Background: an optimization exercise with open tools, aiming at small area. Do not read the settings as production practice. RTL that was checked went through simulation tests only; none was proved equivalent to the original. Some runs may be left out. An edit can pass the tests and still lose a function that they never use. No functional check of the RTL was part of runs 10 and 11. No activity file was given, so power comes from the tool's default toggle rates.

[flow/design.v]
module regfile (writenum, readnum, write, data_in, clk, data_out) ;
  input write ;
  input clk ;
  input [2:0] writenum ;
  input [2:0] readnum ;
  input [15:0] data_in ;
  output [15:0] data_out ;
  wire [7:0] decoder1_out;  
  wire [7:0] decoder2_out;  
  wire load0 ; 
  wire load1 ; 
  wire load2 ;
  wire load3 ;
  wire load4 ;
  wire load5 ;
  wire load6 ;
  wire load7 ;
  wire [15:0] R0_out ; 
  wire [15:0] R1_out ; 
  wire [15:0] R2_out ; 
  wire [15:0] R3_out ;
  wire [15:0] R4_out ;
  wire [15:0] R5_out ;
  wire [15:0] R6_out ;
  wire [15:0] R7_out ;
  Dec #(3,8) decoder1 (.dec_in(writenum), .dec_out(decoder1_out));  
  assign load0 = decoder1_out[0] & write ;  
  assign load1 = decoder1_out[1] & write ;
  assign load2 = decoder1_out[2] & write ;
  assign load3 = decoder1_out[3] & write ;
  assign load4 = decoder1_out[4] & write ;
  assign load5 = decoder1_out[5] & write ;
  assign load6 = decoder1_out[6] & write ;
  assign load7 = decoder1_out[7] & write ;
  dflipflop #(16) R0 (.in(data_in),.clk(clk), .load(load0), .out(R0_out)) ;  
  dflipflop #(16) R1 (.in(data_in),.clk(clk), .load(load1), .out(R1_out)) ;  
  dflipflop #(16) R2 (.in(data_in),.clk(clk), .load(load2), .out(R2_out)) ;  
  dflipflop #(16) R3 (.in(data_in),.clk(clk), .load(load3), .out(R3_out)) ;  
  dflipflop #(16) R4 (.in(data_in),.clk(clk), .load(load4), .out(R4_out)) ;  
  dflipflop #(16) R5 (.in(data_in),.clk(clk), .load(load5), .out(R5_out)) ;  
  dflipflop #(16) R6 (.in(data_in),.clk(clk), .load(load6), .out(R6_out)) ;  
  dflipflop #(16) R7 (.in(data_in),.clk(clk), .load(load7), .out(R7_out)) ;  
  Dec #(3,8) decoder2(.dec_in(readnum),.dec_out(decoder2_out)) ;  
  Mux8a #(16) mux(.in0(R0_out), .in1(R1_out), .in2(R2_out), .in3(R3_out), .in4(R4_out), .in5(R5_out), .in6(R6_out), .in7(R7_out), .sel(decoder2_out), .out(data_out)) ;
endmodule
module dflipflop(in, clk, load, out);
  parameter p = 16 ;
	input [p-1:0] in ;
	input clk ;
	input load ;
	output reg [p-1:0] out ;
    always@(posedge clk) begin 
		if(load) 
			out <= in;  
	end
endmodule
module Dec( dec_in, dec_out) ;  
  parameter n = 3 ;
  parameter m = 8 ;
  input  [n-1:0] dec_in ;  
  output [m-1:0] dec_out ;  
  wire [m-1:0] dec_out = 1'b1 << dec_in ;  
endmodule
module Mux8a(in0, in1, in2, in3, in4, in5, in6, in7, sel, out) ;  
  parameter p = 1 ;
  input [p-1:0] in0, in1, in2, in3, in4, in5, in6, in7 ;   
  input [7:0] sel ;  
  output [p-1:0] out ; 
  reg [p-1:0] out ; 
  always @(*) begin
    case(sel) 
      8'b00000001: out = in0 ;  
      8'b00000010: out = in1 ;  
      8'b00000100: out = in2 ;
      8'b00001000: out = in3 ;
      8'b00010000: out = in4 ;
      8'b00100000: out = in5 ;
      8'b01000000: out = in6 ;
      8'b10000000: out = in7 ;
	  default: out =  {p{1'bx}} ;  
    endcase
  end
endmodule
module shifter(shift, b, shift_out);
parameter m = 2;
parameter n = 16 ;
input [m-1:0] shift ;
input [n-1:0] b ;  
output reg [n-1:0] shift_out ;
always @ (*) begin
	case(shift)
		2'b00: shift_out = b ;
		2'b01: shift_out = b << 1 ;  
		2'b10: shift_out = b >> 1 ;  
		2'b11: {shift_out[15], shift_out[14:0]} = {b[15], b[15:1]} ;  
		default: shift_out = 16'bx ; 
	endcase
end
endmodule 
module ALU (ain, bin, alu_out, ALUop, status_in);
parameter m = 16 ;
parameter n = 2 ;
input [m-1:0] ain ;
input [m-1:0] bin ;
input [n-1:0] ALUop ;
output reg [m-1:0] alu_out ;
output reg status_in ;
always @ (*) begin
	case(ALUop)
		2'b00: alu_out = ain + bin ;
		2'b01: alu_out = ain - bin ;
		2'b10: alu_out = ain & bin ;
		2'b11: alu_out = ain ;
	endcase
	if (alu_out == 16'b0)
		status_in = 1'b1 ;
	else
		status_in = 1'b0 ;
 end
endmodule
module datapath (datapath_in, vsel, asel, bsel, loada, loadb, loadc, loads, writenum, write, readnum, clk, ALUop, shift, datapath_out, status) ;
parameter m = 16 ;
input  [m-1:0] datapath_in ;
input  [0:0] vsel ;
input  [0:0] asel ;
input  [0:0] bsel ;
input  [0:0] loada ;
input  [0:0] loadb ;
input  [0:0] loadc ;
input  [0:0] loads ;
input  [2:0] writenum ;
input  [0:0] write ;
input  [2:0] readnum ;
input  [0:0] clk ;
input  [1:0] ALUop ;
input  [1:0] shift ;
output [m-1:0] datapath_out ;
output [0:0] status ;  
wire [m-1:0] data_in ;  
wire [m-1:0] data_out ;
wire [m-1:0] aout ;  
wire [m-1:0] bout ;  
wire [m-1:0] shift_out ;  
wire [m-1:0] Ain ;  
wire [m-1:0] Bin ;  
wire [m-1:0] alu_out ;  
wire [0:0] status_in ;  
Mux2in #(16) mux1 (.in0(datapath_in), .in1(datapath_out), .sel(vsel), .out(data_in)) ; 
regfile regfile (.writenum(writenum), .readnum(readnum), .write(write), .data_in(data_in), .clk(clk), .data_out(data_out)) ;
dflipflop #(16) apipe (.in(data_out), .clk(clk), .load(loada), .out(aout)) ;  
dflipflop #(16) bpipe (.in(data_out), .clk(clk), .load(loadb), .out(bout)) ;  
shifter #(2, 16) shifter (.shift(shift), .b(bout), .shift_out(shift_out)) ;
Mux2in #(16) muxasel(.in0(aout), .in1(16'b0), .sel(asel), .out(Ain)) ;  
Mux2in #(16) muxbsel(.in0(shift_out), .in1({11'b0, datapath_in[4:0]}), .sel(bsel), .out(Bin)) ;  
ALU #(16, 2) alu (.ain(Ain), .bin(Bin), .alu_out(alu_out), .ALUop(ALUop), .status_in(status_in)) ;
dflipflop #(16) cpipe (.in(alu_out), .clk(clk), .load(loadc), .out(datapath_out)) ;  
dflipflop #(1) statuspipe (.in(status_in), .clk(clk), .load(loads), .out(status)) ;
endmodule
module Mux2in(in0, in1, sel, out) ;  
  parameter p = 1 ;
  input [p-1:0] in0, in1 ;   
  input [0:0] sel ;  
  output [p-1:0] out ; 
  reg [p-1:0] out ; 
  always @(*) begin
    case(sel) 
      1'b1: out = in0 ;  
      1'b0: out = in1 ;  
        default: out =  {p{1'bx}} ;  
    endcase
  end
endmodule
[flow/run.sh]
#!/bin/bash
# synth_recipe.tcl (not shown) runs the flow's synth.tcl, then flattens the netlist and writes it again
# the make line also repeats each setting of config.mk as NAME=value (left out here)
make -C /OpenROAD-flow-scripts/flow DESIGN_CONFIG=/design/flow/config.mk WORK_HOME=/design/flow/orfs CLKGATE_MAP_FILE= SYNTH_SCRIPT=/design/flow/synth_recipe.tcl finish
[flow/config.mk]
export PLATFORM = sky130hd
export DESIGN_NAME = datapath
export DESIGN_NICKNAME = datapath
export VERILOG_FILES = /design/flow/design.v
export SDC_FILE = /design/flow/constraint.sdc
export NUM_CORES = 4
export LEC_CHECK = 0
export CAP_MARGIN = 20
export CORE_MARGIN = 2
export CORE_UTILIZATION = 40
export SLEW_MARGIN = 20
[flow/constraint.sdc]
create_clock -name core_clock -period 5.0 [get_ports {clk}]
set_input_delay 1.0000 -clock core_clock [delete_from_list [all_inputs] [get_ports {clk}]]
set_output_delay 1.0000 -clock core_clock [all_outputs]
set_load 0.01 [all_outputs]
**Run 1: routed clock nets over the placement**

(4 px per µm)
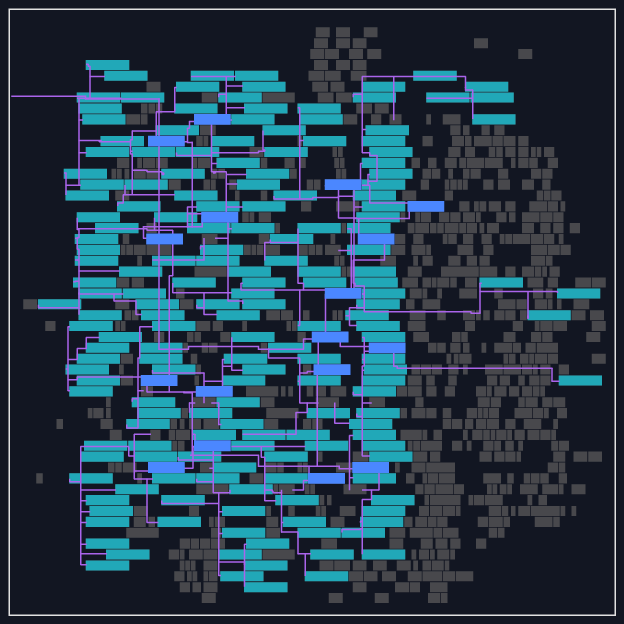
legend:
  flip-flops:
    colour: cyan
    count: 177
  clock wires:
    colour: purple
    length: 1960 µm
  cells driving clock nets:
    colour: blue
    count: 17
routed clock nets: 18
clock latency (worst-skew pair): 0.43 ns
Power Clock: 0.00129 W
Clock Power Share: 0.347

**Run 1: metal 3**

(3 px per µm)
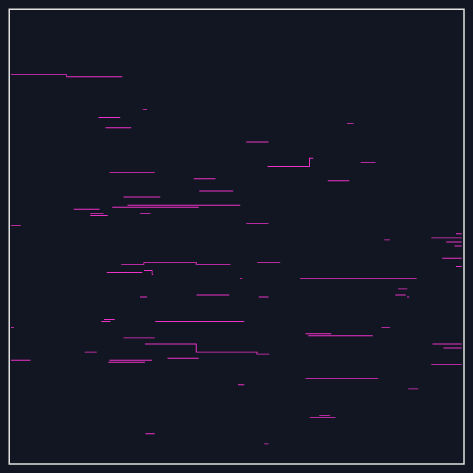
main direction: horizontal
longest straight run: 38.6 µm
wire length on this layer: 620 µm
nets with wire on the layer: 45
share of all routed wire: 3.0%
WL final: 20600 µm
vias: 5813
met3 usage: 0.0268

**Run 1: M2 wires**

(4 px per µm)
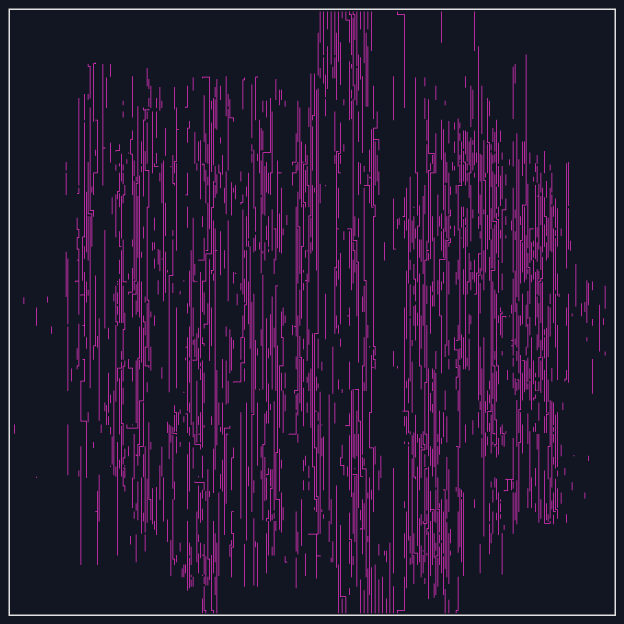
wire length on this layer: 10600 µm
longest straight run: 61.2 µm
share of all routed wire: 52%
main direction: vertical
nets with wire on the layer: 707
met2 Track Usage GR: 0.331

==> notes.md, run 1 <==
DRT Pass-1 Iters=4; metal2 WL=10600 µm; sequential share of the synthesized area=0.614; critical path fanouts, max=3; wire length per cell=19.1 µm; IO Pins=52; Cells after DPL=1044; r2r startpoint=bpipe.out[2]; Post-Syn Area=8650 µm²; total grt overflow=0; DR iter-0 viols=373; area taken by multi-input logic gates=3110 µm²; Worst slew margin=0.364; FP Rows=53; Tightest Pin Transition=0.951 ns; asr flop ratio synth=0; simple logic cell fraction of the synthesized area=0.101; complex-gate fraction of the synthesized area=0.123; GRT met1 Usage=0.247; internal power=0.00272 W; Finish-stage setup viols=0; commonest non-fill, non-tap cells in the layout=edfxtp_1 (177), buf_4 (82), nor2_1 (58); Final Hold Vio Count=0; Core Box Area=21200 µm²; main combinational cell family by area after synthesis=compound AO/OA/AOI/OAI gates; Netlist cell types=67; Largest Pwr Group=sequential cells; vias per inst=5.39; sw power=0.00101 W; FF+latch area=5320 µm²; cell area after layout=10600 µm²; maximum clock frequency=0.214 GHz; crit share post-route=0.936; part of the power in registers=0.474; Placed Area=9990 µm²; synth warn=6; P_comb=0.000666 W; worst ir drop on vdd=0.201 mV; clock buffer depth=2; Top Usage Layer GRT=met2; clock sink count=177; Residual DRC=0; Tmin final=4.68 ns; critical path type=in -> reg; Detail Route Antenna Nets=0; Clk pin slew, worst setup/hold paths=0.07 ns; CTS resizes=5; Layout Cells excl Fill=1078; CP startpoint=datapath_in[0]; GRT Util Overall=0.190; multiplexer share of the synthesized area=0.0807; Initial Utilization=0.409; CTS H-tree depth=4; final worst clock skew=0.0148 ns; Arr. time, crit path=4.94 ns; layout cells sized above 1=0.219; clk root buf=clkbuf_16; Die ar.=22800 µm²; hold slack final=0.603 ns; P&R area growth vs syn=23.0%; Worst setup SP type=primary input; CP delay by family, top=simple AND/OR/NAND/NOR gates; Sw Share=0.271; critical path cell sequence=clkdlybuf4s50_1, nor2_1, a31o_2, inv_2, nor4_4, inv_1, or3_1, nor2_1, nor2_1, xnor2_1, ha_1, or2_1, buf_4, o311a_1, nor3_1, xor2_1, o21ai_0, or4_1, nor4_2; worst endpoint required time=5.26 ns; min-delay src=regfile.R0.out[15]; CP max-delay cell=or4_1; RSZ-0062 raised after global routing=false; Gate Count Post-Synth=668; flip-flop and latch count after synthesis=177; MaxCap Viol Count=0; Post-Syn Area per Cell=13.0 µm²; Synth Area in Adders=0.0254; number of flops mapped to enable cells by yosys=177; hold crit path type=reg -> reg; status=timing/DRC/antenna clean; routability cong.=0.875; Largest stage delay, worst path=0.57 ns; PortBufs=51; antenna diode count=0; nets=842; Leak=3.93 nW; vias in the first global route=5943; xor/xnor share of the synthesized area=0.0223; Syn Nets=720; Die Ht=151 µm; met3 WL=619 µm; CTS Hold Buffers Added=0; TritonCTS clock tree=yes; WL met1=9080 µm; DR top layer=met4; first-pass GRT wire length=32600 µm; Design Power=0.00373 W; PD cells=350 nW/µm²; filler cell count=1801; most common cell after layout, fill and taps aside=edfxtp_1; die width=151 µm; Logic pwr share=0.179; Post-CTS Setup Inserts=0; Core Util, Final=0.503; Num CTS Buffers=17; CP Capture Type=register; HPWL Detailed=14800 µm; max-slew violation count=0; pin count of the biggest net entering global routing=44; Flop+latch power=0.00177 W; WP buf/inv=4; antenna violations before repair=0; crit-path most repeated cell=nor2_1; Main synth FF type=edfxtp_1
[run 1: state kept, by name, indices dropped and copies added, names as in the netlist]
signal and count:
cpipe.out 16, regfile.R0.out 16, regfile.R1.out 16, regfile.R2.out 16, statuspipe.out 1, regfile.R6.out 16, regfile.R5.out 16, regfile.R4.out 16
apipe.out 16, bpipe.out 16, regfile.R7.out 16, regfile.R3.out 16
[run 1: path summary, 6_finish.rpt]
check,to,slack [ns],cells past startpoint
worst max-delay path,statuspipe.out,0.32,19
worst min register to register,bpipe.out[15],0.60,2
worst max register to register,statuspipe.out,0.72,17
worst min-delay path,bpipe.out[15],0.60,2
[run 1: final cells by class]
class	instances	share of cell area
repair buffers	136	0.109
multi-input cells	424	0.292
well taps	275	0.0323
clock buffers	17	0.0399
clock inverters	15	0.0157
flip-flops and latches	177	0.499
inverters	34	0.0120
[run 1: stage by stage]
stage	setup WS, ns	setup TNS, ns
4_1_cts	0.0316	0
2_1_floorplan	0.184	0
3_5_place_dp	-0.518	-1.44
3_3_place_gp	-0.380	-1.14
6_report	0.321	0
5_1_grt	0.0359	0
[run 1: tightest hold or removal path, stage by stage (launching register included)]
cell,delay (ns)
edfxtp_1,0.33
nor2_1,0.04
nor2_1,0.11
[run 1: cells in the mapped netlist, types with 2 or more instances]
cell      count  area share
a31o_2        2      0.0020
a211oi_1      5      0.0043
a21o_1        3      0.0026
inv_1        31       0.013
nand2_1      41       0.018
nor3b_1       2      0.0017
a31oi_1       5      0.0036
mux4_2        7       0.018
edfxtp_1    177        0.61
or4_1         2      0.0017
o221ai_1      3      0.0030
buf_2         4      0.0023
o211ai_2      2      0.0029
mux2_2       23       0.030
a221oi_1     20       0.020
o31ai_1       5      0.0043
a21oi_2       3      0.0030
and2_1       13      0.0094
a311oi_1      2      0.0020
o21ai_0      32       0.019
a21oi_1      28       0.016
xnor2_1      12       0.012
nor3_1       10      0.0058
nand3_1      13      0.0075
clkbuf_1     21      0.0091
nand2b_1     11      0.0080
or3_1         6      0.0043
nor2b_1       8      0.0058
xor2_1       10       0.010
o21a_1        5      0.0043
a22o_1        6      0.0061
nor2_1       58       0.025
buf_1         4      0.0017
inv_2         2     0.00087
o211ai_1     14       0.012
o31a_1        2      0.0020
ha_1         16       0.023
a21boi_0      2      0.0017
buf_6         4      0.0052
mux2i_1      27       0.031
==> run 2: changes to the inputs <==
--- a/flow/config.mk
+++ b/flow/config.mk
@@ -5,7 +5,9 @@
 export SDC_FILE = /design/flow/constraint.sdc
 export NUM_CORES = 4
 export LEC_CHECK = 0
+export ABC_AREA = 1
 export CAP_MARGIN = 20
 export CORE_MARGIN = 2
 export CORE_UTILIZATION = 40
+export GPL_TIMING_DRIVEN = 0
 export SLEW_MARGIN = 20
**Run 2: routed clock nets over the placement**

(4 px per µm)
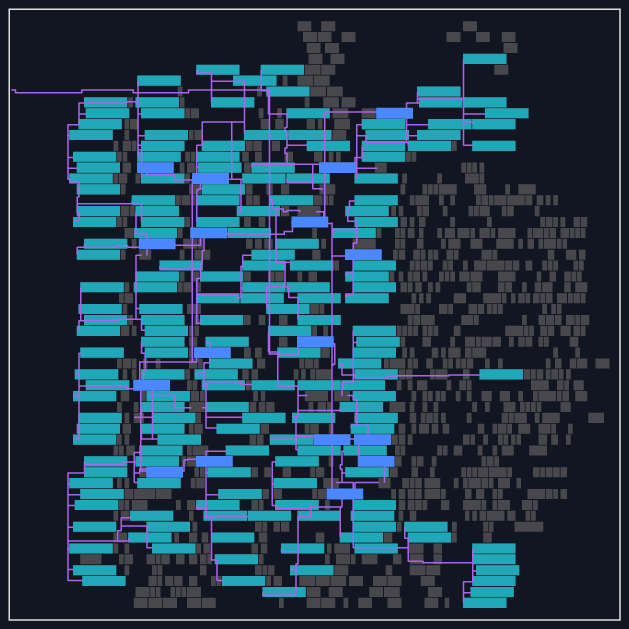
legend:
  flip-flops:
    colour: cyan
    count: 177
  clock wires:
    colour: purple
    length: 1810 µm
  cells driving clock nets:
    colour: blue
    count: 17
routed clock nets: 18
Clock Power Share: 0.355
final worst clock skew: 0.0117 ns
Power Clock: 0.00128 W

**Run 2: metal 3**

(3 px per µm)
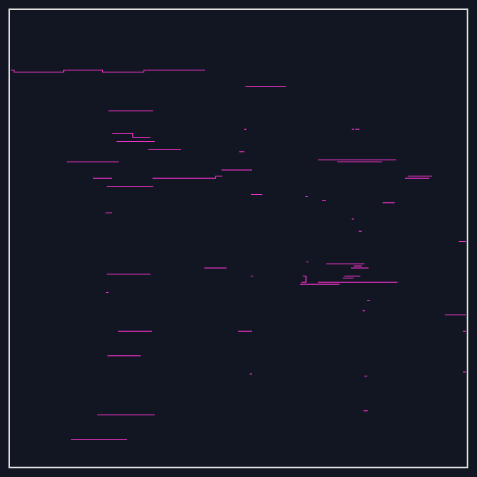
wire length on this layer: 445 µm
main direction: horizontal
longest straight run: 26.2 µm
WL final: 19200 µm
met3 usage: 0.0247

==> notes.md, run 2 <==
clock buffer depth=2 (unchanged); clock sink count=177 (unchanged); WHS Path Cells=2 (unchanged); Arr. time, crit path=4.79 ns (was 4.94 ns); worst ir drop on vdd=0.236 mV (was 0.201 mV); RSZ-0062 raised after global routing=false (unchanged); Reg2Reg Depth=20 (was 17); Design Power=0.00361 W (was 0.00373 W); worst endpoint required time=5.27 ns (was 5.26 ns); Layout Cells excl Fill=1219 (was 1078); CP Capture Type=register (unchanged); clk root buf=clkbuf_16 (unchanged); Worst slew margin=0.386 (was 0.364); Sw Share=0.276 (was 0.271); status=timing/DRC/antenna clean (unchanged); Finish-stage setup viols=0 (unchanged); Min-Delay Endpoint=bpipe.out[13] (was bpipe.out[15]); layout cells sized above 1=0.101 (was 0.219); PortBufs=45 (was 51); Num CTS Buffers=17 (unchanged); asr flop ratio synth=0 (unchanged); Final Hold Vio Count=0 (unchanged); routability cong.=0.872 (was 0.875); Initial Utilization=0.406 (was 0.409); Tmin final=4.52 ns (was 4.68 ns); total negative slack=0 ns (unchanged); Gate Count Post-Synth=858 (was 668); CTS resizes=0 (was 5); maximum clock frequency=0.221 GHz (was 0.214 GHz); TritonCTS clock tree=yes (unchanged); max-slew violation count=0 (unchanged); Detail Route Antenna Nets=0 (unchanged); PD cells=352 nW/µm² (was 350 nW/µm²); CTS Hold Buffers Added=0 (unchanged); clock latency (worst-skew pair)=0.43 ns (about the same); commonest non-fill, non-tap cells in the layout=edfxtp_1 (177), inv_1 (170), nand2_1 (113) (was edfxtp_1 (177), buf_4 (82), nor2_1 (58)); DR iter-0 viols=349 (was 373); sequential share of the synthesized area=0.604 (was 0.614); pin count of the biggest net entering global routing=20 (was 44); min-delay src=regfile.R1.out[13] (was regfile.R0.out[15]); r2r startpoint=bpipe.out[1] (was bpipe.out[2]); synth warn=6 (unchanged); internal power=0.00261 W (was 0.00272 W); pre-CTS setup slack=0.0784 ns (was -0.518 ns); vias per inst=4.89 (was 5.39); Clk pin slew, worst setup/hold paths=0.07 ns (about the same); Yosys top cell by area=edfxtp_1 (unchanged); Post-CTS Setup Inserts=0 (unchanged); Leak=4.28 nW (was 3.93 nW); critical path type=in -> reg (unchanged); Worst Setup Slack, final=0.480 ns (was 0.321 ns); R2R Path End=statuspipe.out (unchanged); Cells after DPL=1187 (was 1044); CTS H-tree depth=4 (unchanged); MaxCap Viol Count=0 (unchanged); Yosys top cell area share=0.604 (was 0.614); sw power=0.000996 W (was 0.00101 W); synth cell count leaders=edfxtp_1 (177), inv_1 (170), nand2_1 (113) (was edfxtp_1 (177), nor2_1 (58), nand2_1 (41)); die width=152 µm (was 151 µm); DRT Pass-1 Iters=5 (was 4); Logic pwr share=0.154 (was 0.179); HPWL Detailed=14900 µm (was 14800 µm); antenna violations before repair=0 (unchanged); Core Box Area=21700 µm² (was 21200 µm²); Post-Syn Area per Cell=10.3 µm² (was 13.0 µm²); Tightest Pin Transition=0.920 ns (was 0.951 ns); hold slack final=0.613 ns (was 0.603 ns); most common cell in the netlist=edfxtp_1 (unchanged); first-pass GRT wire length=30200 µm (was 32600 µm); IO Pins=52 (unchanged); vias in the first global route=5799 (was 5943); total grt overflow=0 (unchanged); wire length per cell=15.8 µm (was 19.1 µm); Residual DRC=0 (unchanged); hold crit path type=reg -> reg (unchanged); reg-to-reg setup timing slack=1.35 ns (was 0.72 ns); Netlist cell types=47 (was 67); nets=978 (was 842); FP Rows=54 (was 53); Die ar.=23200 µm² (was 22800 µm²); Worst setup SP type=primary input (unchanged); crit share post-route=0.904 (was 0.936); Main synth FF type=edfxtp_1 (unchanged); flip-flop and latch count after synthesis=177 (unchanged); most common cell after layout, fill and taps aside=edfxtp_1 (unchanged); GRT Util Overall=0.168 (was 0.190); number of flops mapped to enable cells by yosys=177 (unchanged); Syn Nets=910 (was 720); antenna diode count=0 (unchanged); part of the power in registers=0.490 (was 0.474); Die Ht=152 µm (was 151 µm); Post-Syn Area=8800 µm² (was 8650 µm²); Synth area leaders=edfxtp_1 (60%), inv_1 (7.3%), nand2_1 (4.8%), nand3_1 (4.0%), o22ai_1 (3.6%) (was edfxtp_1 (61%), mux2i_1 (3.1%), mux2_2 (3.0%), nor2_1 (2.5%), ha_1 (2.3%)); critical path fanouts, max=10 (was 3); P&R area growth vs syn=16.6% (was 23.0%)
**Run 2: M2 wires**

(4 px per µm)
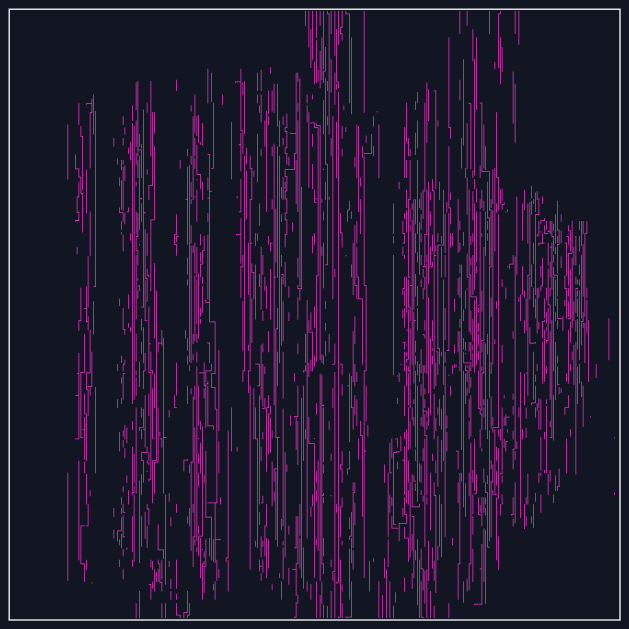
share of all routed wire: 52%
main direction: vertical
vias: 5964
met2 Track Usage GR: 0.306

run 2: how the worst max path moves through the flow:
stage	from	end	slack, ns	depth (start not counted)
2_1_floorplan	bsel[0]	statuspipe.out	1.19	20
3_3_place_gp	shift[1]	statuspipe.out	0.08	22
3_5_place_dp	shift[1]	statuspipe.out	0.08	22
4_1_cts	shift[1]	statuspipe.out	0.50	22
5_1_grt	shift[1]	statuspipe.out	0.07	23
6_report	shift[1]	statuspipe.out	0.48	23
run 2: cells by family (layout without fill, tap and decap cells):
family,after synthesis,in the layout,share of synthesized area
mux,16,16,0.0205
simple gates,277,277,0.141
xor+xnor,17,17,0.0169
flops,177,177,0.604
compound gates,149,149,0.102
buf+inv,205,286,0.0910
fa+ha+maj,17,17,0.0250
run 2: power by group through the flow:
stage | Combinational [W] | Sequential [W] | Clock [W]
after floorplan | 0.000353 | 0.00180 | 0
after global placement | 0.000548 | 0.00180 | 0
after detailed placement | 0.000557 | 0.00180 | 0
after CTS | 0.000560 | 0.00177 | 0.00130
after global routing | 0.000622 | 0.00178 | 0.00135
final | 0.000557 | 0.00177 | 0.00128
run 2: through the flow:
| stage | utilization | area (µm²) |
|---|---|---|
| 2_1_floorplan | - | 8800 |
| 5_1_grt | 0.473 | 10300 |
| 4_1_cts | 0.473 | 10300 |
| 3_5_place_dp | 0.446 | 9670 |
| 3_3_place_gp | 0.442 | 9600 |
| 6_report | 0.473 | 10300 |
run 2: critical path, cell delays in order:
cell and delay, ns:
clkdlybuf4s50_1 0.56, buf_6 0.18, inv_2 0.09, nand3_1 0.08, nand3_1 0.10, nand2_2 0.11
nand3_1 0.13, nor2_1 0.14, and2_1 0.15, a21oi_1 0.08, xor2_1 0.14, inv_1 0.06
ha_1 0.35, a21oi_1 0.23, a21boi_1 0.26, nand2_1 0.15, a21oi_1 0.28, o21ai_0 0.12
a21oi_1 0.17, nor2_1 0.09, nor2_1 0.09, nand2_1 0.07, nor3_2 0.17
run 2: layer usage:
layer	routed length (µm)	up-vias	global-route usage
met5	0	-	0
met4	372	0	0.0570
met3	444	25	0.0247
met2	9930	83	0.306
met1	8470	2792	0.203
li1	-	3064	-
run 2: cell type report:
class	instances	area, µm²
fillers	1991	11400
flip-flops and latches	177	5320
multi-input cells	476	2700
inverters	178	668
repair buffers	49	503
clock buffers	17	425
well taps	280	350
clock inverters	15	164
plain buffers	27	133
--- run 3 (changed files replaced; the others as in run 2) ---
==> flow/design.v <==
module datapath (datapath_in, vsel, asel, bsel, loada, loadb, loadc, loads,
                 writenum, write, readnum, clk, ALUop, shift, datapath_out, status);
  input  [15:0] datapath_in;
  input  [0:0]  vsel, asel, bsel, loada, loadb, loadc, loads;
  input  [2:0]  writenum;
  input  [0:0]  write;
  input  [2:0]  readnum;
  input  [0:0]  clk;
  input  [1:0]  ALUop;
  input  [1:0]  shift;
  output [15:0] datapath_out;
  output [0:0]  status;
  reg [15:0] R0, R1, R2, R3, R4, R5, R6, R7, A, B, C;
  reg        S;
  assign datapath_out = C;
  assign status = S;
  wire [7:0]  we, rs;
  wire [15:0] data_in;
  wire [15:0] rf, bb, alu, p, g;
  wire [16:0] cy;
  wire        zero;
  wire        t0, t1, t2, t03, nbi, sub, andop;
  wire [2:0] wn, rn;
  genvar k;
  generate
    for (k = 0; k < 3; k = k + 1) begin : dinv
      dp_inv iw (.a(writenum[k]), .y(wn[k]));
      dp_inv ir (.a(readnum[k]), .y(rn[k]));
    end
    for (k = 0; k < 8; k = k + 1) begin : dec
      dp_and4 dw (.a(write[0]), .b(k & 4 ? writenum[2] : wn[2]), .c(k & 2 ? writenum[1] : wn[1]),
                  .d(k & 1 ? writenum[0] : wn[0]), .y(we[k]));
      dp_and3 dr (.a(k & 4 ? readnum[2] : rn[2]), .b(k & 2 ? readnum[1] : rn[1]),
                  .c(k & 1 ? readnum[0] : rn[0]), .y(rs[k]));
    end
  endgenerate
  dp_ctl  ctl  (.ALUop(ALUop), .bsel(bsel[0]), .shift(shift), .t0(t0), .t1(t1),
                .t2(t2), .t03(t03), .nbi(nbi), .sub(sub), .andop(andop));
  always @(posedge clk) begin
    if (we[0]) R0 <= data_in;
    if (we[1]) R1 <= data_in;
    if (we[2]) R2 <= data_in;
    if (we[3]) R3 <= data_in;
    if (we[4]) R4 <= data_in;
    if (we[5]) R5 <= data_in;
    if (we[6]) R6 <= data_in;
    if (we[7]) R7 <= data_in;
    if (loada) A <= rf;
    if (loadb) B <= rf;
    if (loadc) C <= alu;
    if (loads) S <= zero;
  end
  assign cy[0] = sub;
  genvar i;
  generate
    for (i = 0; i < 16; i = i + 1) begin : sl
      wire dn;
      dp_mux2i dm (.a0(C[i]), .a1(datapath_in[i]), .s(vsel[0]), .y(dn));
      dp_inv   di (.a(dn), .y(data_in[i]));
      wire y1, y2;
      dp_aoi222 ra (.a1(rs[0]), .a2(R0[i]), .b1(rs[1]), .b2(R1[i]), .c1(rs[2]), .c2(R2[i]), .y(y1));
      dp_aoi222 rb (.a1(rs[3]), .a2(R3[i]), .b1(rs[4]), .b2(R4[i]), .c1(rs[5]), .c2(R5[i]), .y(y2));
      dp_rdtail rc (.y1(y1), .y2(y2), .a1(rs[6]), .a2(R6[i]), .b1(rs[7]), .b2(R7[i]), .y(rf[i]));
      if (i == 0) begin : b0
        wire ns;
        dp_aoi22 sa (.a1(t0), .a2(B[0]), .b1(t2), .b2(B[1]), .y(ns));
        dp_immx  sb (.ns(ns), .nbi(nbi), .d(datapath_in[0]), .sub(sub), .bb(bb[0]));
      end else if (i < 5) begin : imm
        wire ns;
        dp_aoi222 sa (.a1(t0), .a2(B[i]), .b1(t1), .b2(B[i-1]), .c1(t2), .c2(B[i+1]), .y(ns));
        dp_immx   sb (.ns(ns), .nbi(nbi), .d(datapath_in[i]), .sub(sub), .bb(bb[i]));
      end else if (i < 15) begin : mid
        dp_opb ob (.t0(t0), .t1(t1), .t2(t2), .b(B[i]), .bl(B[i-1]), .br(B[i+1]),
                   .sub(sub), .bb(bb[i]));
      end else begin : hi
        dp_opb15 ob (.t03(t03), .t1(t1), .b(B[15]), .bl(B[14]), .sub(sub), .bb(bb[15]));
      end
      wire xn;
      dp_nand2 an (.a(asel[0]), .b(A[i]), .y(xn));
      if (i % 2 == 0) begin : ev
        dp_xnor2 pp (.a(xn), .b(bb[i]), .y(p[i]));
        dp_and3  gg (.a(asel[0]), .b(A[i]), .c(bb[i]), .y(g[i]));
        dp_sum0  sm (.p(p[i]), .ci(cy[i]), .g(g[i]), .andop(andop), .r(alu[i]));
      end else begin : od
        dp_xor2  pp (.a(xn), .b(bb[i]), .y(p[i]));
        dp_nand3 gg (.a(asel[0]), .b(A[i]), .c(bb[i]), .y(g[i]));
        wire sn;
        dp_sn1   sx (.p0(p[i-1]), .g0(g[i-1]), .pn1(p[i]), .ci(cy[i-1]), .sn(sn));
        dp_mux2i sm (.a0(sn), .a1(g[i]), .s(andop), .y(alu[i]));
        if (i < 15) begin : cc
          dp_cy2 cy2 (.p0(p[i-1]), .g0(g[i-1]), .pn1(p[i]), .gn1(g[i]), .ci(cy[i-1]),
                      .co(cy[i+1]));
        end
      end
    end
  endgenerate
  dp_zero zr (.r(alu), .zero(zero));
endmodule
module dp_ctl (input [1:0] ALUop, input bsel, input [1:0] shift,
               output t0, t1, t2, t03, nbi, sub, andop);
  wire pass = ALUop[1] & ALUop[0];
  wire e = bsel & ~pass;
  assign t0 = e & ~shift[1] & ~shift[0];
  assign t1 = e & ~shift[1] & shift[0];
  assign t2 = e & shift[1];
  assign t03 = e & ~(shift[1] ^ shift[0]);
  assign nbi = ~bsel & ~pass;
  assign sub = ~ALUop[1] & ALUop[0];
  assign andop = ALUop[1] & ~ALUop[0];
endmodule
module dp_aoi222 (input a1, a2, b1, b2, c1, c2, output y);
  assign y = ~((a1 & a2) | (b1 & b2) | (c1 & c2));
endmodule
module dp_aoi22 (input a1, a2, b1, b2, output y);
  assign y = ~((a1 & a2) | (b1 & b2));
endmodule
module dp_rdtail (input y1, y2, a1, a2, b1, b2, output y);
  assign y = ~(y1 & y2 & ~((a1 & a2) | (b1 & b2)));
endmodule
module dp_immx (input ns, nbi, d, sub, output bb);
  wire nbin = ns & ~(nbi & d);
  assign bb = ~(nbin ^ sub);
endmodule
module dp_opb (input t0, t1, t2, b, bl, br, sub, output bb);
  wire nbin = ~((t0 & b) | (t1 & bl) | (t2 & br));
  assign bb = ~(nbin ^ sub);
endmodule
module dp_opb15 (input t03, t1, b, bl, sub, output bb);
  wire nbin = ~((t03 & b) | (t1 & bl));
  assign bb = ~(nbin ^ sub);
endmodule
module dp_nand2 (input a, b, output y);
  assign y = ~(a & b);
endmodule
module dp_nand3 (input a, b, c, output y);
  assign y = ~(a & b & c);
endmodule
module dp_and3 (input a, b, c, output y);
  assign y = a & b & c;
endmodule
module dp_xor2 (input a, b, output y);
  assign y = a ^ b;
endmodule
module dp_xnor2 (input a, b, output y);
  assign y = ~(a ^ b);
endmodule
module dp_sum0 (input p, ci, g, andop, output r);
  assign r = andop ? g : (p ^ ci);
endmodule
module dp_sn1 (input p0, g0, pn1, ci, output sn);
  wire c1n = ~(g0 | (p0 & ci));
  assign sn = ~(pn1 ^ c1n);
endmodule
module dp_cy2 (input p0, g0, pn1, gn1, ci, output co);
  wire c1n = ~(g0 | (p0 & ci));
  assign co = ~(gn1 & (pn1 | c1n));
endmodule
module dp_inv (input a, output y);
  assign y = ~a;
endmodule
module dp_and4 (input a, b, c, d, output y);
  assign y = a & b & c & d;
endmodule
module dp_mux2i (input a0, a1, s, output y);
  assign y = ~(s ? a1 : a0);
endmodule
module dp_zero (input [15:0] r, output zero);
  assign zero = ~|r;
endmodule
==> flow/config.mk <==
export PLATFORM = sky130hd
export DESIGN_NAME = datapath
export DESIGN_NICKNAME = datapath
export VERILOG_FILES = /design/flow/design.v
export SDC_FILE = /design/flow/constraint.sdc
export NUM_CORES = 4
export LEC_CHECK = 0
export CAP_MARGIN = 20
export CORE_MARGIN = 2
export CORE_UTILIZATION = 40
export SLEW_MARGIN = 20
export SYNTH_HIERARCHICAL = 1
**Run 3: metal 3**

(3 px per µm)
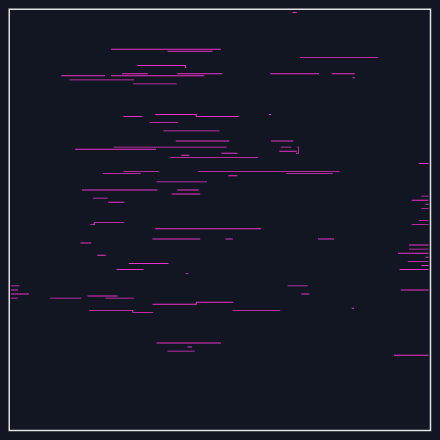
main direction: horizontal
share of all routed wire: 5.2%
nets with wire on the layer: 58
wire length on this layer: 903 µm
longest straight run: 46.9 µm
vias: 4614
WL final: 17300 µm
met3 usage: 0.0315

**Run 3: M2 wires**

(4 px per µm)
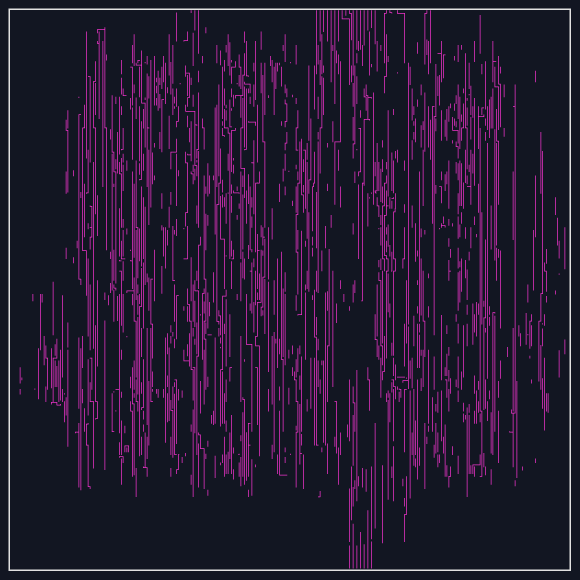
wire length on this layer: 8720 µm
longest straight run: 82.1 µm
nets with wire on the layer: 526
share of all routed wire: 50%
met2 Track Usage GR: 0.298

==> notes.md, run 3 <==
TritonCTS clock tree=yes (unchanged); layout cells sized above 1=0.182 (was 0.101); MaxCap Viol Count=0 (unchanged); Largest stage delay, worst path=0.25 ns (was 0.56 ns); routability cong.=0.767 (was 0.872); Num CTS Buffers=17 (unchanged); crit-path most repeated cell=o21ai_2 (was a21oi_1); Layout Cells excl Fill=806 (was 1219); Clk pin slew, worst setup/hold paths=0.07 ns (about the same); Worst slew margin=0.285 (was 0.386); Yosys top cell by area=edfxtp_1 (unchanged); Main synth FF type=edfxtp_1 (unchanged); Leak=3.23 nW (was 4.28 nW); Post-Syn Area per Cell=16.2 µm² (was 10.3 µm²); Detail Route Antenna Nets=0 (unchanged); synth cell count leaders=edfxtp_1 (177), a222oi_1 (46), xnor2_1 (40) (was edfxtp_1 (177), inv_1 (170), nand2_1 (113)); Reg2Reg Depth=22 (was 20); Initial Utilization=0.410 (was 0.406); status=timing/DRC/antenna clean (unchanged); critical path fanouts, max=4 (was 10); CP delay by family, top=compound AO/OA/AOI/OAI gates (was simple AND/OR/NAND/NOR gates); Design Power=0.00367 W (was 0.00361 W); flip-flop and latch count after synthesis=177 (unchanged); antenna diode count=0 (unchanged); WP depth=26 (was 23); CTS Hold Buffers Added=0 (unchanged); Syn Nets=492 (was 910); IO Pins=52 (unchanged); Tmin final=4.55 ns (was 4.52 ns); Core Util, Final=0.510 (was 0.473); first-pass GRT wire length=26200 µm (was 30200 µm); total grt overflow=0 (unchanged); asr flop ratio synth=0 (unchanged); P&R area growth vs syn=24.5% (was 16.6%); CTS H-tree depth=4 (unchanged); Die ar.=19600 µm² (was 23200 µm²); total negative slack=0 ns (unchanged); clk root buf=clkbuf_16 (unchanged); RSZ-0062 raised after global routing=false (unchanged); Worst setup SP type=primary input (unchanged); hold crit path type=reg -> reg (unchanged); Tightest Pin Transition=1.07 ns (was 0.920 ns); filler cell count=1493 (was 1991); nets=600 (was 978); die width=140 µm (was 152 µm); Placed Area=8500 µm² (was 9670 µm²); PD cells=399 nW/µm² (was 352 nW/µm²); vias in the first global route=4542 (was 5799); crit share post-route=0.910 (was 0.904); most common cell after layout, fill and taps aside=edfxtp_1 (unchanged); critical path type=in -> reg (unchanged); Yosys top cell area share=0.720 (was 0.604); antenna violations before repair=0 (unchanged); Core Box Area=18000 µm² (was 21700 µm²); Residual DRC=0 (unchanged); max-slew violation count=0 (unchanged); commonest non-fill, non-tap cells in the layout=edfxtp_1 (177), a222oi_1 (46), clkdlybuf4s50_1 (46) (was edfxtp_1 (177), inv_1 (170), nand2_1 (113)); Final Hold Vio Count=0 (unchanged); HPWL Detailed=11300 µm (was 14900 µm); Cells after DPL=773 (was 1187); Netlist cell types=23 (was 47); clock latency (worst-skew pair)=0.42 ns (was 0.43 ns); PortBufs=51 (was 45); number of flops mapped to enable cells by yosys=177 (unchanged); sequential share of the synthesized area=0.720 (was 0.604); Gate Count Post-Synth=457 (was 858); synth warn=7 (was 6); maximum clock frequency=0.220 GHz (was 0.221 GHz); Arr. time, crit path=4.85 ns (was 4.79 ns); Synth area leaders=edfxtp_1 (72%), a222oi_1 (6.2%), xnor2_1 (4.7%), mux2i_1 (3.3%), nand3_1 (1.6%) (was edfxtp_1 (60%), inv_1 (7.3%), nand2_1 (4.8%), nand3_1 (4.0%), o22ai_1 (3.6%)); final worst clock skew=0.00788 ns (was 0.0117 ns); most common cell in the netlist=edfxtp_1 (unchanged); Die Ht=140 µm (was 152 µm); Post-Syn Area=7390 µm² (was 8800 µm²); WHS Path Cells=2 (unchanged); CP Capture Type=register (unchanged); clock sink count=177 (unchanged); worst ir drop on vdd=0.248 mV (was 0.236 mV); cell area after layout=9200 µm² (was 10300 µm²); worst endpoint required time=5.30 ns (was 5.27 ns); WP buf/inv=2 (was 4); FP Rows=49 (was 54); clock buffer depth=2 (unchanged); CP max-delay cell=a21bo_4 (was clkdlybuf4s50_1); DR iter-0 viols=483 (was 349); vias per inst=5.72 (was 4.89); DRT Pass-1 Iters=7 (was 5); Finish-stage setup viols=0 (unchanged); pin count of the biggest net entering global routing=30 (was 20)
**Run 3: signal wires by layer**

(3 px per µm) Two of the layers only.
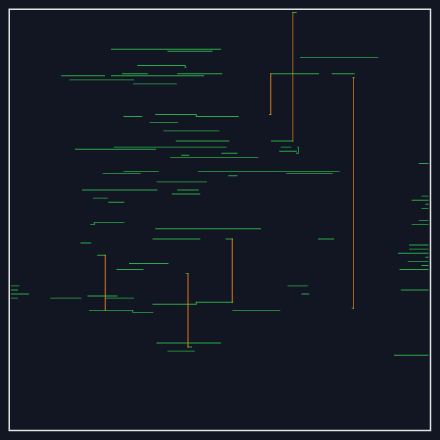
legend:
  met3:
    colour: green
    wire_length: 903 µm
  met4:
    colour: orange
    wire_length: 197 µm
wire length per cell: 21.4 µm
GRT Util Overall: 0.179

## run 3: cell types whose count changed in the layout (fill, tap and decap cells not counted), moves of 20 or more
cell      previous run  this run
a21oi_1             35         2
a31oi_1             20         0
mux2i_1              0        24
buf_4                1        37
inv_1              170        23
o22ai_1             50         0
nand2_1            113        24
nand3_1             71        24
nor2_1              57         1
xnor2_1              2        37
a222oi_1             0        46
## run 3: power by group
group / total, W / internal [W] / switching, W
Clock: 0.00136 / 0.000797 / 0.000563
Sequential: 0.00180 / 0.00176 / 0.0000396
Combinational: 0.000518 / 0.000235 / 0.000283
Total: 0.00367 / 0.00279 / 0.000885
## run 3: timing repair
item / CTS / global route
resized for setup: 0 / 18
buffers inserted: 0 / 2
endpoints found under the setup margin: 0 / 3
## run 3: path summary, 6_finish.rpt
path,startpoint,to,slack [ns]
setup / recovery,ALUop[0],S,0.45
hold / removal,R6[4],A[4],0.59
setup reg to reg,B[1],S,1.09
hold reg to reg,R6[4],A[4],0.59
## run 3: final cells by class
class | count | area (µm²) | share of cell area
clock inverter | 13 | 179 | 0.0194
sequential | 177 | 5320 | 0.578
timing repair buffer | 89 | 812 | 0.0883
multi-input combinational | 257 | 2090 | 0.227
inverter | 23 | 86.3 | 0.00938
clock buffer | 18 | 429 | 0.0466
tap | 229 | 287 | 0.0311
## run 3: logic make-up after synthesis
kind of cell           after synthesis  share of synthesized area
flip-flops                         177                      0.720
AO/OA/AOI/OAI                      101                      0.117
AND/OR/NAND/NOR                     83                     0.0613
XOR/XNOR                            49                     0.0581
buffers and inverters               23                     0.0117
multiplexers                        24                     0.0325
## run 3: worst register-to-register path: cells and delay by family, from the launching register on
kind	cells	cell delay, ns
buffers and inverters	1	0.13
flip-flops	1	0.43
XOR/XNOR	3	0.36
AND/OR/NAND/NOR	2	0.45
AO/OA/AOI/OAI	16	2.42
## run 3: per-layer routing
layer	vias up	GRT usage	share of wire
met5	-	0	0
met4	0	0.0511	0.011
met3	12	0.0315	0.052
met2	145	0.298	0.50
met1	2337	0.243	0.43
li1	2120	-	-
## run 3: per-stage QoR
stage,setup WS (ns),hold WS (ns)
floorplan,-0.277,0.535
global placement,-0.162,0.566
detailed placement,-0.274,0.575
CTS,0.154,0.585
global route,0.0769,0.619
finish,0.448,0.592
==> run 4: changes to the inputs <==
--- a/flow/config.mk
+++ b/flow/config.mk
@@ -8,5 +8,8 @@
 export CAP_MARGIN = 20
 export CORE_MARGIN = 2
 export CORE_UTILIZATION = 40
+export CTS_CLUSTER_DIAMETER = 100
+export CTS_CLUSTER_SIZE = 50
+export GPL_TIMING_DRIVEN = 0
 export SLEW_MARGIN = 20
 export SYNTH_HIERARCHICAL = 1
**Run 4: M2 wires**

(4 px per µm)
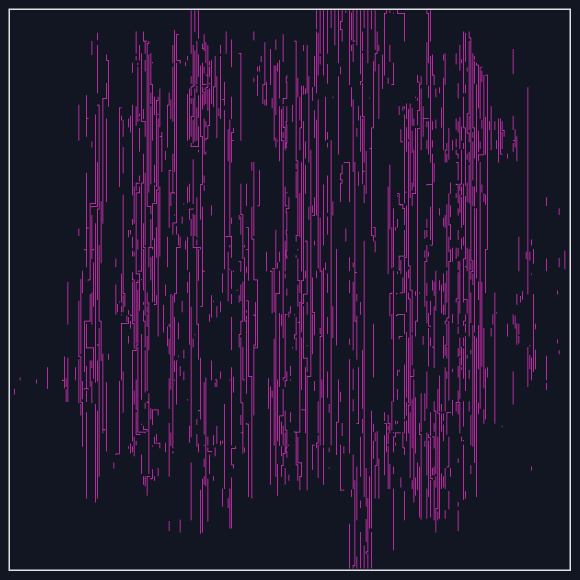
nets with wire on the layer: 505
wire length on this layer: 8270 µm
longest straight run: 76.2 µm
share of all routed wire: 49%
met2 Track Usage GR: 0.291
WL final: 17000 µm
vias: 4517

**Run 4: metal 3**

(3 px per µm)
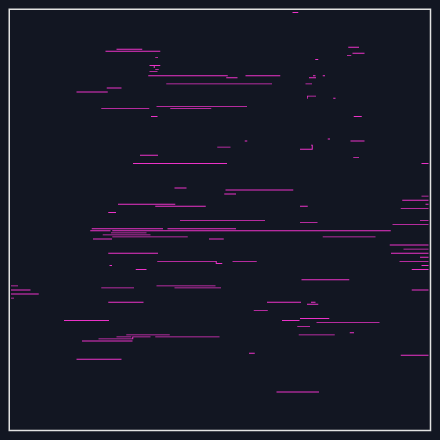
longest straight run: 92.5 µm
share of all routed wire: 6.0%
wire length on this layer: 1020 µm
met3 usage: 0.0403

==> notes.md, run 4 <==
hold crit path type=reg -> reg (unchanged); Num CTS Buffers=17 (unchanged); Worst setup SP type=primary input (unchanged); routability cong.=0.754 (was 0.767); Initial Utilization=0.410 (unchanged); vias in the first global route=4532 (was 4542); antenna violations before repair=0 (unchanged); Post-Syn Area per Cell=16.2 µm² (unchanged); CTS Hold Buffers Added=0 (unchanged); Main synth FF type=edfxtp_1 (unchanged); Die Ht=140 µm (unchanged); HPWL Detailed=10800 µm (was 11300 µm); Syn Nets=492 (unchanged); P&R area growth vs syn=23.8% (was 24.5%); Worst slew margin=0.286 (was 0.285); most common cell in the netlist=edfxtp_1 (unchanged); worst endpoint required time=5.28 ns (was 5.30 ns); Residual DRC=0 (unchanged); Worst Setup Slack, final=0.279 ns (was 0.448 ns); clock latency (worst-skew pair)=0.42 ns (about the same); Core Util, Final=0.507 (was 0.510); Arr. time, crit path=5.00 ns (was 4.85 ns); Synth area leaders=edfxtp_1 (72%), a222oi_1 (6.2%), xnor2_1 (4.7%), mux2i_1 (3.3%), nand3_1 (1.6%) (unchanged); most common cell after layout, fill and taps aside=edfxtp_1 (unchanged); Gate Count Post-Synth=457 (unchanged); DR iter-0 viols=611 (was 483); total negative slack=0 ns (unchanged); FP Rows=49 (unchanged); critical path type=in -> reg (unchanged); commonest non-fill, non-tap cells in the layout=edfxtp_1 (177), a222oi_1 (46), clkdlybuf4s50_1 (45) (was edfxtp_1 (177), a222oi_1 (46), clkdlybuf4s50_1 (46)); flip-flop and latch count after synthesis=177 (unchanged); CP delay by family, top=compound AO/OA/AOI/OAI gates (unchanged); Finish-stage setup viols=0 (unchanged); Final Hold Vio Count=0 (unchanged); crit share post-route=0.944 (was 0.910); filler cell count=1494 (was 1493); TritonCTS clock tree=yes (unchanged); PD cells=405 nW/µm² (was 399 nW/µm²); Tightest Pin Transition=1.07 ns (about the same); Design Power=0.00370 W (was 0.00367 W); die width=140 µm (unchanged); MaxCap Viol Count=0 (unchanged); IO Pins=52 (unchanged); crit-path most repeated cell=o21ai_2 (unchanged); CTS H-tree depth=4 (unchanged); status=timing/DRC/antenna clean (unchanged); first-pass GRT wire length=25900 µm (was 26200 µm); vias per inst=5.67 (was 5.72); pre-CTS setup slack=-1.48 ns (was -0.274 ns); clk root buf=clkbuf_16 (unchanged); Tmin final=4.72 ns (was 4.55 ns); PortBufs=51 (unchanged); number of flops mapped to enable cells by yosys=177 (unchanged); critical path fanouts, max=4 (unchanged); pin count of the biggest net entering global routing=33 (was 30); Post-Syn Area=7390 µm² (unchanged); Largest stage delay, worst path=0.28 ns (was 0.25 ns); synth warn=7 (unchanged); synth cell count leaders=edfxtp_1 (177), a222oi_1 (46), xnor2_1 (40) (unchanged); FF+latch area=5320 µm² (unchanged); Yosys top cell area share=0.720 (unchanged); sequential share of the synthesized area=0.720 (unchanged); Die ar.=19600 µm² (unchanged); WP buf/inv=2 (unchanged); area taken by multi-input logic gates=2110 µm² (was 2090 µm²); Leak=3.17 nW (was 3.23 nW); cell area after layout=9140 µm² (was 9200 µm²); maximum clock frequency=0.212 GHz (was 0.220 GHz); worst ir drop on vdd=0.252 mV (was 0.248 mV); CP Capture Type=register (unchanged); Netlist cell types=23 (unchanged); asr flop ratio synth=0 (unchanged); CP max-delay cell=a21bo_4 (unchanged); Core Box Area=18000 µm² (unchanged); clock buffer depth=2 (unchanged); antenna diode count=0 (unchanged); Clk pin slew, worst setup/hold paths=0.07 ns (about the same); Detail Route Antenna Nets=0 (unchanged); Placed Area=8240 µm² (was 8500 µm²); max-slew violation count=0 (unchanged); total grt overflow=0 (unchanged); final worst clock skew=0.0138 ns (was 0.00788 ns); layout cells sized above 1=0.173 (was 0.182); Yosys top cell by area=edfxtp_1 (unchanged); clock sink count=177 (unchanged); DRT Pass-1 Iters=5 (was 7)
**Run 4: signal wires by layer**

(3 px per µm) Two of the layers only.
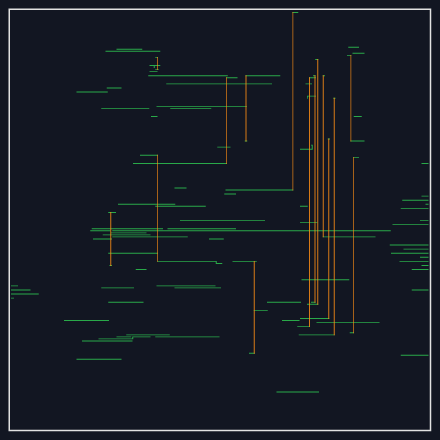
legend:
  met4:
    colour: orange
    wire_length: 717 µm
  met3:
    colour: green
    wire_length: 1020 µm
wire length per cell: 21.3 µm
GRT Util Overall: 0.178

-- run 4: cell counts after synthesis --
Identical to the previous run, type by type.
-- run 4: what timing repair did --
action                                 4_1_cts  5_1_grt
setup endpoints to repair                    5        3
gates resized for setup                     17       10
setup buffers                               20        6
pin swaps                                   23       21
endpoints found under the hold margin        0        0
-- run 4: final timing paths --
path,to,cells past startpoint,slack (ns),start
worst max register to register,S,21,1.10,B[1]
worst min register to register,B[5],2,0.58,R4[5]
worst min-delay path,B[5],2,0.58,R4[5]
worst max-delay path,S,26,0.28,bsel[0]
-- run 4: layer usage --
metal  track usage  share of wire
met1         0.223           0.41
met2         0.291           0.49
met3        0.0403          0.060
met4        0.0926          0.042
met5             0              0
-- run 4: power breakdown --
group | leakage (nW) | switching [W] | internal (W)
sequential | 1.66 | 0.0000391 | 0.00176
clock | 0.310 | 0.000551 | 0.000848
combinational | 1.21 | 0.000282 | 0.000223
total | 3.17 | 0.000873 | 0.00283
-- run 4: area by class of cell --
type,instances,share of cell area
Tap cell,229,0.0313
Clock inverter,14,0.0220
Sequential cell,177,0.581
Multi-Input combinational cell,257,0.230
Inverter,23,0.00944
Clock buffer,18,0.0469
Timing Repair Buffer,78,0.0786
-- run 4: modules after synthesis, one instance, submodules excluded, excerpt --
module	cells	flops+latches	copies in the design
dp_zero	5	0	1
datapath	177	177	1
dp_aoi22	1	0	1
dp_ctl	10	0	1
dp_opb	2	0	10
dp_opb15	2	0	1
dp_and3	1	0	16
dp_nand2	1	0	16
dp_xnor2	1	0	8
dp_mux2i	1	0	24
dp_rdtail	2	0	16
-- run 4: kinds of logic (layout without fill, tap and decap cells) --
kind of cell / Yosys count / in the layout / share of synthesized area
XOR/XNOR: 49 / 49 / 0.0581
AO/OA/AOI/OAI: 101 / 101 / 0.117
buffers and inverters: 23 / 133 / 0.0117
multiplexers: 24 / 24 / 0.0325
flip-flops: 177 / 177 / 0.720
AND/OR/NAND/NOR: 83 / 83 / 0.0613
-- run 4: stage by stage --
step                hold WS, ns  cells
floorplan                 0.535    457
global placement          0.566    737
detailed placement        0.572    738
CTS                       0.585    790
global route              0.604    796
finish                    0.585    796
==> run 5: changes to the inputs <==
--- a/flow/config.mk
+++ b/flow/config.mk
@@ -8,8 +8,7 @@
 export CAP_MARGIN = 20
 export CORE_MARGIN = 2
 export CORE_UTILIZATION = 40
-export CTS_CLUSTER_DIAMETER = 100
-export CTS_CLUSTER_SIZE = 50
+export CTS_BUF_LIST = sky130_fd_sc_hd__clkbuf_8
 export GPL_TIMING_DRIVEN = 0
 export SLEW_MARGIN = 20
 export SYNTH_HIERARCHICAL = 1
**Run 5: M2 wires**

(4 px per µm)
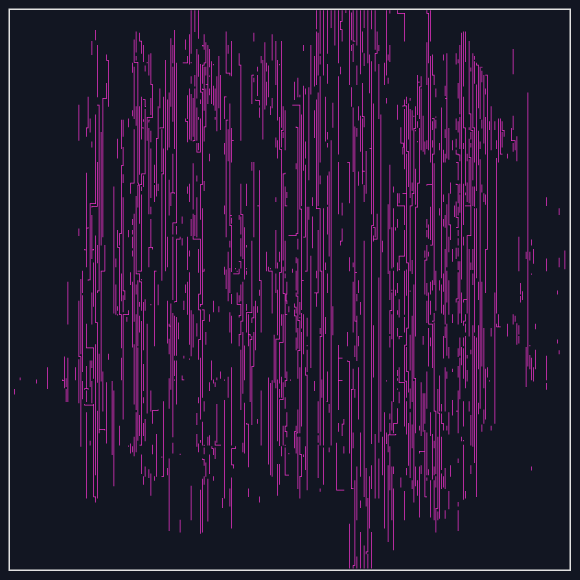
nets with wire on the layer: 506
share of all routed wire: 51%
wire length on this layer: 8670 µm
met2 Track Usage GR: 0.306
WL final: 17000 µm

**Run 5: metal 3**

(3 px per µm)
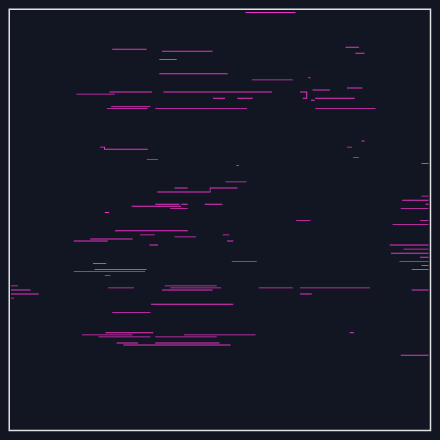
share of all routed wire: 5.4%
main direction: horizontal
nets with wire on the layer: 58
longest straight run: 35.9 µm
vias: 4526
met3 usage: 0.0328

==> notes.md, run 5 <==
Worst setup SP type=primary input (unchanged); r2r startpoint=B[1] (unchanged); maximum clock frequency=0.210 GHz (was 0.212 GHz); DR iter-0 viols=602 (was 611); critical path fanouts, max=4 (unchanged); DR top layer=met4 (unchanged); part of the power in registers=0.533 (was 0.485); sequential share of the synthesized area=0.720 (unchanged); GRT met1 Usage=0.230 (was 0.223); Initial Utilization=0.410 (unchanged); crit-path most repeated cell=o21ai_2 (unchanged); Post-Syn Area per Cell=16.2 µm² (unchanged); most common cell in the netlist=edfxtp_1 (unchanged); Sw Share=0.247 (was 0.236); multiplexer share of the synthesized area=0.0325 (unchanged); crit share post-route=0.951 (was 0.944); clock buffer depth=2 (unchanged); area taken by multi-input logic gates=2110 µm² (unchanged); commonest non-fill, non-tap cells in the layout=edfxtp_1 (177), a222oi_1 (46), clkdlybuf4s50_1 (45) (unchanged); complex-gate fraction of the synthesized area=0.117 (unchanged); die width=140 µm (unchanged); R2R Path End=S (unchanged); Worst slew margin=0.284 (was 0.286); main combinational cell family by area after synthesis=compound AO/OA/AOI/OAI gates (unchanged); asr flop ratio synth=0 (unchanged); P&R area growth vs syn=21.2% (was 23.8%); Core Box Area=18000 µm² (unchanged); FF+latch area=5320 µm² (unchanged); CP max-delay cell=a222oi_1 (was a21bo_4); status=timing/DRC/antenna clean (unchanged); Min-Delay Endpoint=B[8] (was B[5]); Power Clock=0.00107 W (was 0.00140 W); Residual DRC=0 (unchanged); WL met1=7100 µm (was 6980 µm); clk root buf=clkbuf_8 (was clkbuf_16); simple logic cell fraction of the synthesized area=0.0613 (unchanged); Main synth FF type=edfxtp_1 (unchanged); Syn Nets=492 (unchanged); CP Capture Type=register (unchanged); Post-Syn Area=7390 µm² (unchanged); vias per inst=5.69 (was 5.67); WHS Path Cells=2 (unchanged); sw power=0.000832 W (was 0.000873 W); Synth area leaders=edfxtp_1 (72%), a222oi_1 (6.2%), xnor2_1 (4.7%), mux2i_1 (3.3%), nand3_1 (1.6%) (unchanged); total grt overflow=0 (unchanged); Detail Route Antenna Nets=0 (unchanged); reg-to-reg setup timing slack=1.06 ns (was 1.10 ns); antenna violations before repair=0 (unchanged); most common cell after layout, fill and taps aside=edfxtp_1 (unchanged); Gate Count Post-Synth=457 (unchanged); Flop+latch power=0.00179 W (was 0.00180 W); Largest stage delay, worst path=0.32 ns (was 0.28 ns); Die ar.=19600 µm² (unchanged); first-pass GRT wire length=26100 µm (was 25900 µm); synth warn=7 (unchanged); Yosys top cell area share=0.720 (unchanged); pin count of the biggest net entering global routing=33 (unchanged); IO Pins=52 (unchanged); Leak=3.09 nW (was 3.17 nW); Finish-stage setup viols=0 (unchanged); internal power=0.00253 W (was 0.00283 W); Final Hold Vio Count=0 (unchanged); PD cells=376 nW/µm² (was 405 nW/µm²); Top Usage Layer GRT=met2 (unchanged); nets=589 (unchanged); Die Ht=140 µm (unchanged); hold slack final=0.584 ns (was 0.585 ns); Largest Pwr Group=sequential cells (unchanged); vias in the first global route=4533 (was 4532); number of flops mapped to enable cells by yosys=177 (unchanged); critical path type=in -> reg (unchanged); flip-flop and latch count after synthesis=177 (unchanged); P_comb=0.000504 W (was 0.000505 W); hold crit path type=reg -> reg (unchanged); Clk pin slew, worst setup/hold paths=0.09 ns (was 0.07 ns); met3 WL=908 µm (was 1020 µm); Logic pwr share=0.150 (was 0.137); Design Power=0.00336 W (was 0.00370 W); Tmin final=4.75 ns (was 4.72 ns); min-delay src=R4[8] (was R4[5]); Num CTS Buffers=17 (unchanged); worst endpoint required time=5.31 ns (was 5.28 ns); metal2 WL=8670 µm (was 8270 µm); PortBufs=51 (unchanged); worst ir drop on vdd=0.184 mV (was 0.252 mV); layout cells sized above 1=0.173 (unchanged); HPWL Detailed=10800 µm (unchanged); antenna diode count=0 (unchanged); Tightest Pin Transition=1.07 ns (about the same); Yosys top cell by area=edfxtp_1 (unchanged); routability cong.=0.754 (unchanged); Layout Cells excl Fill=796 (unchanged); clock sink count=177 (unchanged); TritonCTS clock tree=yes (unchanged); Reg2Reg Depth=21 (unchanged); MaxCap Viol Count=0 (unchanged); GRT Util Overall=0.178 (unchanged); Netlist cell types=23 (unchanged); final worst clock skew=0.00693 ns (was 0.0138 ns); Synth Area in Adders=0 (unchanged); max-slew violation count=0 (unchanged); DRT Pass-1 Iters=8 (was 5); wire length per cell=21.3 µm (about the same); synth cell count leaders=edfxtp_1 (177), a222oi_1 (46), xnor2_1 (40) (unchanged); filler cell count=1518 (was 1494); Arr. time, crit path=5.07 ns (was 5.00 ns); xor/xnor share of the synthesized area=0.0581 (unchanged); Cells after DPL=738 (unchanged); FP Rows=49 (unchanged); CTS Hold Buffers Added=0 (unchanged); CTS H-tree depth=4 (unchanged)
**Run 5: routed clock nets over the placement**

(4 px per µm)
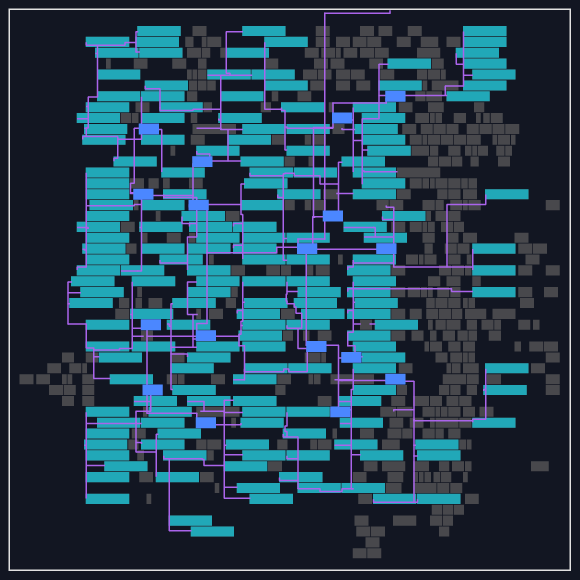
legend:
  cells driving clock nets:
    colour: blue
    count: 17
  clock wires:
    colour: purple
    length: 1740 µm
  flip-flops:
    colour: cyan
    count: 177
routed clock nets: 18
Clock Power Share: 0.317
clock latency (worst-skew pair): 0.44 ns

==> run 5: cell counts after synthesis <==
No cell type changed its count.
==> run 5: layout make-up <==
cell class,count,area share
Clock inverter,15,0.0229
Inverter,23,0.00965
Clock buffer,17,0.0261
Sequential cell,177,0.594
Multi-Input combinational cell,257,0.235
Tap cell,229,0.0320
Timing Repair Buffer,78,0.0801
==> run 5: through the flow <==
stage / cell area (µm²) / utilization / TNS, ns / setup slack [ns]
floorplan: 7430 / - / -0.277 / -0.277
global placement: 8230 / 0.456 / -5.36 / -1.38
detailed placement: 8240 / 0.457 / -6.20 / -1.48
CTS: 8880 / 0.493 / 0 / 0.0480
global route: 8950 / 0.497 / -0.00509 / -0.00509
finish: 8950 / 0.497 / 0 / 0.246
==> run 5: worst max-delay path by stage <==
| stage | start | endpoint | slack [ns] | cells past startpoint |
|---|---|---|---|---|
| 2_1_floorplan | bsel[0] | S | -0.28 | 25 |
| 3_5_place_dp | ALUop[0] | S | -1.48 | 26 |
| 6_report | bsel[0] | S | 0.25 | 25 |
| 3_3_place_gp | bsel[0] | S | -1.38 | 26 |
| 4_1_cts | ALUop[0] | S | 0.05 | 27 |
| 5_1_grt | bsel[0] | S | -0.005 | 27 |
==> run 5: cells by family after synthesis <==
| logic type | count (synthesis) |
|---|---|
| XOR/XNOR | 49 |
| AO/OA/AOI/OAI | 101 |
| buffers and inverters | 23 |
| flip-flops | 177 |
| multiplexers | 24 |
| AND/OR/NAND/NOR | 83 |
==> run 5: Yosys stat by module, one instance, submodules excluded, a selection <==
module	cells inside	area, µm²	times used
datapath	177	5320	1
dp_immx	2	20.0	5
dp_aoi22	1	12.5	1
dp_xor2	1	8.76	8
dp_mux2i	1	10.0	24
dp_ctl	10	72.6	1
dp_cy2	2	10.0	7
dp_opb15	2	21.3	1
dp_and4	1	8.76	8
dp_rdtail	2	12.5	16
==> run 5: critical path, delay by kind of cell <==
family / cells / cell delay, ns
AO/OA/AOI/OAI: 17 / 2.63
AND/OR/NAND/NOR: 3 / 0.58
buffers and inverters: 2 / 0.40
XOR/XNOR: 3 / 0.45
==> run 5: timing repair <==
item                                    in CTS  in global routing
pin swaps                                   23                 19
cloned                                       0                  0
setup buffers                               20                  6
gates resized for setup                     17                  9
endpoints found under the setup margin       5                  2
==> run 6: changes to the inputs <==
--- a/flow/config.mk
+++ b/flow/config.mk
@@ -7,7 +7,7 @@
 export LEC_CHECK = 0
 export CAP_MARGIN = 20
 export CORE_MARGIN = 2
-export CORE_UTILIZATION = 40
+export CORE_UTILIZATION = 60
 export CTS_BUF_LIST = sky130_fd_sc_hd__clkbuf_8
 export GPL_TIMING_DRIVEN = 0
 export SLEW_MARGIN = 20
**Run 6: signal wires by layer**

(3 px per µm) Two of the layers only.
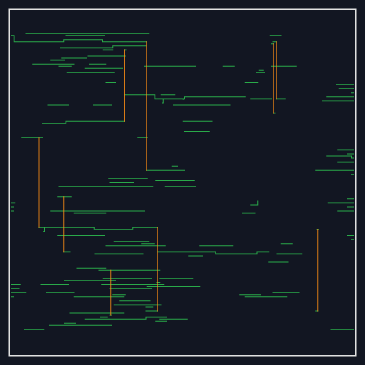
legend:
  met3:
    colour: green
    wire_length: 1160 µm
  met4:
    colour: orange
    wire_length: 227 µm
vias: 4568
wire length per cell: 23.0 µm
WL final: 16300 µm
GRT Util Overall: 0.258

**Run 6: routed clock nets over the placement**

(4 px per µm)
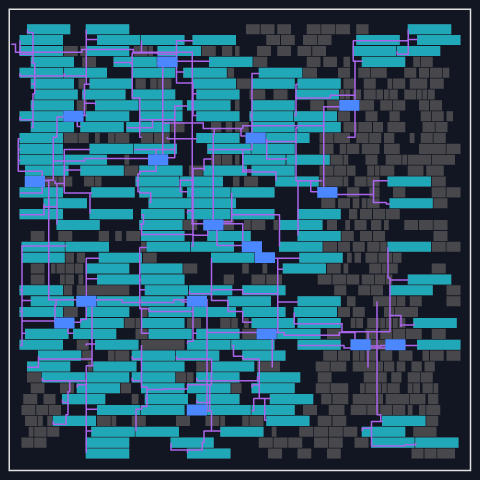
legend:
  cells driving clock nets:
    colour: blue
    count: 17
  clock wires:
    colour: purple
    length: 1770 µm
  flip-flops:
    colour: cyan
    count: 177
routed clock nets: 18
clock latency (worst-skew pair): 0.47 ns
Power Clock: 0.00105 W
Clock Power Share: 0.313
final worst clock skew: 0.0112 ns

==> notes.md, run 6 <==
part of the power in registers=0.537 (was 0.533); internal power=0.00245 W (was 0.00253 W); hold crit path type=reg -> reg (unchanged); sw power=0.000890 W (was 0.000832 W); clock sink count=177 (unchanged); max-slew violation count=0 (unchanged); Post-Syn Area=7390 µm² (unchanged); Arr. time, crit path=5.00 ns (was 5.07 ns); FP Rows=40 (was 49); most common cell in the netlist=edfxtp_1 (unchanged); most common cell after layout, fill and taps aside=edfxtp_1 (unchanged); Die ar.=13200 µm² (was 19600 µm²); clk root buf=clkbuf_8 (unchanged); synth cell count leaders=edfxtp_1 (177), a222oi_1 (46), xnor2_1 (40) (unchanged); flip-flop and latch count after synthesis=177 (unchanged); total negative slack=0 ns (unchanged); Design Power=0.00334 W (was 0.00336 W); clock buffer depth=2 (unchanged); IO Pins=52 (unchanged); vias in the first global route=4355 (was 4533); worst endpoint required time=5.23 ns (was 5.31 ns); Syn Nets=492 (unchanged); Reg2Reg Depth=23 (was 21); nets=584 (was 589); DR iter-0 viols=674 (was 602); HPWL Detailed=10100 µm (was 10800 µm); synth warn=7 (unchanged); Tightest Pin Transition=1.08 ns (was 1.07 ns); Worst slew margin=0.278 (was 0.284); PortBufs=51 (unchanged); hold slack final=0.580 ns (was 0.584 ns); crit-path most repeated cell=o21ai_2 (unchanged); critical path fanouts, max=13 (was 4); Detail Route Antenna Nets=0 (unchanged); P&R area growth vs syn=19.5% (was 21.2%); Worst setup SP type=primary input (unchanged); Residual DRC=0 (unchanged); Post-Syn Area per Cell=16.2 µm² (unchanged); TritonCTS clock tree=yes (unchanged); Gate Count Post-Synth=457 (unchanged); area taken by multi-input logic gates=2120 µm² (was 2110 µm²); routability cong.=0.785 (was 0.754); Min-Delay Endpoint=A[4] (was B[8]); DRT Pass-1 Iters=6 (was 8); non-clk buf share=0.0769 (was 0.0801); maximum clock frequency=0.210 GHz (about the same); Area-dominant class=flip-flops and latches (unchanged); total grt overflow=0 (unchanged); Largest stage delay, worst path=0.31 ns (was 0.32 ns); WP buf/inv=6 (was 2); Num CTS Buffers=17 (unchanged); antenna violations before repair=0 (unchanged); CP max-delay cell=a222oi_1 (unchanged); Synth area leaders=edfxtp_1 (72%), a222oi_1 (6.2%), xnor2_1 (4.7%), mux2i_1 (3.3%), nand3_1 (1.6%) (unchanged); FF+latch count=177 (unchanged); R2R Path End=C[15] (was S); asr flop ratio synth=0 (unchanged); commonest non-fill, non-tap cells in the layout=edfxtp_1 (177), a222oi_1 (46), clkdlybuf4s50_1 (45) (unchanged); Core Util, Final=0.735 (was 0.497); Initial Utilization=0.615 (was 0.410); Clk pin slew, worst setup/hold paths=0.10 ns (was 0.09 ns); number of flops mapped to enable cells by yosys=177 (unchanged); multi-input combinational area share=0.240 (was 0.235); min-delay src=R4[4] (was R4[8]); PD cells=378 nW/µm² (was 376 nW/µm²); Finish-stage setup viols=0 (unchanged); Tmin final=4.76 ns (was 4.75 ns); FF+latch area=5320 µm² (unchanged); Netlist cell types=23 (unchanged); Main synth FF type=edfxtp_1 (unchanged); sequential share of cell area=0.602 (was 0.594); comb_multi_in=257 (unchanged); antenna diode count=0 (unchanged); crit share post-route=0.953 (was 0.951); Tapcell Cnt=147 (was 229); status=timing/DRC/antenna clean (unchanged); clk cell area share=0.0506 (was 0.0491); layout cells sized above 1=0.174 (was 0.173); worst ir drop on vdd=0.362 mV (was 0.184 mV); nonclk buf count=73 (was 78); first-pass GRT wire length=24100 µm (was 26100 µm); CTS H-tree depth=4 (unchanged); filler cell count=753 (was 1518)
**Run 6: M2 wires**

(4 px per µm)
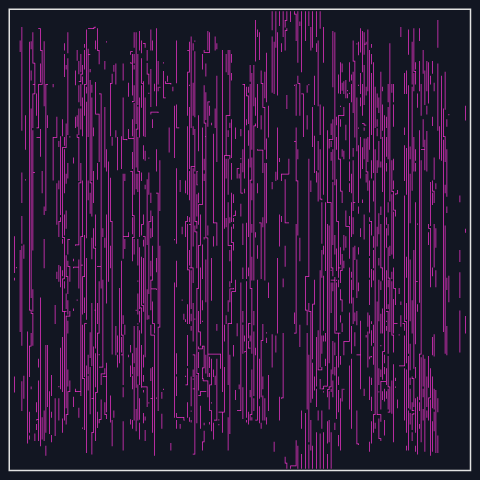
main direction: vertical
share of all routed wire: 50%
wire length on this layer: 8220 µm
longest straight run: 85.3 µm
nets with wire on the layer: 511
met2 Track Usage GR: 0.424

-- run 6: logic make-up after synthesis --
group           after synthesis  synth area share
xor+xnor                     49            0.0581
mux                          24            0.0325
buf+inv                      23            0.0117
compound gates              101             0.117
simple gates                 83            0.0613
flops                       177             0.720
-- run 6: Yosys stat by module, one instance, submodules excluded, a selection --
module     cells  flops+latches  copies in the design
dp_and3        1              0                    16
dp_and4        1              0                     8
dp_aoi22       1              0                     1
dp_aoi222      1              0                    36
dp_ctl        10              0                     1
dp_cy2         2              0                     7
dp_immx        2              0                     5
dp_inv         1              0                    22
dp_mux2i       1              0                    24
dp_nand2       1              0                    16
dp_opb         2              0                    10
dp_opb15       2              0                     1
dp_sum0        3              0                     8
dp_xor2        1              0                     8
dp_zero        5              0                     1
-- run 6: worst max-delay path by stage --
stage | startpoint | to | slack, ns | cells after the start
after detailed placement | ALUop[0] | S | -1.52 | 26
after global placement | bsel[0] | S | -1.43 | 26
after CTS | shift[0] | S | 0.07 | 25
final | bsel[0] | C[15] | 0.24 | 27
after global routing | bsel[0] | C[15] | -0.05 | 28
after floorplan | bsel[0] | S | -0.28 | 25
-- run 6: routing by layer --
metal | vias to the layer above | global-route usage | wire (µm)
li1 | 2082 | - | -
met1 | 2256 | 0.350 | 6700
met2 | 210 | 0.424 | 8220
met3 | 20 | 0.0485 | 1160
met4 | 0 | 0.0932 | 227
met5 | - | 0 | 0
-- run 6: timing repair --
item	4_1_cts	5_1_grt
pin swaps	18	19
setup endpoints to repair	5	2
gates resized for setup	15	14
hold buffers	0	0
setup buffers	16	5
hold endpoints to repair	0	0
-- run 6: stage by stage --
stage / setup WS (ns) / std cells / area, µm²
after floorplan: -0.277 / 457 / 7430
after global placement: -1.43 / 655 / 8120
after detailed placement: -1.52 / 656 / 8140
after CTS: 0.0676 / 704 / 8760
after global routing: -0.0453 / 709 / 8830
final: 0.236 / 709 / 8830
-- run 6: power by group through the flow --
stage / Combinational (W) / Clock, W / Sequential [W]
2_1_floorplan: 0.000257 / 0 / 0.00182
3_3_place_gp: 0.000428 / 0 / 0.00182
3_5_place_dp: 0.000445 / 0 / 0.00183
4_1_cts: 0.000480 / 0.00106 / 0.00179
5_1_grt: 0.000544 / 0.00112 / 0.00180
6_report: 0.000500 / 0.00105 / 0.00179
==> run 7: changes to the inputs <==
--- a/flow/config.mk
+++ b/flow/config.mk
@@ -5,10 +5,11 @@
 export SDC_FILE = /design/flow/constraint.sdc
 export NUM_CORES = 4
 export LEC_CHECK = 0
-export CAP_MARGIN = 20
+export CAP_MARGIN = 0
 export CORE_MARGIN = 2
 export CORE_UTILIZATION = 60
 export CTS_BUF_LIST = sky130_fd_sc_hd__clkbuf_8
 export GPL_TIMING_DRIVEN = 0
-export SLEW_MARGIN = 20
+export SLEW_MARGIN = 0
 export SYNTH_HIERARCHICAL = 1
+export TNS_END_PERCENT = 0
**Run 7: routed clock nets over the placement**

(4 px per µm)
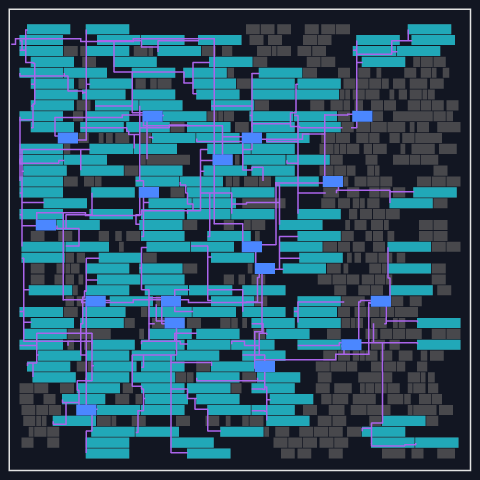
legend:
  cells driving clock nets:
    colour: blue
    count: 17
  clock wires:
    colour: purple
    length: 1860 µm
  flip-flops:
    colour: cyan
    count: 177
routed clock nets: 18
Clock Power Share: 0.314
final worst clock skew: 0.0104 ns

**Run 7: M2 wires**

(4 px per µm)
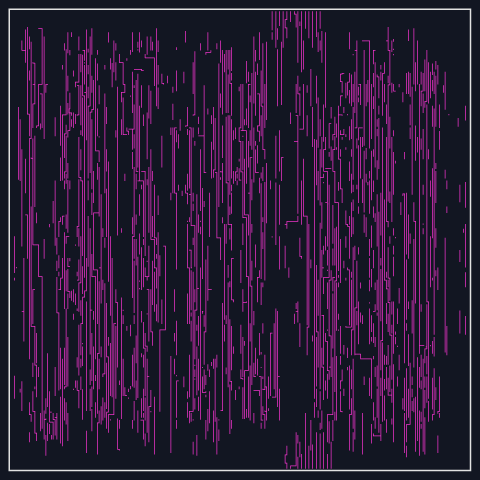
longest straight run: 67.3 µm
nets with wire on the layer: 513
wire length on this layer: 8260 µm
main direction: vertical
vias: 4539
WL final: 16400 µm

==> notes.md, run 7 <==
total negative slack=0 ns (unchanged); Worst Setup Slack, final=0.288 ns (was 0.236 ns); clock latency (worst-skew pair)=0.47 ns (about the same); die width=115 µm (unchanged); Worst slew margin=0.293 (was 0.278); critical path type=in -> reg (unchanged); pin count of the biggest net entering global routing=33 (unchanged); HPWL Detailed=10100 µm (about the same); Design Power=0.00333 W (was 0.00334 W); clock sink count=177 (unchanged); clk root buf=clkbuf_8 (unchanged); PortBufs=51 (unchanged); Residual DRC=0 (unchanged); filler cell count=756 (was 753); Worst setup SP type=primary input (unchanged); sw power=0.000855 W (was 0.000890 W); met2 Track Usage GR=0.433 (was 0.424); Post-Syn Area=7390 µm² (unchanged); clock buffer depth=2 (unchanged); nets=581 (was 584); total grt overflow=0 (unchanged); Clk pin slew, worst setup/hold paths=0.09 ns (was 0.10 ns); DR iter-0 viols=627 (was 674); critical path fanouts, max=4 (was 13); GRT Util Overall=0.263 (was 0.258); Sw Share=0.257 (was 0.266); antenna diode count=0 (unchanged); Final Hold Vio Count=0 (unchanged); Top Usage Layer GRT=met2 (unchanged); cell area after layout=8810 µm² (was 8830 µm²); Core Util, Final=0.733 (was 0.735); layout cells sized above 1=0.168 (was 0.174); GRT met1 Usage=0.350 (about the same); Placed Area=8150 µm² (was 8140 µm²); synth cell count leaders=edfxtp_1 (177), a222oi_1 (46), xnor2_1 (40) (unchanged); worst endpoint required time=5.22 ns (was 5.23 ns); synth warn=7 (unchanged); MaxCap Viol Count=0 (unchanged); P&R area growth vs syn=19.2% (was 19.5%); Die ar.=13200 µm² (unchanged); first-pass GRT wire length=24700 µm (was 24100 µm); Gate Count Post-Synth=457 (unchanged); Num CTS Buffers=17 (unchanged); pre-CTS setup slack=-1.53 ns (was -1.52 ns); TritonCTS clock tree=yes (unchanged); Initial Utilization=0.615 (unchanged); worst ir drop on vdd=0.261 mV (was 0.362 mV); hold crit path type=reg -> reg (unchanged); Core Box Area=12000 µm² (unchanged); max-slew violation count=0 (unchanged); flip-flop and latch count after synthesis=177 (unchanged); vias in the first global route=4480 (was 4355); Yosys top cell area share=0.720 (unchanged); CTS H-tree depth=4 (unchanged); Syn Nets=492 (unchanged); Layout Cells excl Fill=706 (was 709); internal power=0.00248 W (was 0.00245 W); DRT Pass-1 Iters=7 (was 6); number of flops mapped to enable cells by yosys=177 (unchanged); Tightest Pin Transition=1.06 ns (was 1.08 ns); Yosys top cell by area=edfxtp_1 (unchanged); Synth area leaders=edfxtp_1 (72%), a222oi_1 (6.2%), xnor2_1 (4.7%), mux2i_1 (3.3%), nand3_1 (1.6%) (unchanged); Tmin final=4.71 ns (was 4.76 ns); most common cell in the netlist=edfxtp_1 (unchanged); Cells after DPL=656 (unchanged); Netlist cell types=23 (unchanged); Detail Route Antenna Nets=0 (unchanged); Leak=3.06 nW (was 3.05 nW); area taken by multi-input logic gates=2120 µm² (unchanged); antenna violations before repair=0 (unchanged); status=timing/DRC/antenna clean (unchanged); routability cong.=0.785 (unchanged); Main synth FF type=edfxtp_1 (unchanged); maximum clock frequency=0.212 GHz (was 0.210 GHz); most common cell after layout, fill and taps aside=edfxtp_1 (unchanged); Post-Syn Area per Cell=16.2 µm² (unchanged); Arr. time, crit path=4.93 ns (was 5.00 ns); asr flop ratio synth=0 (unchanged)
**Run 7: metal 3**

(4 px per µm)
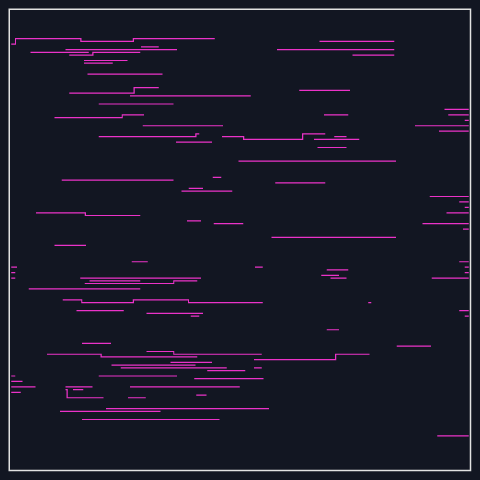
share of all routed wire: 7.7%
nets with wire on the layer: 68
longest straight run: 40.5 µm
met3 usage: 0.0675

-- run 7: cells by family (layout without fill, tap and decap cells) --
family                    after synthesis  in the layout  share of synthesized area
buffers and inverters                  23            125                     0.0117
xor gates and xnor gates               49             49                     0.0581
and+or+nand+nor                        83             83                     0.0613
AOI/OAI and AO/OA                     101            101                      0.117
DFF                                   177            177                      0.720
muxes                                  24             24                     0.0325
-- run 7: metal layers --
layer	wire length, µm	up-vias	part of all wire
met5	0	-	0
met4	134	0	0.0082
met3	1260	15	0.077
met2	8260	177	0.50
met1	6720	2267	0.41
li1	-	2080	-
-- run 7: final cells by class --
type	count	share of cell area
Multi-Input combinational cell	257	0.241
Sequential cell	177	0.603
Timing Repair Buffer	70	0.0764
Clock inverter	15	0.0222
Inverter	23	0.00980
Clock buffer	17	0.0266
Tap cell	147	0.0209
-- run 7: final timing paths --
| kind | depth (start not counted) | slack [ns] | startpoint | end |
|---|---|---|---|---|
| worst max register to register | 22 | 1.18 | B[1] | S |
| worst max-delay path | 26 | 0.29 | bsel[0] | S |
| worst min-delay path | 2 | 0.59 | R4[8] | B[8] |
| worst min register to register | 2 | 0.59 | R4[8] | B[8] |
-- run 7: critical path, cell delays in order --
cell	delay, ns
dlygate4sd2_1	0.23
a21bo_4	0.26
nor3_4	0.32
a22oi_2	0.12
a21boi_2	0.18
xnor2_2	0.24
and3_4	0.23
a21oi_1	0.05
o21ai_2	0.19
a21oi_2	0.07
o21ai_2	0.16
a21oi_2	0.08
o21ai_2	0.15
a21oi_2	0.07
o21ai_2	0.13
a21oi_1	0.09
o21ai_2	0.16
a21oi_2	0.08
o21ai_2	0.17
a21oi_2	0.08
o21ai_2	0.18
a21oi_2	0.08
xnor2_1	0.13
mux2i_1	0.20
nor4_2	0.07
and4_1	0.21
-- run 7: what timing repair did --
action,CTS,global route
resized for setup,18,10
buffers inserted,17,1
cloned,0,0
pin swaps,19,13
endpoints found under the setup margin,5,2
-- run 7: power groups by stage --
| stage | Combinational, W | Clock, W | Sequential (W) |
|---|---|---|---|
| 3_3_place_gp | 0.000428 | 0 | 0.00182 |
| 5_1_grt | 0.000534 | 0.00113 | 0.00180 |
| 3_5_place_dp | 0.000446 | 0 | 0.00183 |
| 6_report | 0.000491 | 0.00105 | 0.00179 |
| 2_1_floorplan | 0.000257 | 0 | 0.00182 |
| 4_1_cts | 0.000485 | 0.00107 | 0.00179 |
==> run 8: changes to the inputs <==
==> flow/config.mk (replaced) <==
export PLATFORM = sky130hd
export DESIGN_NAME = datapath
export DESIGN_NICKNAME = datapath
export VERILOG_FILES = /design/flow/design.v
export SDC_FILE = /design/flow/constraint.sdc
export NUM_CORES = 4
export LEC_CHECK = 0
export CAP_MARGIN = 20
export CORE_MARGIN = 2
export CORE_UTILIZATION = 40
export GPL_TIMING_DRIVEN = 0
export SLEW_MARGIN = 20
export SYNTH_HIERARCHICAL = 1
**Run 8: routed clock nets over the placement**

(4 px per µm)
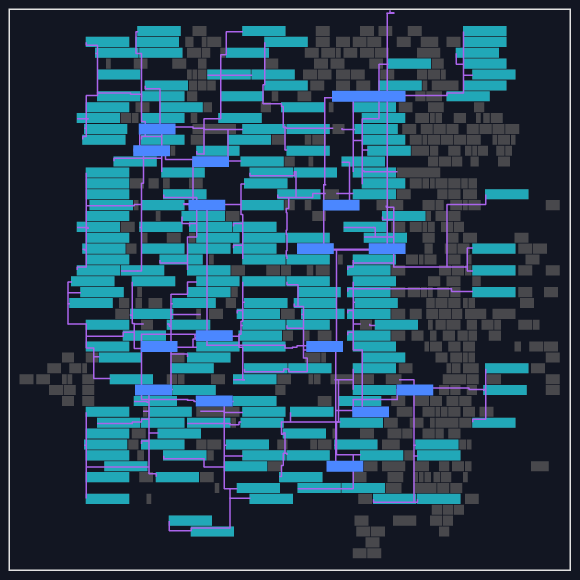
legend:
  flip-flops:
    colour: cyan
    count: 177
  clock wires:
    colour: purple
    length: 1770 µm
  cells driving clock nets:
    colour: blue
    count: 17
routed clock nets: 18
Clock Power Share: 0.378
Power Clock: 0.00140 W
final worst clock skew: 0.0138 ns
clock latency (worst-skew pair): 0.42 ns

==> notes.md, run 8 <==
status=timing/DRC/antenna clean (unchanged); CTS H-tree depth=4 (unchanged); wire length per cell=21.3 µm (was 23.2 µm); nets=589 (was 581); worst endpoint required time=5.28 ns (was 5.22 ns); first-pass GRT wire length=25900 µm (was 24700 µm); Final Hold Vio Count=0 (unchanged); most common cell in the netlist=edfxtp_1 (unchanged); FP Rows=49 (was 40); number of flops mapped to enable cells by yosys=177 (unchanged); HPWL Detailed=10800 µm (was 10100 µm); critical path fanouts, max=4 (unchanged); layout cells sized above 1=0.173 (was 0.168); clk root buf=clkbuf_16 (was clkbuf_8); routability cong.=0.754 (was 0.785); pin count of the biggest net entering global routing=33 (unchanged); met3 WL=1020 µm (was 1260 µm); crit share post-route=0.944 (was 0.942); CTS Hold Buffers Added=0 (unchanged); Synth area leaders=edfxtp_1 (72%), a222oi_1 (6.2%), xnor2_1 (4.7%), mux2i_1 (3.3%), nand3_1 (1.6%) (unchanged); vias per inst=5.67 (was 6.43); TritonCTS clock tree=yes (unchanged); area taken by multi-input logic gates=2110 µm² (was 2120 µm²); FF+latch area=5320 µm² (unchanged); Syn Nets=492 (unchanged); die width=140 µm (was 115 µm); Core Box Area=18000 µm² (was 12000 µm²); asr flop ratio synth=0 (unchanged); Main synth FF type=edfxtp_1 (unchanged); Gate Count Post-Synth=457 (unchanged); Post-Syn Area per Cell=16.2 µm² (unchanged); Largest stage delay, worst path=0.28 ns (was 0.32 ns); Design Power=0.00370 W (was 0.00333 W); PortBufs=51 (unchanged); metal2 WL=8270 µm (was 8260 µm); hold crit path type=reg -> reg (unchanged); Die ar.=19600 µm² (was 13200 µm²); flip-flop and latch count after synthesis=177 (unchanged); CP max-delay cell=a21bo_4 (was nor3_4); Worst Setup Slack, final=0.279 ns (was 0.288 ns); pre-CTS setup slack=-1.48 ns (was -1.53 ns); Residual DRC=0 (unchanged); Leak=3.17 nW (was 3.06 nW); PD cells=405 nW/µm² (was 378 nW/µm²); worst ir drop on vdd=0.252 mV (was 0.261 mV); vias=4517 (was 4539); maximum clock frequency=0.212 GHz (about the same); DR top layer=met4 (unchanged); antenna violations before repair=0 (unchanged); Worst slew margin=0.286 (was 0.293); MaxCap Viol Count=0 (unchanged); antenna diode count=0 (unchanged); GRT Util Overall=0.178 (was 0.263); Tightest Pin Transition=1.07 ns (was 1.06 ns); DR iter-0 viols=611 (was 627); DRT Pass-1 Iters=5 (was 7); sequential share of the synthesized area=0.720 (unchanged); Netlist cell types=23 (unchanged); Arr. time, crit path=5.00 ns (was 4.93 ns); CP Capture Type=register (unchanged); Worst setup SP type=primary input (unchanged); WL final=17000 µm (was 16400 µm); Num CTS Buffers=17 (unchanged); clock sink count=177 (unchanged); synth cell count leaders=edfxtp_1 (177), a222oi_1 (46), xnor2_1 (40) (unchanged); max-slew violation count=0 (unchanged); P&R area growth vs syn=23.8% (was 19.2%); total negative slack=0 ns (unchanged); IO Pins=52 (unchanged); filler cell count=1494 (was 756); Detail Route Antenna Nets=0 (unchanged); Tmin final=4.72 ns (was 4.71 ns); commonest non-fill, non-tap cells in the layout=edfxtp_1 (177), a222oi_1 (46), clkdlybuf4s50_1 (45) (unchanged); synth warn=7 (unchanged); clock buffer depth=2 (unchanged); Core Util, Final=0.507 (was 0.733); Post-Syn Area=7390 µm² (unchanged); Yosys top cell area share=0.720 (unchanged); WL met1=6980 µm (was 6720 µm); vias in the first global route=4532 (was 4480); critical path type=in -> reg (unchanged); most common cell after layout, fill and taps aside=edfxtp_1 (unchanged); Clk pin slew, worst setup/hold paths=0.07 ns (was 0.09 ns); Finish-stage setup viols=0 (unchanged); Initial Utilization=0.410 (was 0.615); total grt overflow=0 (unchanged); Die Ht=140 µm (was 115 µm); Yosys top cell by area=edfxtp_1 (unchanged); crit-path most repeated cell=o21ai_2 (unchanged)
-- run 8: routing by layer --
metal / vias to the layer above / global-route usage
met1: 2217 / 0.223
met3: 32 / 0.0403
met2: 171 / 0.291
met4: 0 / 0.0926
met5: - / 0
li1: 2097 / -
-- run 8: final cells by class --
class | instances | area share
clock inverters | 14 | 0.0220
clock buffers | 18 | 0.0469
well taps | 229 | 0.0313
flip-flops and latches | 177 | 0.581
multi-input cells | 257 | 0.230
inverters | 23 | 0.00944
repair buffers | 78 | 0.0786
-- run 8: cells by family after synthesis --
group,Yosys count,synth area share
flops,177,0.720
compound gates,101,0.117
simple gates,83,0.0613
xor+xnor,49,0.0581
mux,24,0.0325
buf+inv,23,0.0117
-- run 8: critical path, delay by kind of cell --
kind	cells	cell delay (ns)
AO/OA/AOI/OAI	18	2.37
AND/OR/NAND/NOR	4	0.93
XOR/XNOR	2	0.37
buffers and inverters	2	0.33
-- run 8: worst paths after layout --
kind,from,end,slack [ns],depth (start not counted)
setup reg to reg,B[1],S,1.10,21
hold reg to reg,R4[5],B[5],0.58,2
setup / recovery,bsel[0],S,0.28,26
hold / removal,R4[5],B[5],0.58,2
-- run 8: where the power goes --
part / switching, W / leakage (nW) / internal (W)
clock network: 0.000551 / 0.310 / 0.000848
logic: 0.000282 / 1.21 / 0.000223
registers: 0.0000391 / 1.66 / 0.00176
total: 0.000873 / 3.17 / 0.00283
-- run 8: timing repair --
action	in CTS	in global routing
setup endpoints to repair	5	3
buffers inserted	20	6
pin swaps	23	21
gates resized for setup	17	10
endpoints found under the hold margin	0	0
-- run 8: per-stage QoR --
stage,cell area [µm²],instances,hold WS (ns)
after CTS,9080,790,0.585
after global routing,9140,796,0.604
after floorplan,7430,457,0.535
after detailed placement,8240,738,0.572
after global placement,8230,737,0.566
final,9140,796,0.585
-- run 8: per-module statistics from Yosys (local to each module, per instance), excerpt --
module,times used,cell area (µm²)
dp_and3,16,6.26
dp_rdtail,16,12.5
dp_opb15,1,21.3
dp_nand2,16,3.75
dp_nand3,8,5.00
dp_ctl,1,72.6
dp_sum0,8,17.5
dp_zero,1,33.8
dp_opb,10,18.8
dp_xnor2,8,8.76
==> run 9: changes to the inputs <==
--- a/flow/config.mk
+++ b/flow/config.mk
@@ -8,6 +8,7 @@
 export CAP_MARGIN = 20
 export CORE_MARGIN = 2
 export CORE_UTILIZATION = 40
+export CTS_BUF_LIST = sky130_fd_sc_hd__clkbuf_4 sky130_fd_sc_hd__clkbuf_8
 export GPL_TIMING_DRIVEN = 0
 export SLEW_MARGIN = 20
 export SYNTH_HIERARCHICAL = 1
**Run 9: metal 3**

(3 px per µm)
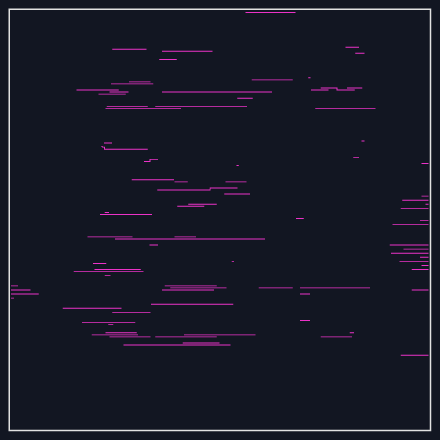
nets with wire on the layer: 54
share of all routed wire: 5.6%
main direction: horizontal
WL final: 17000 µm
vias: 4522
met3 usage: 0.0328

**Run 9: routed clock nets over the placement**

(4 px per µm)
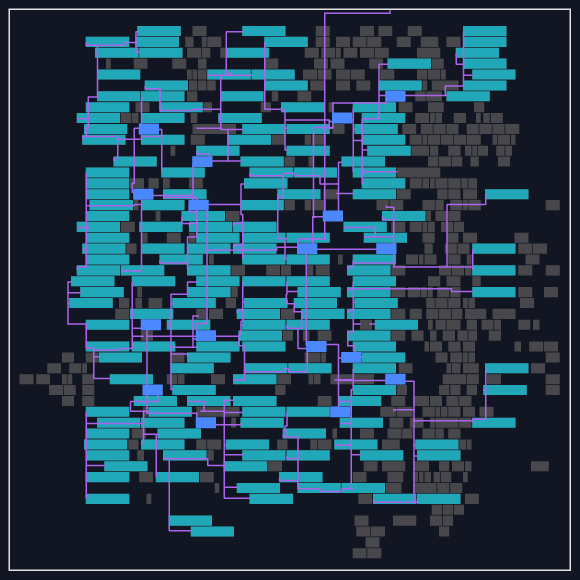
legend:
  flip-flops:
    colour: cyan
    count: 177
  cells driving clock nets:
    colour: blue
    count: 17
  clock wires:
    colour: purple
    length: 1740 µm
routed clock nets: 18
Clock Power Share: 0.318
Power Clock: 0.00107 W
clock latency (worst-skew pair): 0.44 ns
final worst clock skew: 0.00715 ns

==> notes.md, run 9 <==
PD cells=376 nW/µm² (was 405 nW/µm²); routability cong.=0.754 (unchanged); Flop+latch power=0.00179 W (was 0.00180 W); most common cell in the netlist=edfxtp_1 (unchanged); Core Util, Final=0.497 (was 0.507); layout cells sized above 1=0.175 (was 0.173); pre-CTS setup slack=-1.48 ns (unchanged); Logic pwr share=0.150 (was 0.137); min-delay src=R4[8] (was R4[5]); Largest Pwr Group=sequential cells (unchanged); Worst Setup Slack, final=0.249 ns (was 0.279 ns); clock buffer depth=2 (unchanged); critical path fanouts, max=4 (unchanged); wire length per cell=21.3 µm (about the same); Cells after DPL=738 (unchanged); Min-Delay Endpoint=B[8] (was B[5]); Design Power=0.00337 W (was 0.00370 W); Arr. time, crit path=5.06 ns (was 5.00 ns); status=timing/DRC/antenna clean (unchanged); DRT Pass-1 Iters=7 (was 5); most common cell after layout, fill and taps aside=edfxtp_1 (unchanged); Finish-stage setup viols=0 (unchanged); Post-Syn Area per Cell=16.2 µm² (unchanged); vias in the first global route=4533 (was 4532); crit share post-route=0.950 (was 0.944); HPWL Detailed=10800 µm (unchanged); die width=140 µm (unchanged); clk root buf=clkbuf_8 (was clkbuf_16); nets=589 (unchanged); number of flops mapped to enable cells by yosys=177 (unchanged); part of the power in registers=0.532 (was 0.485); CP max-delay cell=a222oi_1 (was a21bo_4); CTS H-tree depth=4 (unchanged); TritonCTS clock tree=yes (unchanged); sw power=0.000831 W (was 0.000873 W); critical path type=in -> reg (unchanged); Layout Cells excl Fill=796 (unchanged); hold crit path type=reg -> reg (unchanged); worst ir drop on vdd=0.183 mV (was 0.252 mV); clock sink count=177 (unchanged); CP Capture Type=register (unchanged); CTS Hold Buffers Added=0 (unchanged); antenna violations before repair=0 (unchanged); WHS Path Cells=2 (unchanged); CP delay by family, top=compound AO/OA/AOI/OAI gates (unchanged); Largest stage delay, worst path=0.32 ns (was 0.28 ns); first-pass GRT wire length=26100 µm (was 25900 µm); Worst setup SP type=primary input (unchanged); Reg2Reg Depth=21 (unchanged); PortBufs=51 (unchanged); crit-path most repeated cell=o21ai_2 (unchanged); total grt overflow=0 (unchanged); Residual DRC=0 (unchanged); Core Box Area=18000 µm² (unchanged); Yosys top cell by area=edfxtp_1 (unchanged); GRT Util Overall=0.178 (unchanged); pin count of the biggest net entering global routing=33 (unchanged); R2R Path End=S (unchanged); Worst slew margin=0.287 (was 0.286); Main synth FF type=edfxtp_1 (unchanged); max-slew violation count=0 (unchanged); asr flop ratio synth=0 (unchanged); Clk pin slew, worst setup/hold paths=0.09 ns (was 0.07 ns); sequential share of the synthesized area=0.720 (unchanged); Initial Utilization=0.410 (unchanged); IO Pins=52 (unchanged); commonest non-fill, non-tap cells in the layout=edfxtp_1 (177), a222oi_1 (46), clkdlybuf4s50_1 (45) (unchanged); synth cell count leaders=edfxtp_1 (177), a222oi_1 (46), xnor2_1 (40) (unchanged); Gate Count Post-Synth=457 (unchanged); Die ar.=19600 µm² (unchanged); Post-Syn Area=7390 µm² (unchanged); Netlist cell types=23 (unchanged); P&R area growth vs syn=21.2% (was 23.8%); reg-to-reg setup timing slack=1.07 ns (was 1.10 ns); r2r startpoint=B[1] (unchanged); FP Rows=49 (unchanged); Tightest Pin Transition=1.07 ns (about the same); synth warn=7 (unchanged); WP buf/inv=2 (unchanged); internal power=0.00254 W (was 0.00283 W); Final Hold Vio Count=0 (unchanged); P_comb=0.000504 W (was 0.000505 W); Yosys top cell area share=0.720 (unchanged); Tmin final=4.75 ns (was 4.72 ns); vias per inst=5.68 (was 5.67); MaxCap Viol Count=0 (unchanged); maximum clock frequency=0.210 GHz (was 0.212 GHz); Sw Share=0.246 (was 0.236); flip-flop and latch count after synthesis=177 (unchanged); Detail Route Antenna Nets=0 (unchanged); Syn Nets=492 (unchanged); worst endpoint required time=5.31 ns (was 5.28 ns); Num CTS Buffers=17 (unchanged); Die Ht=140 µm (unchanged); DR iter-0 viols=601 (was 611); Synth area leaders=edfxtp_1 (72%), a222oi_1 (6.2%), xnor2_1 (4.7%), mux2i_1 (3.3%), nand3_1 (1.6%) (unchanged); antenna diode count=0 (unchanged); Leak=3.09 nW (was 3.17 nW)
**Run 9: M2 wires**

(4 px per µm)
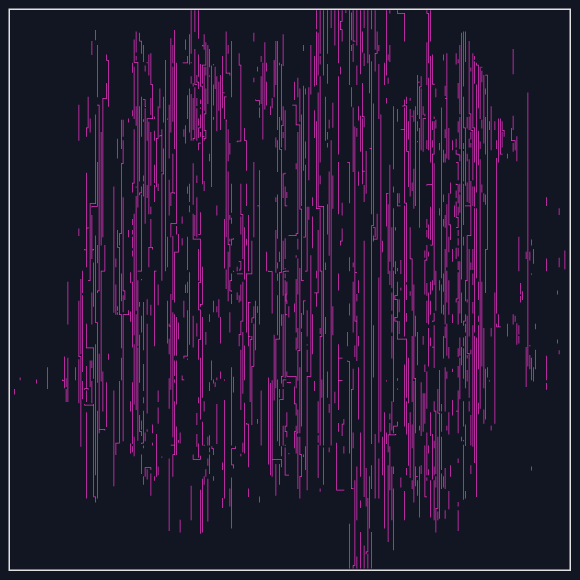
share of all routed wire: 51%
wire length on this layer: 8670 µm
met2 Track Usage GR: 0.306

run 9: logic make-up (layout without fill, tap and decap cells):
| kind of cell | Yosys count | after routing | synth area share |
|---|---|---|---|
| compound gates | 101 | 101 | 0.117 |
| xor+xnor | 49 | 49 | 0.0581 |
| buf+inv | 23 | 133 | 0.0117 |
| flops | 177 | 177 | 0.720 |
| mux | 24 | 24 | 0.0325 |
| simple gates | 83 | 83 | 0.0613 |
run 9: Yosys stat by module (local to each module, per instance), excerpt:
module	cells	flops+latches	copies in the design
dp_inv	1	0	22
dp_immx	2	0	5
dp_ctl	10	0	1
dp_rdtail	2	0	16
dp_aoi222	1	0	36
dp_sum0	3	0	8
dp_and3	1	0	16
dp_opb	2	0	10
dp_sn1	2	0	8
dp_xor2	1	0	8
datapath	177	177	1
dp_zero	5	0	1
dp_and4	1	0	8
dp_mux2i	1	0	24
run 9: through the flow:
step / setup TNS [ns] / cell area (µm²) / hold WS [ns]
finish: 0 / 8950 / 0.583
global route: -0.00509 / 8950 / 0.611
CTS: 0 / 8890 / 0.590
detailed placement: -6.20 / 8240 / 0.572
global placement: -5.36 / 8230 / 0.566
floorplan: -0.277 / 7430 / 0.535
run 9: how the worst max path moves through the flow:
stage	slack, ns	startpoint	end	cells past startpoint
2_1_floorplan	-0.28	bsel[0]	S	25
3_3_place_gp	-1.38	bsel[0]	S	26
3_5_place_dp	-1.48	ALUop[0]	S	26
4_1_cts	0.05	ALUop[0]	S	27
5_1_grt	-0.005	bsel[0]	S	27
6_report	0.25	bsel[0]	S	25
run 9: timing repair:
item,4_1_cts,5_1_grt
buffers inserted,20,6
pin swaps,23,19
resized for setup,17,9
endpoints found under the setup margin,5,2
run 9: cell type report:
class | instances | area [µm²]
Timing Repair Buffer | 78 | 717
Multi-Input combinational cell | 257 | 2110
Sequential cell | 177 | 5320
Clock buffer | 18 | 241
Fill cell | 1518 | 9070
Clock inverter | 14 | 201
Tap cell | 229 | 287
Inverter | 23 | 86.3
run 9: layer usage:
metal	vias to the layer above	wire length [µm]	part of all wire	GRT usage
met5	-	0	0	0
met2	149	8670	0.51	0.306
met4	0	310	0.018	0.0600
met1	2262	7030	0.41	0.230
met3	18	945	0.056	0.0328
li1	2093	-	-	-
==> run 10: changes to the inputs <==
--- a/flow/design.v
+++ b/flow/design.v
@@ -94,7 +94,10 @@
       end
     end
   endgenerate
-  dp_zero zr (.r(alu), .zero(zero));
+  wire zl, zh;
+  dp_zlow  zr0 (.r(alu[11:0]), .y(zl));
+  dp_or4   zr1 (.a(zl), .b(alu[12]), .c(alu[13]), .d(alu[14]), .y(zh));
+  dp_nor2  zr2 (.a(zh), .b(alu[15]), .y(zero));
 endmodule
 module dp_ctl (input [1:0] ALUop, input bsel, input [1:0] shift,
                output t0, t1, t2, t03, nbi, sub, andop);
@@ -164,6 +167,12 @@
 module dp_mux2i (input a0, a1, s, output y);
   assign y = ~(s ? a1 : a0);
 endmodule
-module dp_zero (input [15:0] r, output zero);
-  assign zero = ~|r;
+module dp_zlow (input [11:0] r, output y);
+  assign y = ~(~|r[3:0] & ~|r[7:4] & ~|r[11:8]);
 endmodule
+module dp_or4 (input a, b, c, d, output y);
+  assign y = a | b | c | d;
+endmodule
+module dp_nor2 (input a, b, output y);
+  assign y = ~(a | b);
+endmodule
--- a/flow/config.mk
+++ b/flow/config.mk
@@ -8,7 +8,6 @@
 export CAP_MARGIN = 20
 export CORE_MARGIN = 2
 export CORE_UTILIZATION = 40
-export CTS_BUF_LIST = sky130_fd_sc_hd__clkbuf_4 sky130_fd_sc_hd__clkbuf_8
 export GPL_TIMING_DRIVEN = 0
 export SLEW_MARGIN = 20
 export SYNTH_HIERARCHICAL = 1
**Run 10: routed clock nets over the placement**

(4 px per µm)
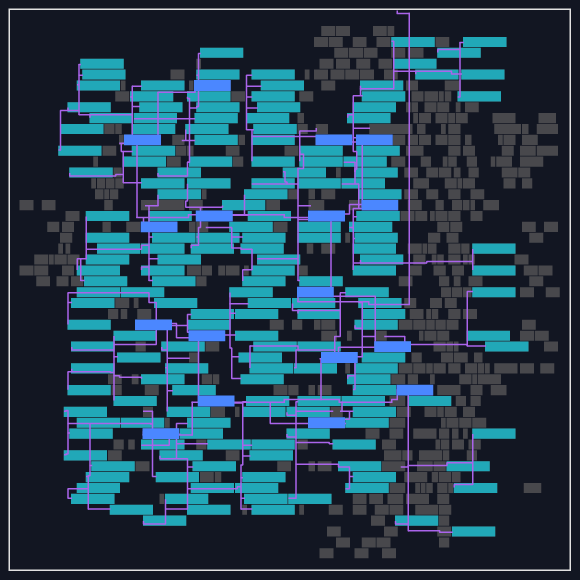
legend:
  flip-flops:
    colour: cyan
    count: 177
  cells driving clock nets:
    colour: blue
    count: 17
  clock wires:
    colour: purple
    length: 1810 µm
routed clock nets: 18
final worst clock skew: 0.00906 ns
Power Clock: 0.00133 W
clock latency (worst-skew pair): 0.43 ns
Clock Power Share: 0.367

**Run 10: metal 3**

(3 px per µm)
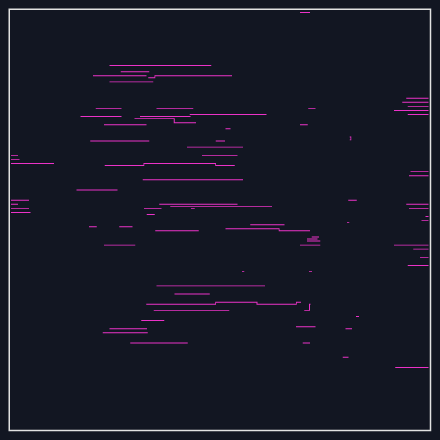
wire length on this layer: 862 µm
nets with wire on the layer: 61
share of all routed wire: 5.1%
longest straight run: 35.9 µm
main direction: horizontal
vias: 4452
WL final: 16900 µm
met3 usage: 0.0335

==> notes.md, run 10 <==
CP startpoint=ALUop[1] (was bsel[0]); first-pass GRT wire length=25300 µm (was 26100 µm); asr flop ratio synth=0 (unchanged); Post-Syn Area per Cell=16.1 µm² (was 16.2 µm²); synth warn=7 (unchanged); PD cells=396 nW/µm² (was 376 nW/µm²); commonest non-fill, non-tap cells in the layout=edfxtp_1 (177), a222oi_1 (46), clkdlybuf4s50_1 (44) (was edfxtp_1 (177), a222oi_1 (46), clkdlybuf4s50_1 (45)); hold crit path type=reg -> reg (unchanged); Worst setup SP type=primary input (unchanged); worst ir drop on vdd=0.241 mV (was 0.183 mV); Detail Route Antenna Nets=0 (unchanged); IO Pins=52 (unchanged); Synth area leaders=edfxtp_1 (72%), a222oi_1 (6.2%), xnor2_1 (4.7%), mux2i_1 (3.3%), nand3_1 (1.7%) (was edfxtp_1 (72%), a222oi_1 (6.2%), xnor2_1 (4.7%), mux2i_1 (3.3%), nand3_1 (1.6%)); sequential share of the synthesized area=0.719 (was 0.720); Leak=3.15 nW (was 3.09 nW); Residual DRC=0 (unchanged); Tightest Pin Transition=1.02 ns (was 1.07 ns); clock sink count=177 (unchanged); most common cell after layout, fill and taps aside=edfxtp_1 (unchanged); crit share post-route=0.990 (was 0.950); wire length per cell=21.3 µm (about the same); pre-CTS setup slack=-1.45 ns (was -1.48 ns); Arr. time, crit path=5.24 ns (was 5.06 ns); MaxCap Viol Count=0 (unchanged); flip-flop and latch count after synthesis=177 (unchanged); Tmin final=4.95 ns (was 4.75 ns); Finish-stage setup viols=0 (unchanged); CP Capture Type=register (unchanged); Placed Area=8250 µm² (was 8240 µm²); cell area after layout=9150 µm² (was 8950 µm²); nets=587 (was 589); PortBufs=51 (unchanged); pin count of the biggest net entering global routing=33 (unchanged); HPWL Detailed=10500 µm (was 10800 µm); clock buffer depth=2 (unchanged); Final Hold Vio Count=0 (unchanged); Yosys top cell area share=0.719 (was 0.720); Main synth FF type=edfxtp_1 (unchanged); Clk pin slew, worst setup/hold paths=0.07 ns (was 0.09 ns); total grt overflow=0 (unchanged); P&R area growth vs syn=23.8% (was 21.2%); worst endpoint required time=5.29 ns (was 5.31 ns); Netlist cell types=24 (was 23); synth cell count leaders=edfxtp_1 (177), a222oi_1 (46), xnor2_1 (40) (unchanged); TritonCTS clock tree=yes (unchanged); internal power=0.00273 W (was 0.00254 W); Die Ht=140 µm (about the same); critical path fanouts, max=4 (unchanged); CP max-delay cell=or4_4 (was a222oi_1); clk root buf=clkbuf_16 (was clkbuf_8); CTS Hold Buffers Added=0 (unchanged); Yosys top cell by area=edfxtp_1 (unchanged); RSZ-0062 raised after global routing=true; antenna diode count=0 (unchanged); GRT Util Overall=0.175 (was 0.178); DRT Pass-1 Iters=6 (was 7); Die ar.=19600 µm² (about the same); Worst Setup Slack, final=0.0525 ns (was 0.249 ns); Core Util, Final=0.507 (was 0.497); maximum clock frequency=0.202 GHz (was 0.210 GHz); critical path type=in -> reg (unchanged); r2r startpoint=B[1] (unchanged); FP Rows=49 (unchanged); most common cell in the netlist=edfxtp_1 (unchanged); Num CTS Buffers=17 (unchanged); min-delay src=R4[4] (was R4[8]); Logic pwr share=0.137 (was 0.150); max-slew violation count=0 (unchanged); Worst slew margin=0.319 (was 0.287); Sw Share=0.247 (was 0.246); Post-Syn Area=7390 µm² (about the same); hold slack final=0.589 ns (was 0.583 ns); Core Box Area=18000 µm² (unchanged); number of flops mapped to enable cells by yosys=177 (unchanged); antenna violations before repair=0 (unchanged); vias in the first global route=4568 (was 4533); die width=140 µm (about the same); Syn Nets=493 (was 492); vias per inst=5.61 (was 5.68); Largest Pwr Group=sequential cells (unchanged); layout cells sized above 1=0.188 (was 0.175); part of the power in registers=0.496 (was 0.532); critical path cell sequence=buf_8, a21bo_4, buf_6, nor3b_4, a222oi_1, a21boi_2, xnor2_2, xor2_2, o21ai_2, a21oi_2, o21ai_2, a21oi_2, o21ai_2, a21oi_2, o21ai_2, a21oi_2, o21ai_2, a21oi_2, xnor2_1, mux2i_1, nor4_1, nand3_1, or4_4, nor2_4; Largest stage delay, worst path=0.59 ns (was 0.32 ns); Initial Utilization=0.410 (about the same); sw power=0.000895 W (was 0.000831 W); routability cong.=0.758 (was 0.754); P_comb=0.000496 W (was 0.000504 W); Flop+latch power=0.00180 W (was 0.00179 W); Gate Count Post-Synth=458 (was 457); DR iter-0 viols=475 (was 601); status=timing/DRC/antenna clean (unchanged); CTS H-tree depth=4 (unchanged)
**Run 10: M2 wires**

(4 px per µm)
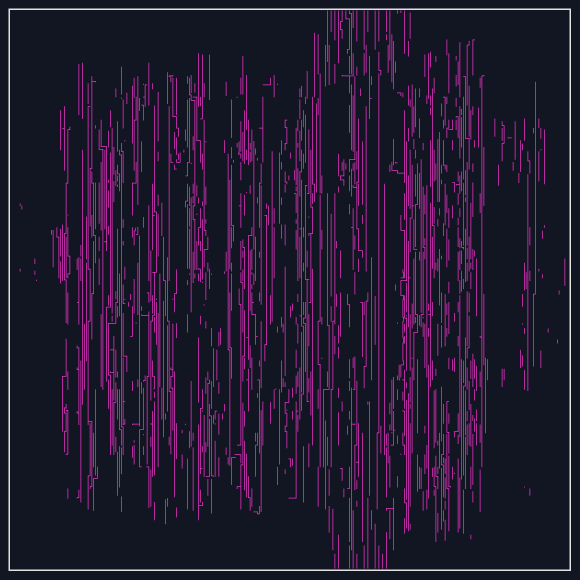
main direction: vertical
longest straight run: 97.7 µm
wire length on this layer: 8620 µm
met2 Track Usage GR: 0.294

==> run 10: logic make-up after synthesis <==
group                  after synthesis  synth area share
AO/OA/AOI/OAI                      101             0.117
XOR/XNOR                            49            0.0581
buffers and inverters               23            0.0117
flip-flops                         177             0.719
multiplexers                        24            0.0325
AND/OR/NAND/NOR                     84            0.0615
==> run 10: final timing paths <==
kind                              to  slack [ns]  depth (start not counted)
worst max-delay path               S        0.05                         24
worst max register to register     S        0.78                         20
worst min register to register  B[4]        0.59                          2
worst min-delay path            B[4]        0.59                          2
==> run 10: through the flow <==
step | total power, W | instances | TNS, ns
6_report | 0.00362 | 794 | 0
5_1_grt | 0.00375 | 794 | -0.119
4_1_cts | 0.00362 | 787 | -0.251
3_5_place_dp | 0.00227 | 739 | -5.56
3_3_place_gp | 0.00226 | 738 | -5.13
2_1_floorplan | 0.00208 | 458 | -0.314
==> run 10: area by class of cell <==
cell class | count | area (µm²)
Fill cell | 1516 | 8880
Sequential cell | 177 | 5320
Multi-Input combinational cell | 258 | 2140
Timing Repair Buffer | 75 | 712
Clock buffer | 17 | 425
Tap cell | 229 | 287
Clock inverter | 15 | 178
Inverter | 23 | 86.3
==> run 10: timing repair <==
action                                  CTS  global route
endpoints found under the setup margin    6             3
resized for setup                        17            30
pin swaps                                15            25
buffers inserted                         16             8
==> run 10: per-module statistics from Yosys (local to each module, per instance), excerpt <==
module | cells | cell area [µm²]
datapath | 177 | 5320
dp_ctl | 10 | 72.6
dp_zlow | 4 | 23.8
dp_opb15 | 2 | 21.3
dp_immx | 2 | 20.0
dp_opb | 2 | 18.8
dp_sum0 | 3 | 17.5
dp_aoi22 | 1 | 12.5
dp_rdtail | 2 | 12.5
dp_cy2 | 2 | 10.0
dp_mux2i | 1 | 10.0
dp_xnor2 | 1 | 8.76
dp_xor2 | 1 | 8.76
dp_or4 | 1 | 7.51
dp_nand2 | 1 | 3.75
dp_inv | 1 | 3.75
==> run 10: critical path: cells and delay by family <==
kind / cells / cell delay, ns
compound gates: 13 / 1.82
xor+xnor: 3 / 0.56
buf+inv: 2 / 0.22
mux: 1 / 0.12
simple gates: 5 / 1.51
==> run 10: routing by layer <==
layer  part of all wire  routed length, µm  track usage
met5                  0                  0            0
met4              0.018                302       0.0621
met3              0.051                862       0.0335
met2               0.51               8620        0.294
met1               0.42               7110        0.229
==> run 11: changes to the inputs <==
--- a/flow/design.v
+++ b/flow/design.v
@@ -94,10 +94,16 @@
       end
     end
   endgenerate
-  wire zl, zh;
-  dp_zlow  zr0 (.r(alu[11:0]), .y(zl));
-  dp_or4   zr1 (.a(zl), .b(alu[12]), .c(alu[13]), .d(alu[14]), .y(zh));
-  dp_nor2  zr2 (.a(zh), .b(alu[15]), .y(zero));
+  wire [7:0] zp;
+  wire [1:0] zq;
+  generate
+    for (k = 0; k < 8; k = k + 1) begin : zt
+      dp_nor2 z0 (.a(alu[2*k]), .b(alu[2*k+1]), .y(zp[k]));
+    end
+  endgenerate
+  dp_nand4 z1 (.a(zp[0]), .b(zp[1]), .c(zp[2]), .d(zp[3]), .y(zq[0]));
+  dp_nand4 z2 (.a(zp[4]), .b(zp[5]), .c(zp[6]), .d(zp[7]), .y(zq[1]));
+  dp_nor2  z3 (.a(zq[0]), .b(zq[1]), .y(zero));
 endmodule
 module dp_ctl (input [1:0] ALUop, input bsel, input [1:0] shift,
                output t0, t1, t2, t03, nbi, sub, andop);
@@ -167,11 +173,8 @@
 module dp_mux2i (input a0, a1, s, output y);
   assign y = ~(s ? a1 : a0);
 endmodule
-module dp_zlow (input [11:0] r, output y);
-  assign y = ~(~|r[3:0] & ~|r[7:4] & ~|r[11:8]);
-endmodule
-module dp_or4 (input a, b, c, d, output y);
-  assign y = a | b | c | d;
+module dp_nand4 (input a, b, c, d, output y);
+  assign y = ~(a & b & c & d);
 endmodule
 module dp_nor2 (input a, b, output y);
   assign y = ~(a | b);
==> flow/config.mk (replaced) <==
export PLATFORM = sky130hd
export DESIGN_NAME = datapath
export DESIGN_NICKNAME = datapath
export VERILOG_FILES = /design/flow/design.v
export SDC_FILE = /design/flow/constraint.sdc
export NUM_CORES = 4
export LEC_CHECK = 0
export CAP_MARGIN = 0
export CORE_MARGIN = 2
export CORE_UTILIZATION = 60
export CTS_BUF_LIST = sky130_fd_sc_hd__clkbuf_8
export GPL_TIMING_DRIVEN = 0
export SLEW_MARGIN = 0
export SYNTH_HIERARCHICAL = 1
export TNS_END_PERCENT = 0
**Run 11: signal wires by layer**

(3 px per µm) Two of the layers only.
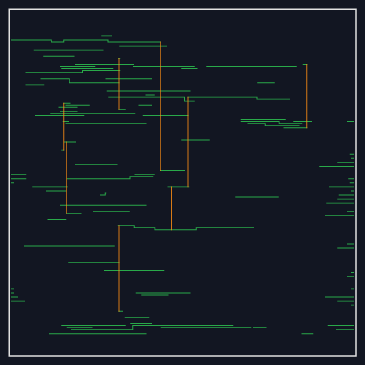
legend:
  met3:
    colour: green
    wire_length: 1170 µm
  met4:
    colour: orange
    wire_length: 193 µm
WL final: 16700 µm
wire length per cell: 23.5 µm
GRT Util Overall: 0.265

**Run 11: metal 3**

(4 px per µm)
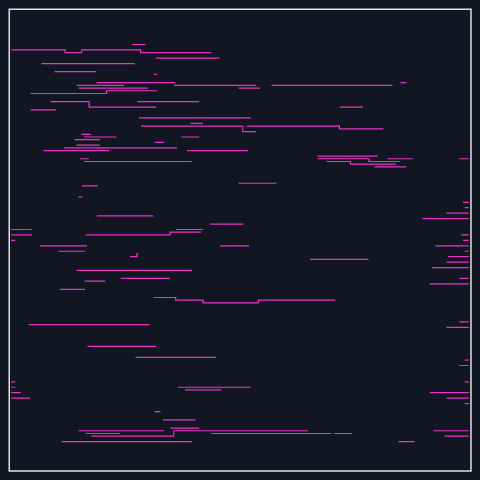
share of all routed wire: 7.0%
wire length on this layer: 1170 µm
longest straight run: 33.4 µm
main direction: horizontal
vias: 4591
met3 usage: 0.0601

==> notes.md, run 11 <==
status=timing/DRC/antenna clean (unchanged); clock sink count=177 (unchanged); routability cong.=0.823 (was 0.758); Netlist cell types=23 (was 24); flip-flop and latch count after synthesis=177 (unchanged); synth cell count leaders=edfxtp_1 (177), a222oi_1 (46), xnor2_1 (40) (unchanged); commonest non-fill, non-tap cells in the layout=edfxtp_1 (177), a222oi_1 (46), clkdlybuf4s50_1 (45) (was edfxtp_1 (177), a222oi_1 (46), clkdlybuf4s50_1 (44)); critical path type=in -> reg (unchanged); Post-Syn Area per Cell=16.0 µm² (was 16.1 µm²); critical path fanouts, max=4 (unchanged); most common cell after layout, fill and taps aside=edfxtp_1 (unchanged); DR iter-0 viols=642 (was 475); IO Pins=52 (unchanged); Synth Area in Adders=0 (unchanged); most common cell in the netlist=edfxtp_1 (unchanged); Tmin final=4.73 ns (was 4.95 ns); Initial Utilization=0.616 (was 0.410); crit-path most repeated cell=o21ai_2; P&R area growth vs syn=18.4% (was 23.8%); clk root buf=clkbuf_8 (was clkbuf_16); Tightest Pin Transition=1.07 ns (was 1.02 ns); clock buffer depth=2 (unchanged); WP buf/inv=2 (unchanged); WHS Path Cells=2 (unchanged); vias in the first global route=4531 (was 4568); clock latency (worst-skew pair)=0.46 ns (was 0.43 ns); final worst clock skew=0.0179 ns (was 0.00906 ns); CTS H-tree depth=4 (unchanged); Yosys top cell area share=0.718 (was 0.719); layout cells sized above 1=0.168 (was 0.188); Die Ht=115 µm (was 140 µm); total grt overflow=0 (unchanged); Arr. time, crit path=4.94 ns (was 5.24 ns); Synth area leaders=edfxtp_1 (72%), a222oi_1 (6.2%), xnor2_1 (4.7%), mux2i_1 (3.2%), nand3_1 (1.6%) (was edfxtp_1 (72%), a222oi_1 (6.2%), xnor2_1 (4.7%), mux2i_1 (3.3%), nand3_1 (1.7%)); GRT met1 Usage=0.365 (was 0.229); max-slew violation count=0 (unchanged); CP Capture Type=register (unchanged); Syn Nets=498 (was 493); asr flop ratio synth=0 (unchanged); Worst Setup Slack, final=0.265 ns (was 0.0525 ns); Detail Route Antenna Nets=0 (unchanged); Gate Count Post-Synth=463 (was 458); crit share post-route=0.947 (was 0.990); nets=590 (was 587); Worst slew margin=0.285 (was 0.319); Main synth FF type=edfxtp_1 (unchanged); filler cell count=814 (was 1516); FF+latch area=5320 µm² (unchanged); Finish-stage setup viols=0 (unchanged); Core Util, Final=0.729 (was 0.507); antenna violations before repair=0 (unchanged); metal2 WL=8350 µm (was 8620 µm); Residual DRC=0 (unchanged); pre-CTS setup slack=-1.42 ns (was -1.45 ns); number of flops mapped to enable cells by yosys=177 (unchanged); MaxCap Viol Count=0 (unchanged); maximum clock frequency=0.211 GHz (was 0.202 GHz); multiplexer share of the synthesized area=0.0325 (about the same); first-pass GRT wire length=25200 µm (was 25300 µm); CP max-delay cell=nor3b_4 (was or4_4); Post-Syn Area=7400 µm² (was 7390 µm²); PD cells=366 nW/µm² (was 396 nW/µm²); synth warn=7 (unchanged); TritonCTS clock tree=yes (unchanged); worst endpoint required time=5.21 ns (was 5.29 ns); Worst setup SP type=primary input (unchanged); pin count of the biggest net entering global routing=33 (unchanged); simple logic cell fraction of the synthesized area=0.0629 (was 0.0615); vias per inst=6.43 (was 5.61); Reg2Reg Depth=22 (was 20); complex-gate fraction of the synthesized area=0.117 (about the same); WP depth=27 (was 24); Core Box Area=12000 µm² (was 18000 µm²); Final Hold Vio Count=0 (unchanged); die width=115 µm (was 140 µm); WL met1=7030 µm (was 7110 µm); PortBufs=51 (unchanged); antenna diode count=0 (unchanged); Num CTS Buffers=17 (unchanged); Clk pin slew, worst setup/hold paths=0.10 ns (was 0.07 ns); Die ar.=13200 µm² (was 19600 µm²); xor/xnor share of the synthesized area=0.0580 (was 0.0581); worst ir drop on vdd=0.290 mV (was 0.241 mV)
**Run 11: M2 wires**

(4 px per µm)
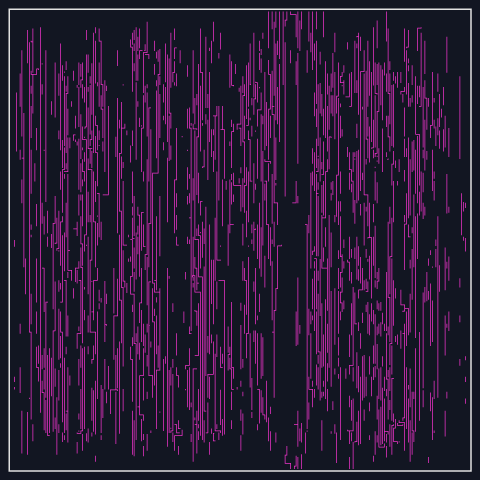
share of all routed wire: 50%
wire length on this layer: 8350 µm
met2 Track Usage GR: 0.427

-- run 11: tightest hold or removal path, cell delays in order, from the launching register on --
cell	delay [ns]
edfxtp_1	0.33
a222oi_1	0.06
nand3_1	0.10
-- run 11: power breakdown --
group	internal, W	switching [W]	total, W
registers	0.00176	0.0000388	0.00179
clock network	0.000400	0.000522	0.000922
logic	0.000211	0.000281	0.000492
total	0.00237	0.000842	0.00321
-- run 11: metrics by stage --
step / TNS (ns) / hold WS (ns) / power, W / cell area, µm² / instances
floorplan: -0.171 / 0.535 / 0.00209 / 7440 / 463
global placement: -5.10 / 0.556 / 0.00225 / 8140 / 661
detailed placement: -5.92 / 0.567 / 0.00227 / 8150 / 662
CTS: 0 / 0.591 / 0.00320 / 8670 / 707
global route: -0.0105 / 0.619 / 0.00333 / 8760 / 714
finish: 0 / 0.585 / 0.00321 / 8760 / 714
-- run 11: layout make-up --
cell class | instances | share of cell area
Sequential cell | 177 | 0.607
Multi-Input combinational cell | 263 | 0.243
Timing Repair Buffer | 73 | 0.0767
Clock buffer | 17 | 0.0267
Tap cell | 147 | 0.0210
Clock inverter | 14 | 0.0157
Inverter | 23 | 0.00986
-- run 11: logic make-up after synthesis --
group | count (synthesis)
xor+xnor | 49
simple gates | 89
compound gates | 101
mux | 24
flops | 177
buf+inv | 23
-- run 11: Yosys stat by module (local to each module, per instance), a selection --
module	cell area, µm²	cells	copies in the design
dp_ctl	72.6	10	1
dp_opb15	21.3	2	1
dp_immx	20.0	2	5
dp_sn1	17.5	2	8
dp_sum0	17.5	3	8
dp_rdtail	12.5	2	16
dp_cy2	10.0	2	7
dp_aoi222	10.0	1	36
dp_mux2i	10.0	1	24
dp_xor2	8.76	1	8
dp_nand4	6.26	1	2
dp_nand3	5.00	1	8
-- run 11: path summary, 6_finish.rpt --
path / from / endpoint / slack, ns
worst min register to register: R4[3] / B[3] / 0.58
worst max register to register: B[2] / S / 1.11
worst max-delay path: bsel[0] / S / 0.27
worst min-delay path: R4[3] / B[3] / 0.58
-- run 11: timing repair --
item,CTS,global route
setup buffers,14,7
gates resized for setup,16,12
pin swaps,15,16
hold buffers,0,0
setup endpoints to repair,5,2

==> notes/layouts.md <==
Pictures saved along the way, in no particular order.

Signal wires by layer.
picture 1
(3 px per µm) Two of the layers only.
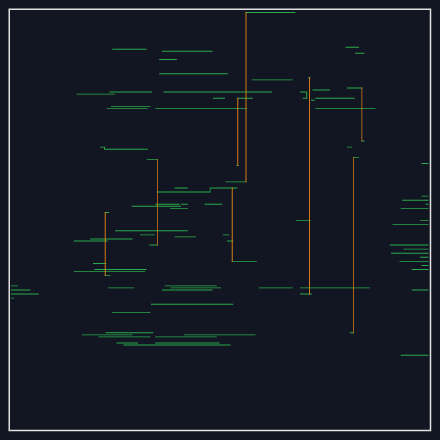
picture 2
(2 px per µm) Two of the layers only.
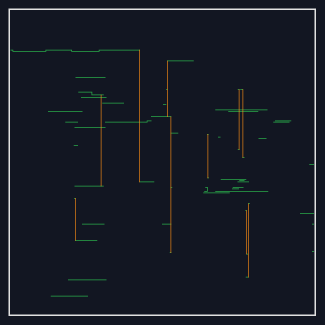
picture 3
(2 px per µm) Two of the layers only.
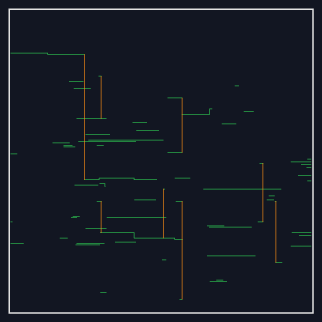
picture 4
(3 px per µm) Two of the layers only.
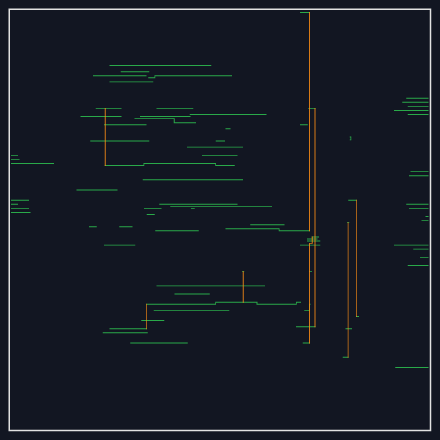
picture 5
(3 px per µm) Two of the layers only.
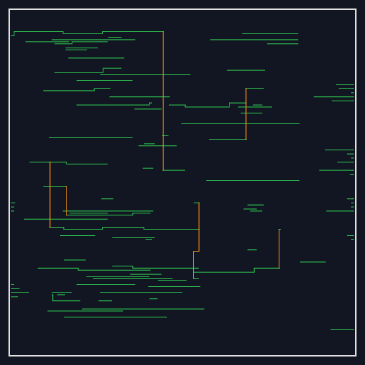
picture 4: run 10
picture 2: run 2
picture 3: run 1
picture 5: run 7
picture 1: run 5
Of these, smallest die: picture 5

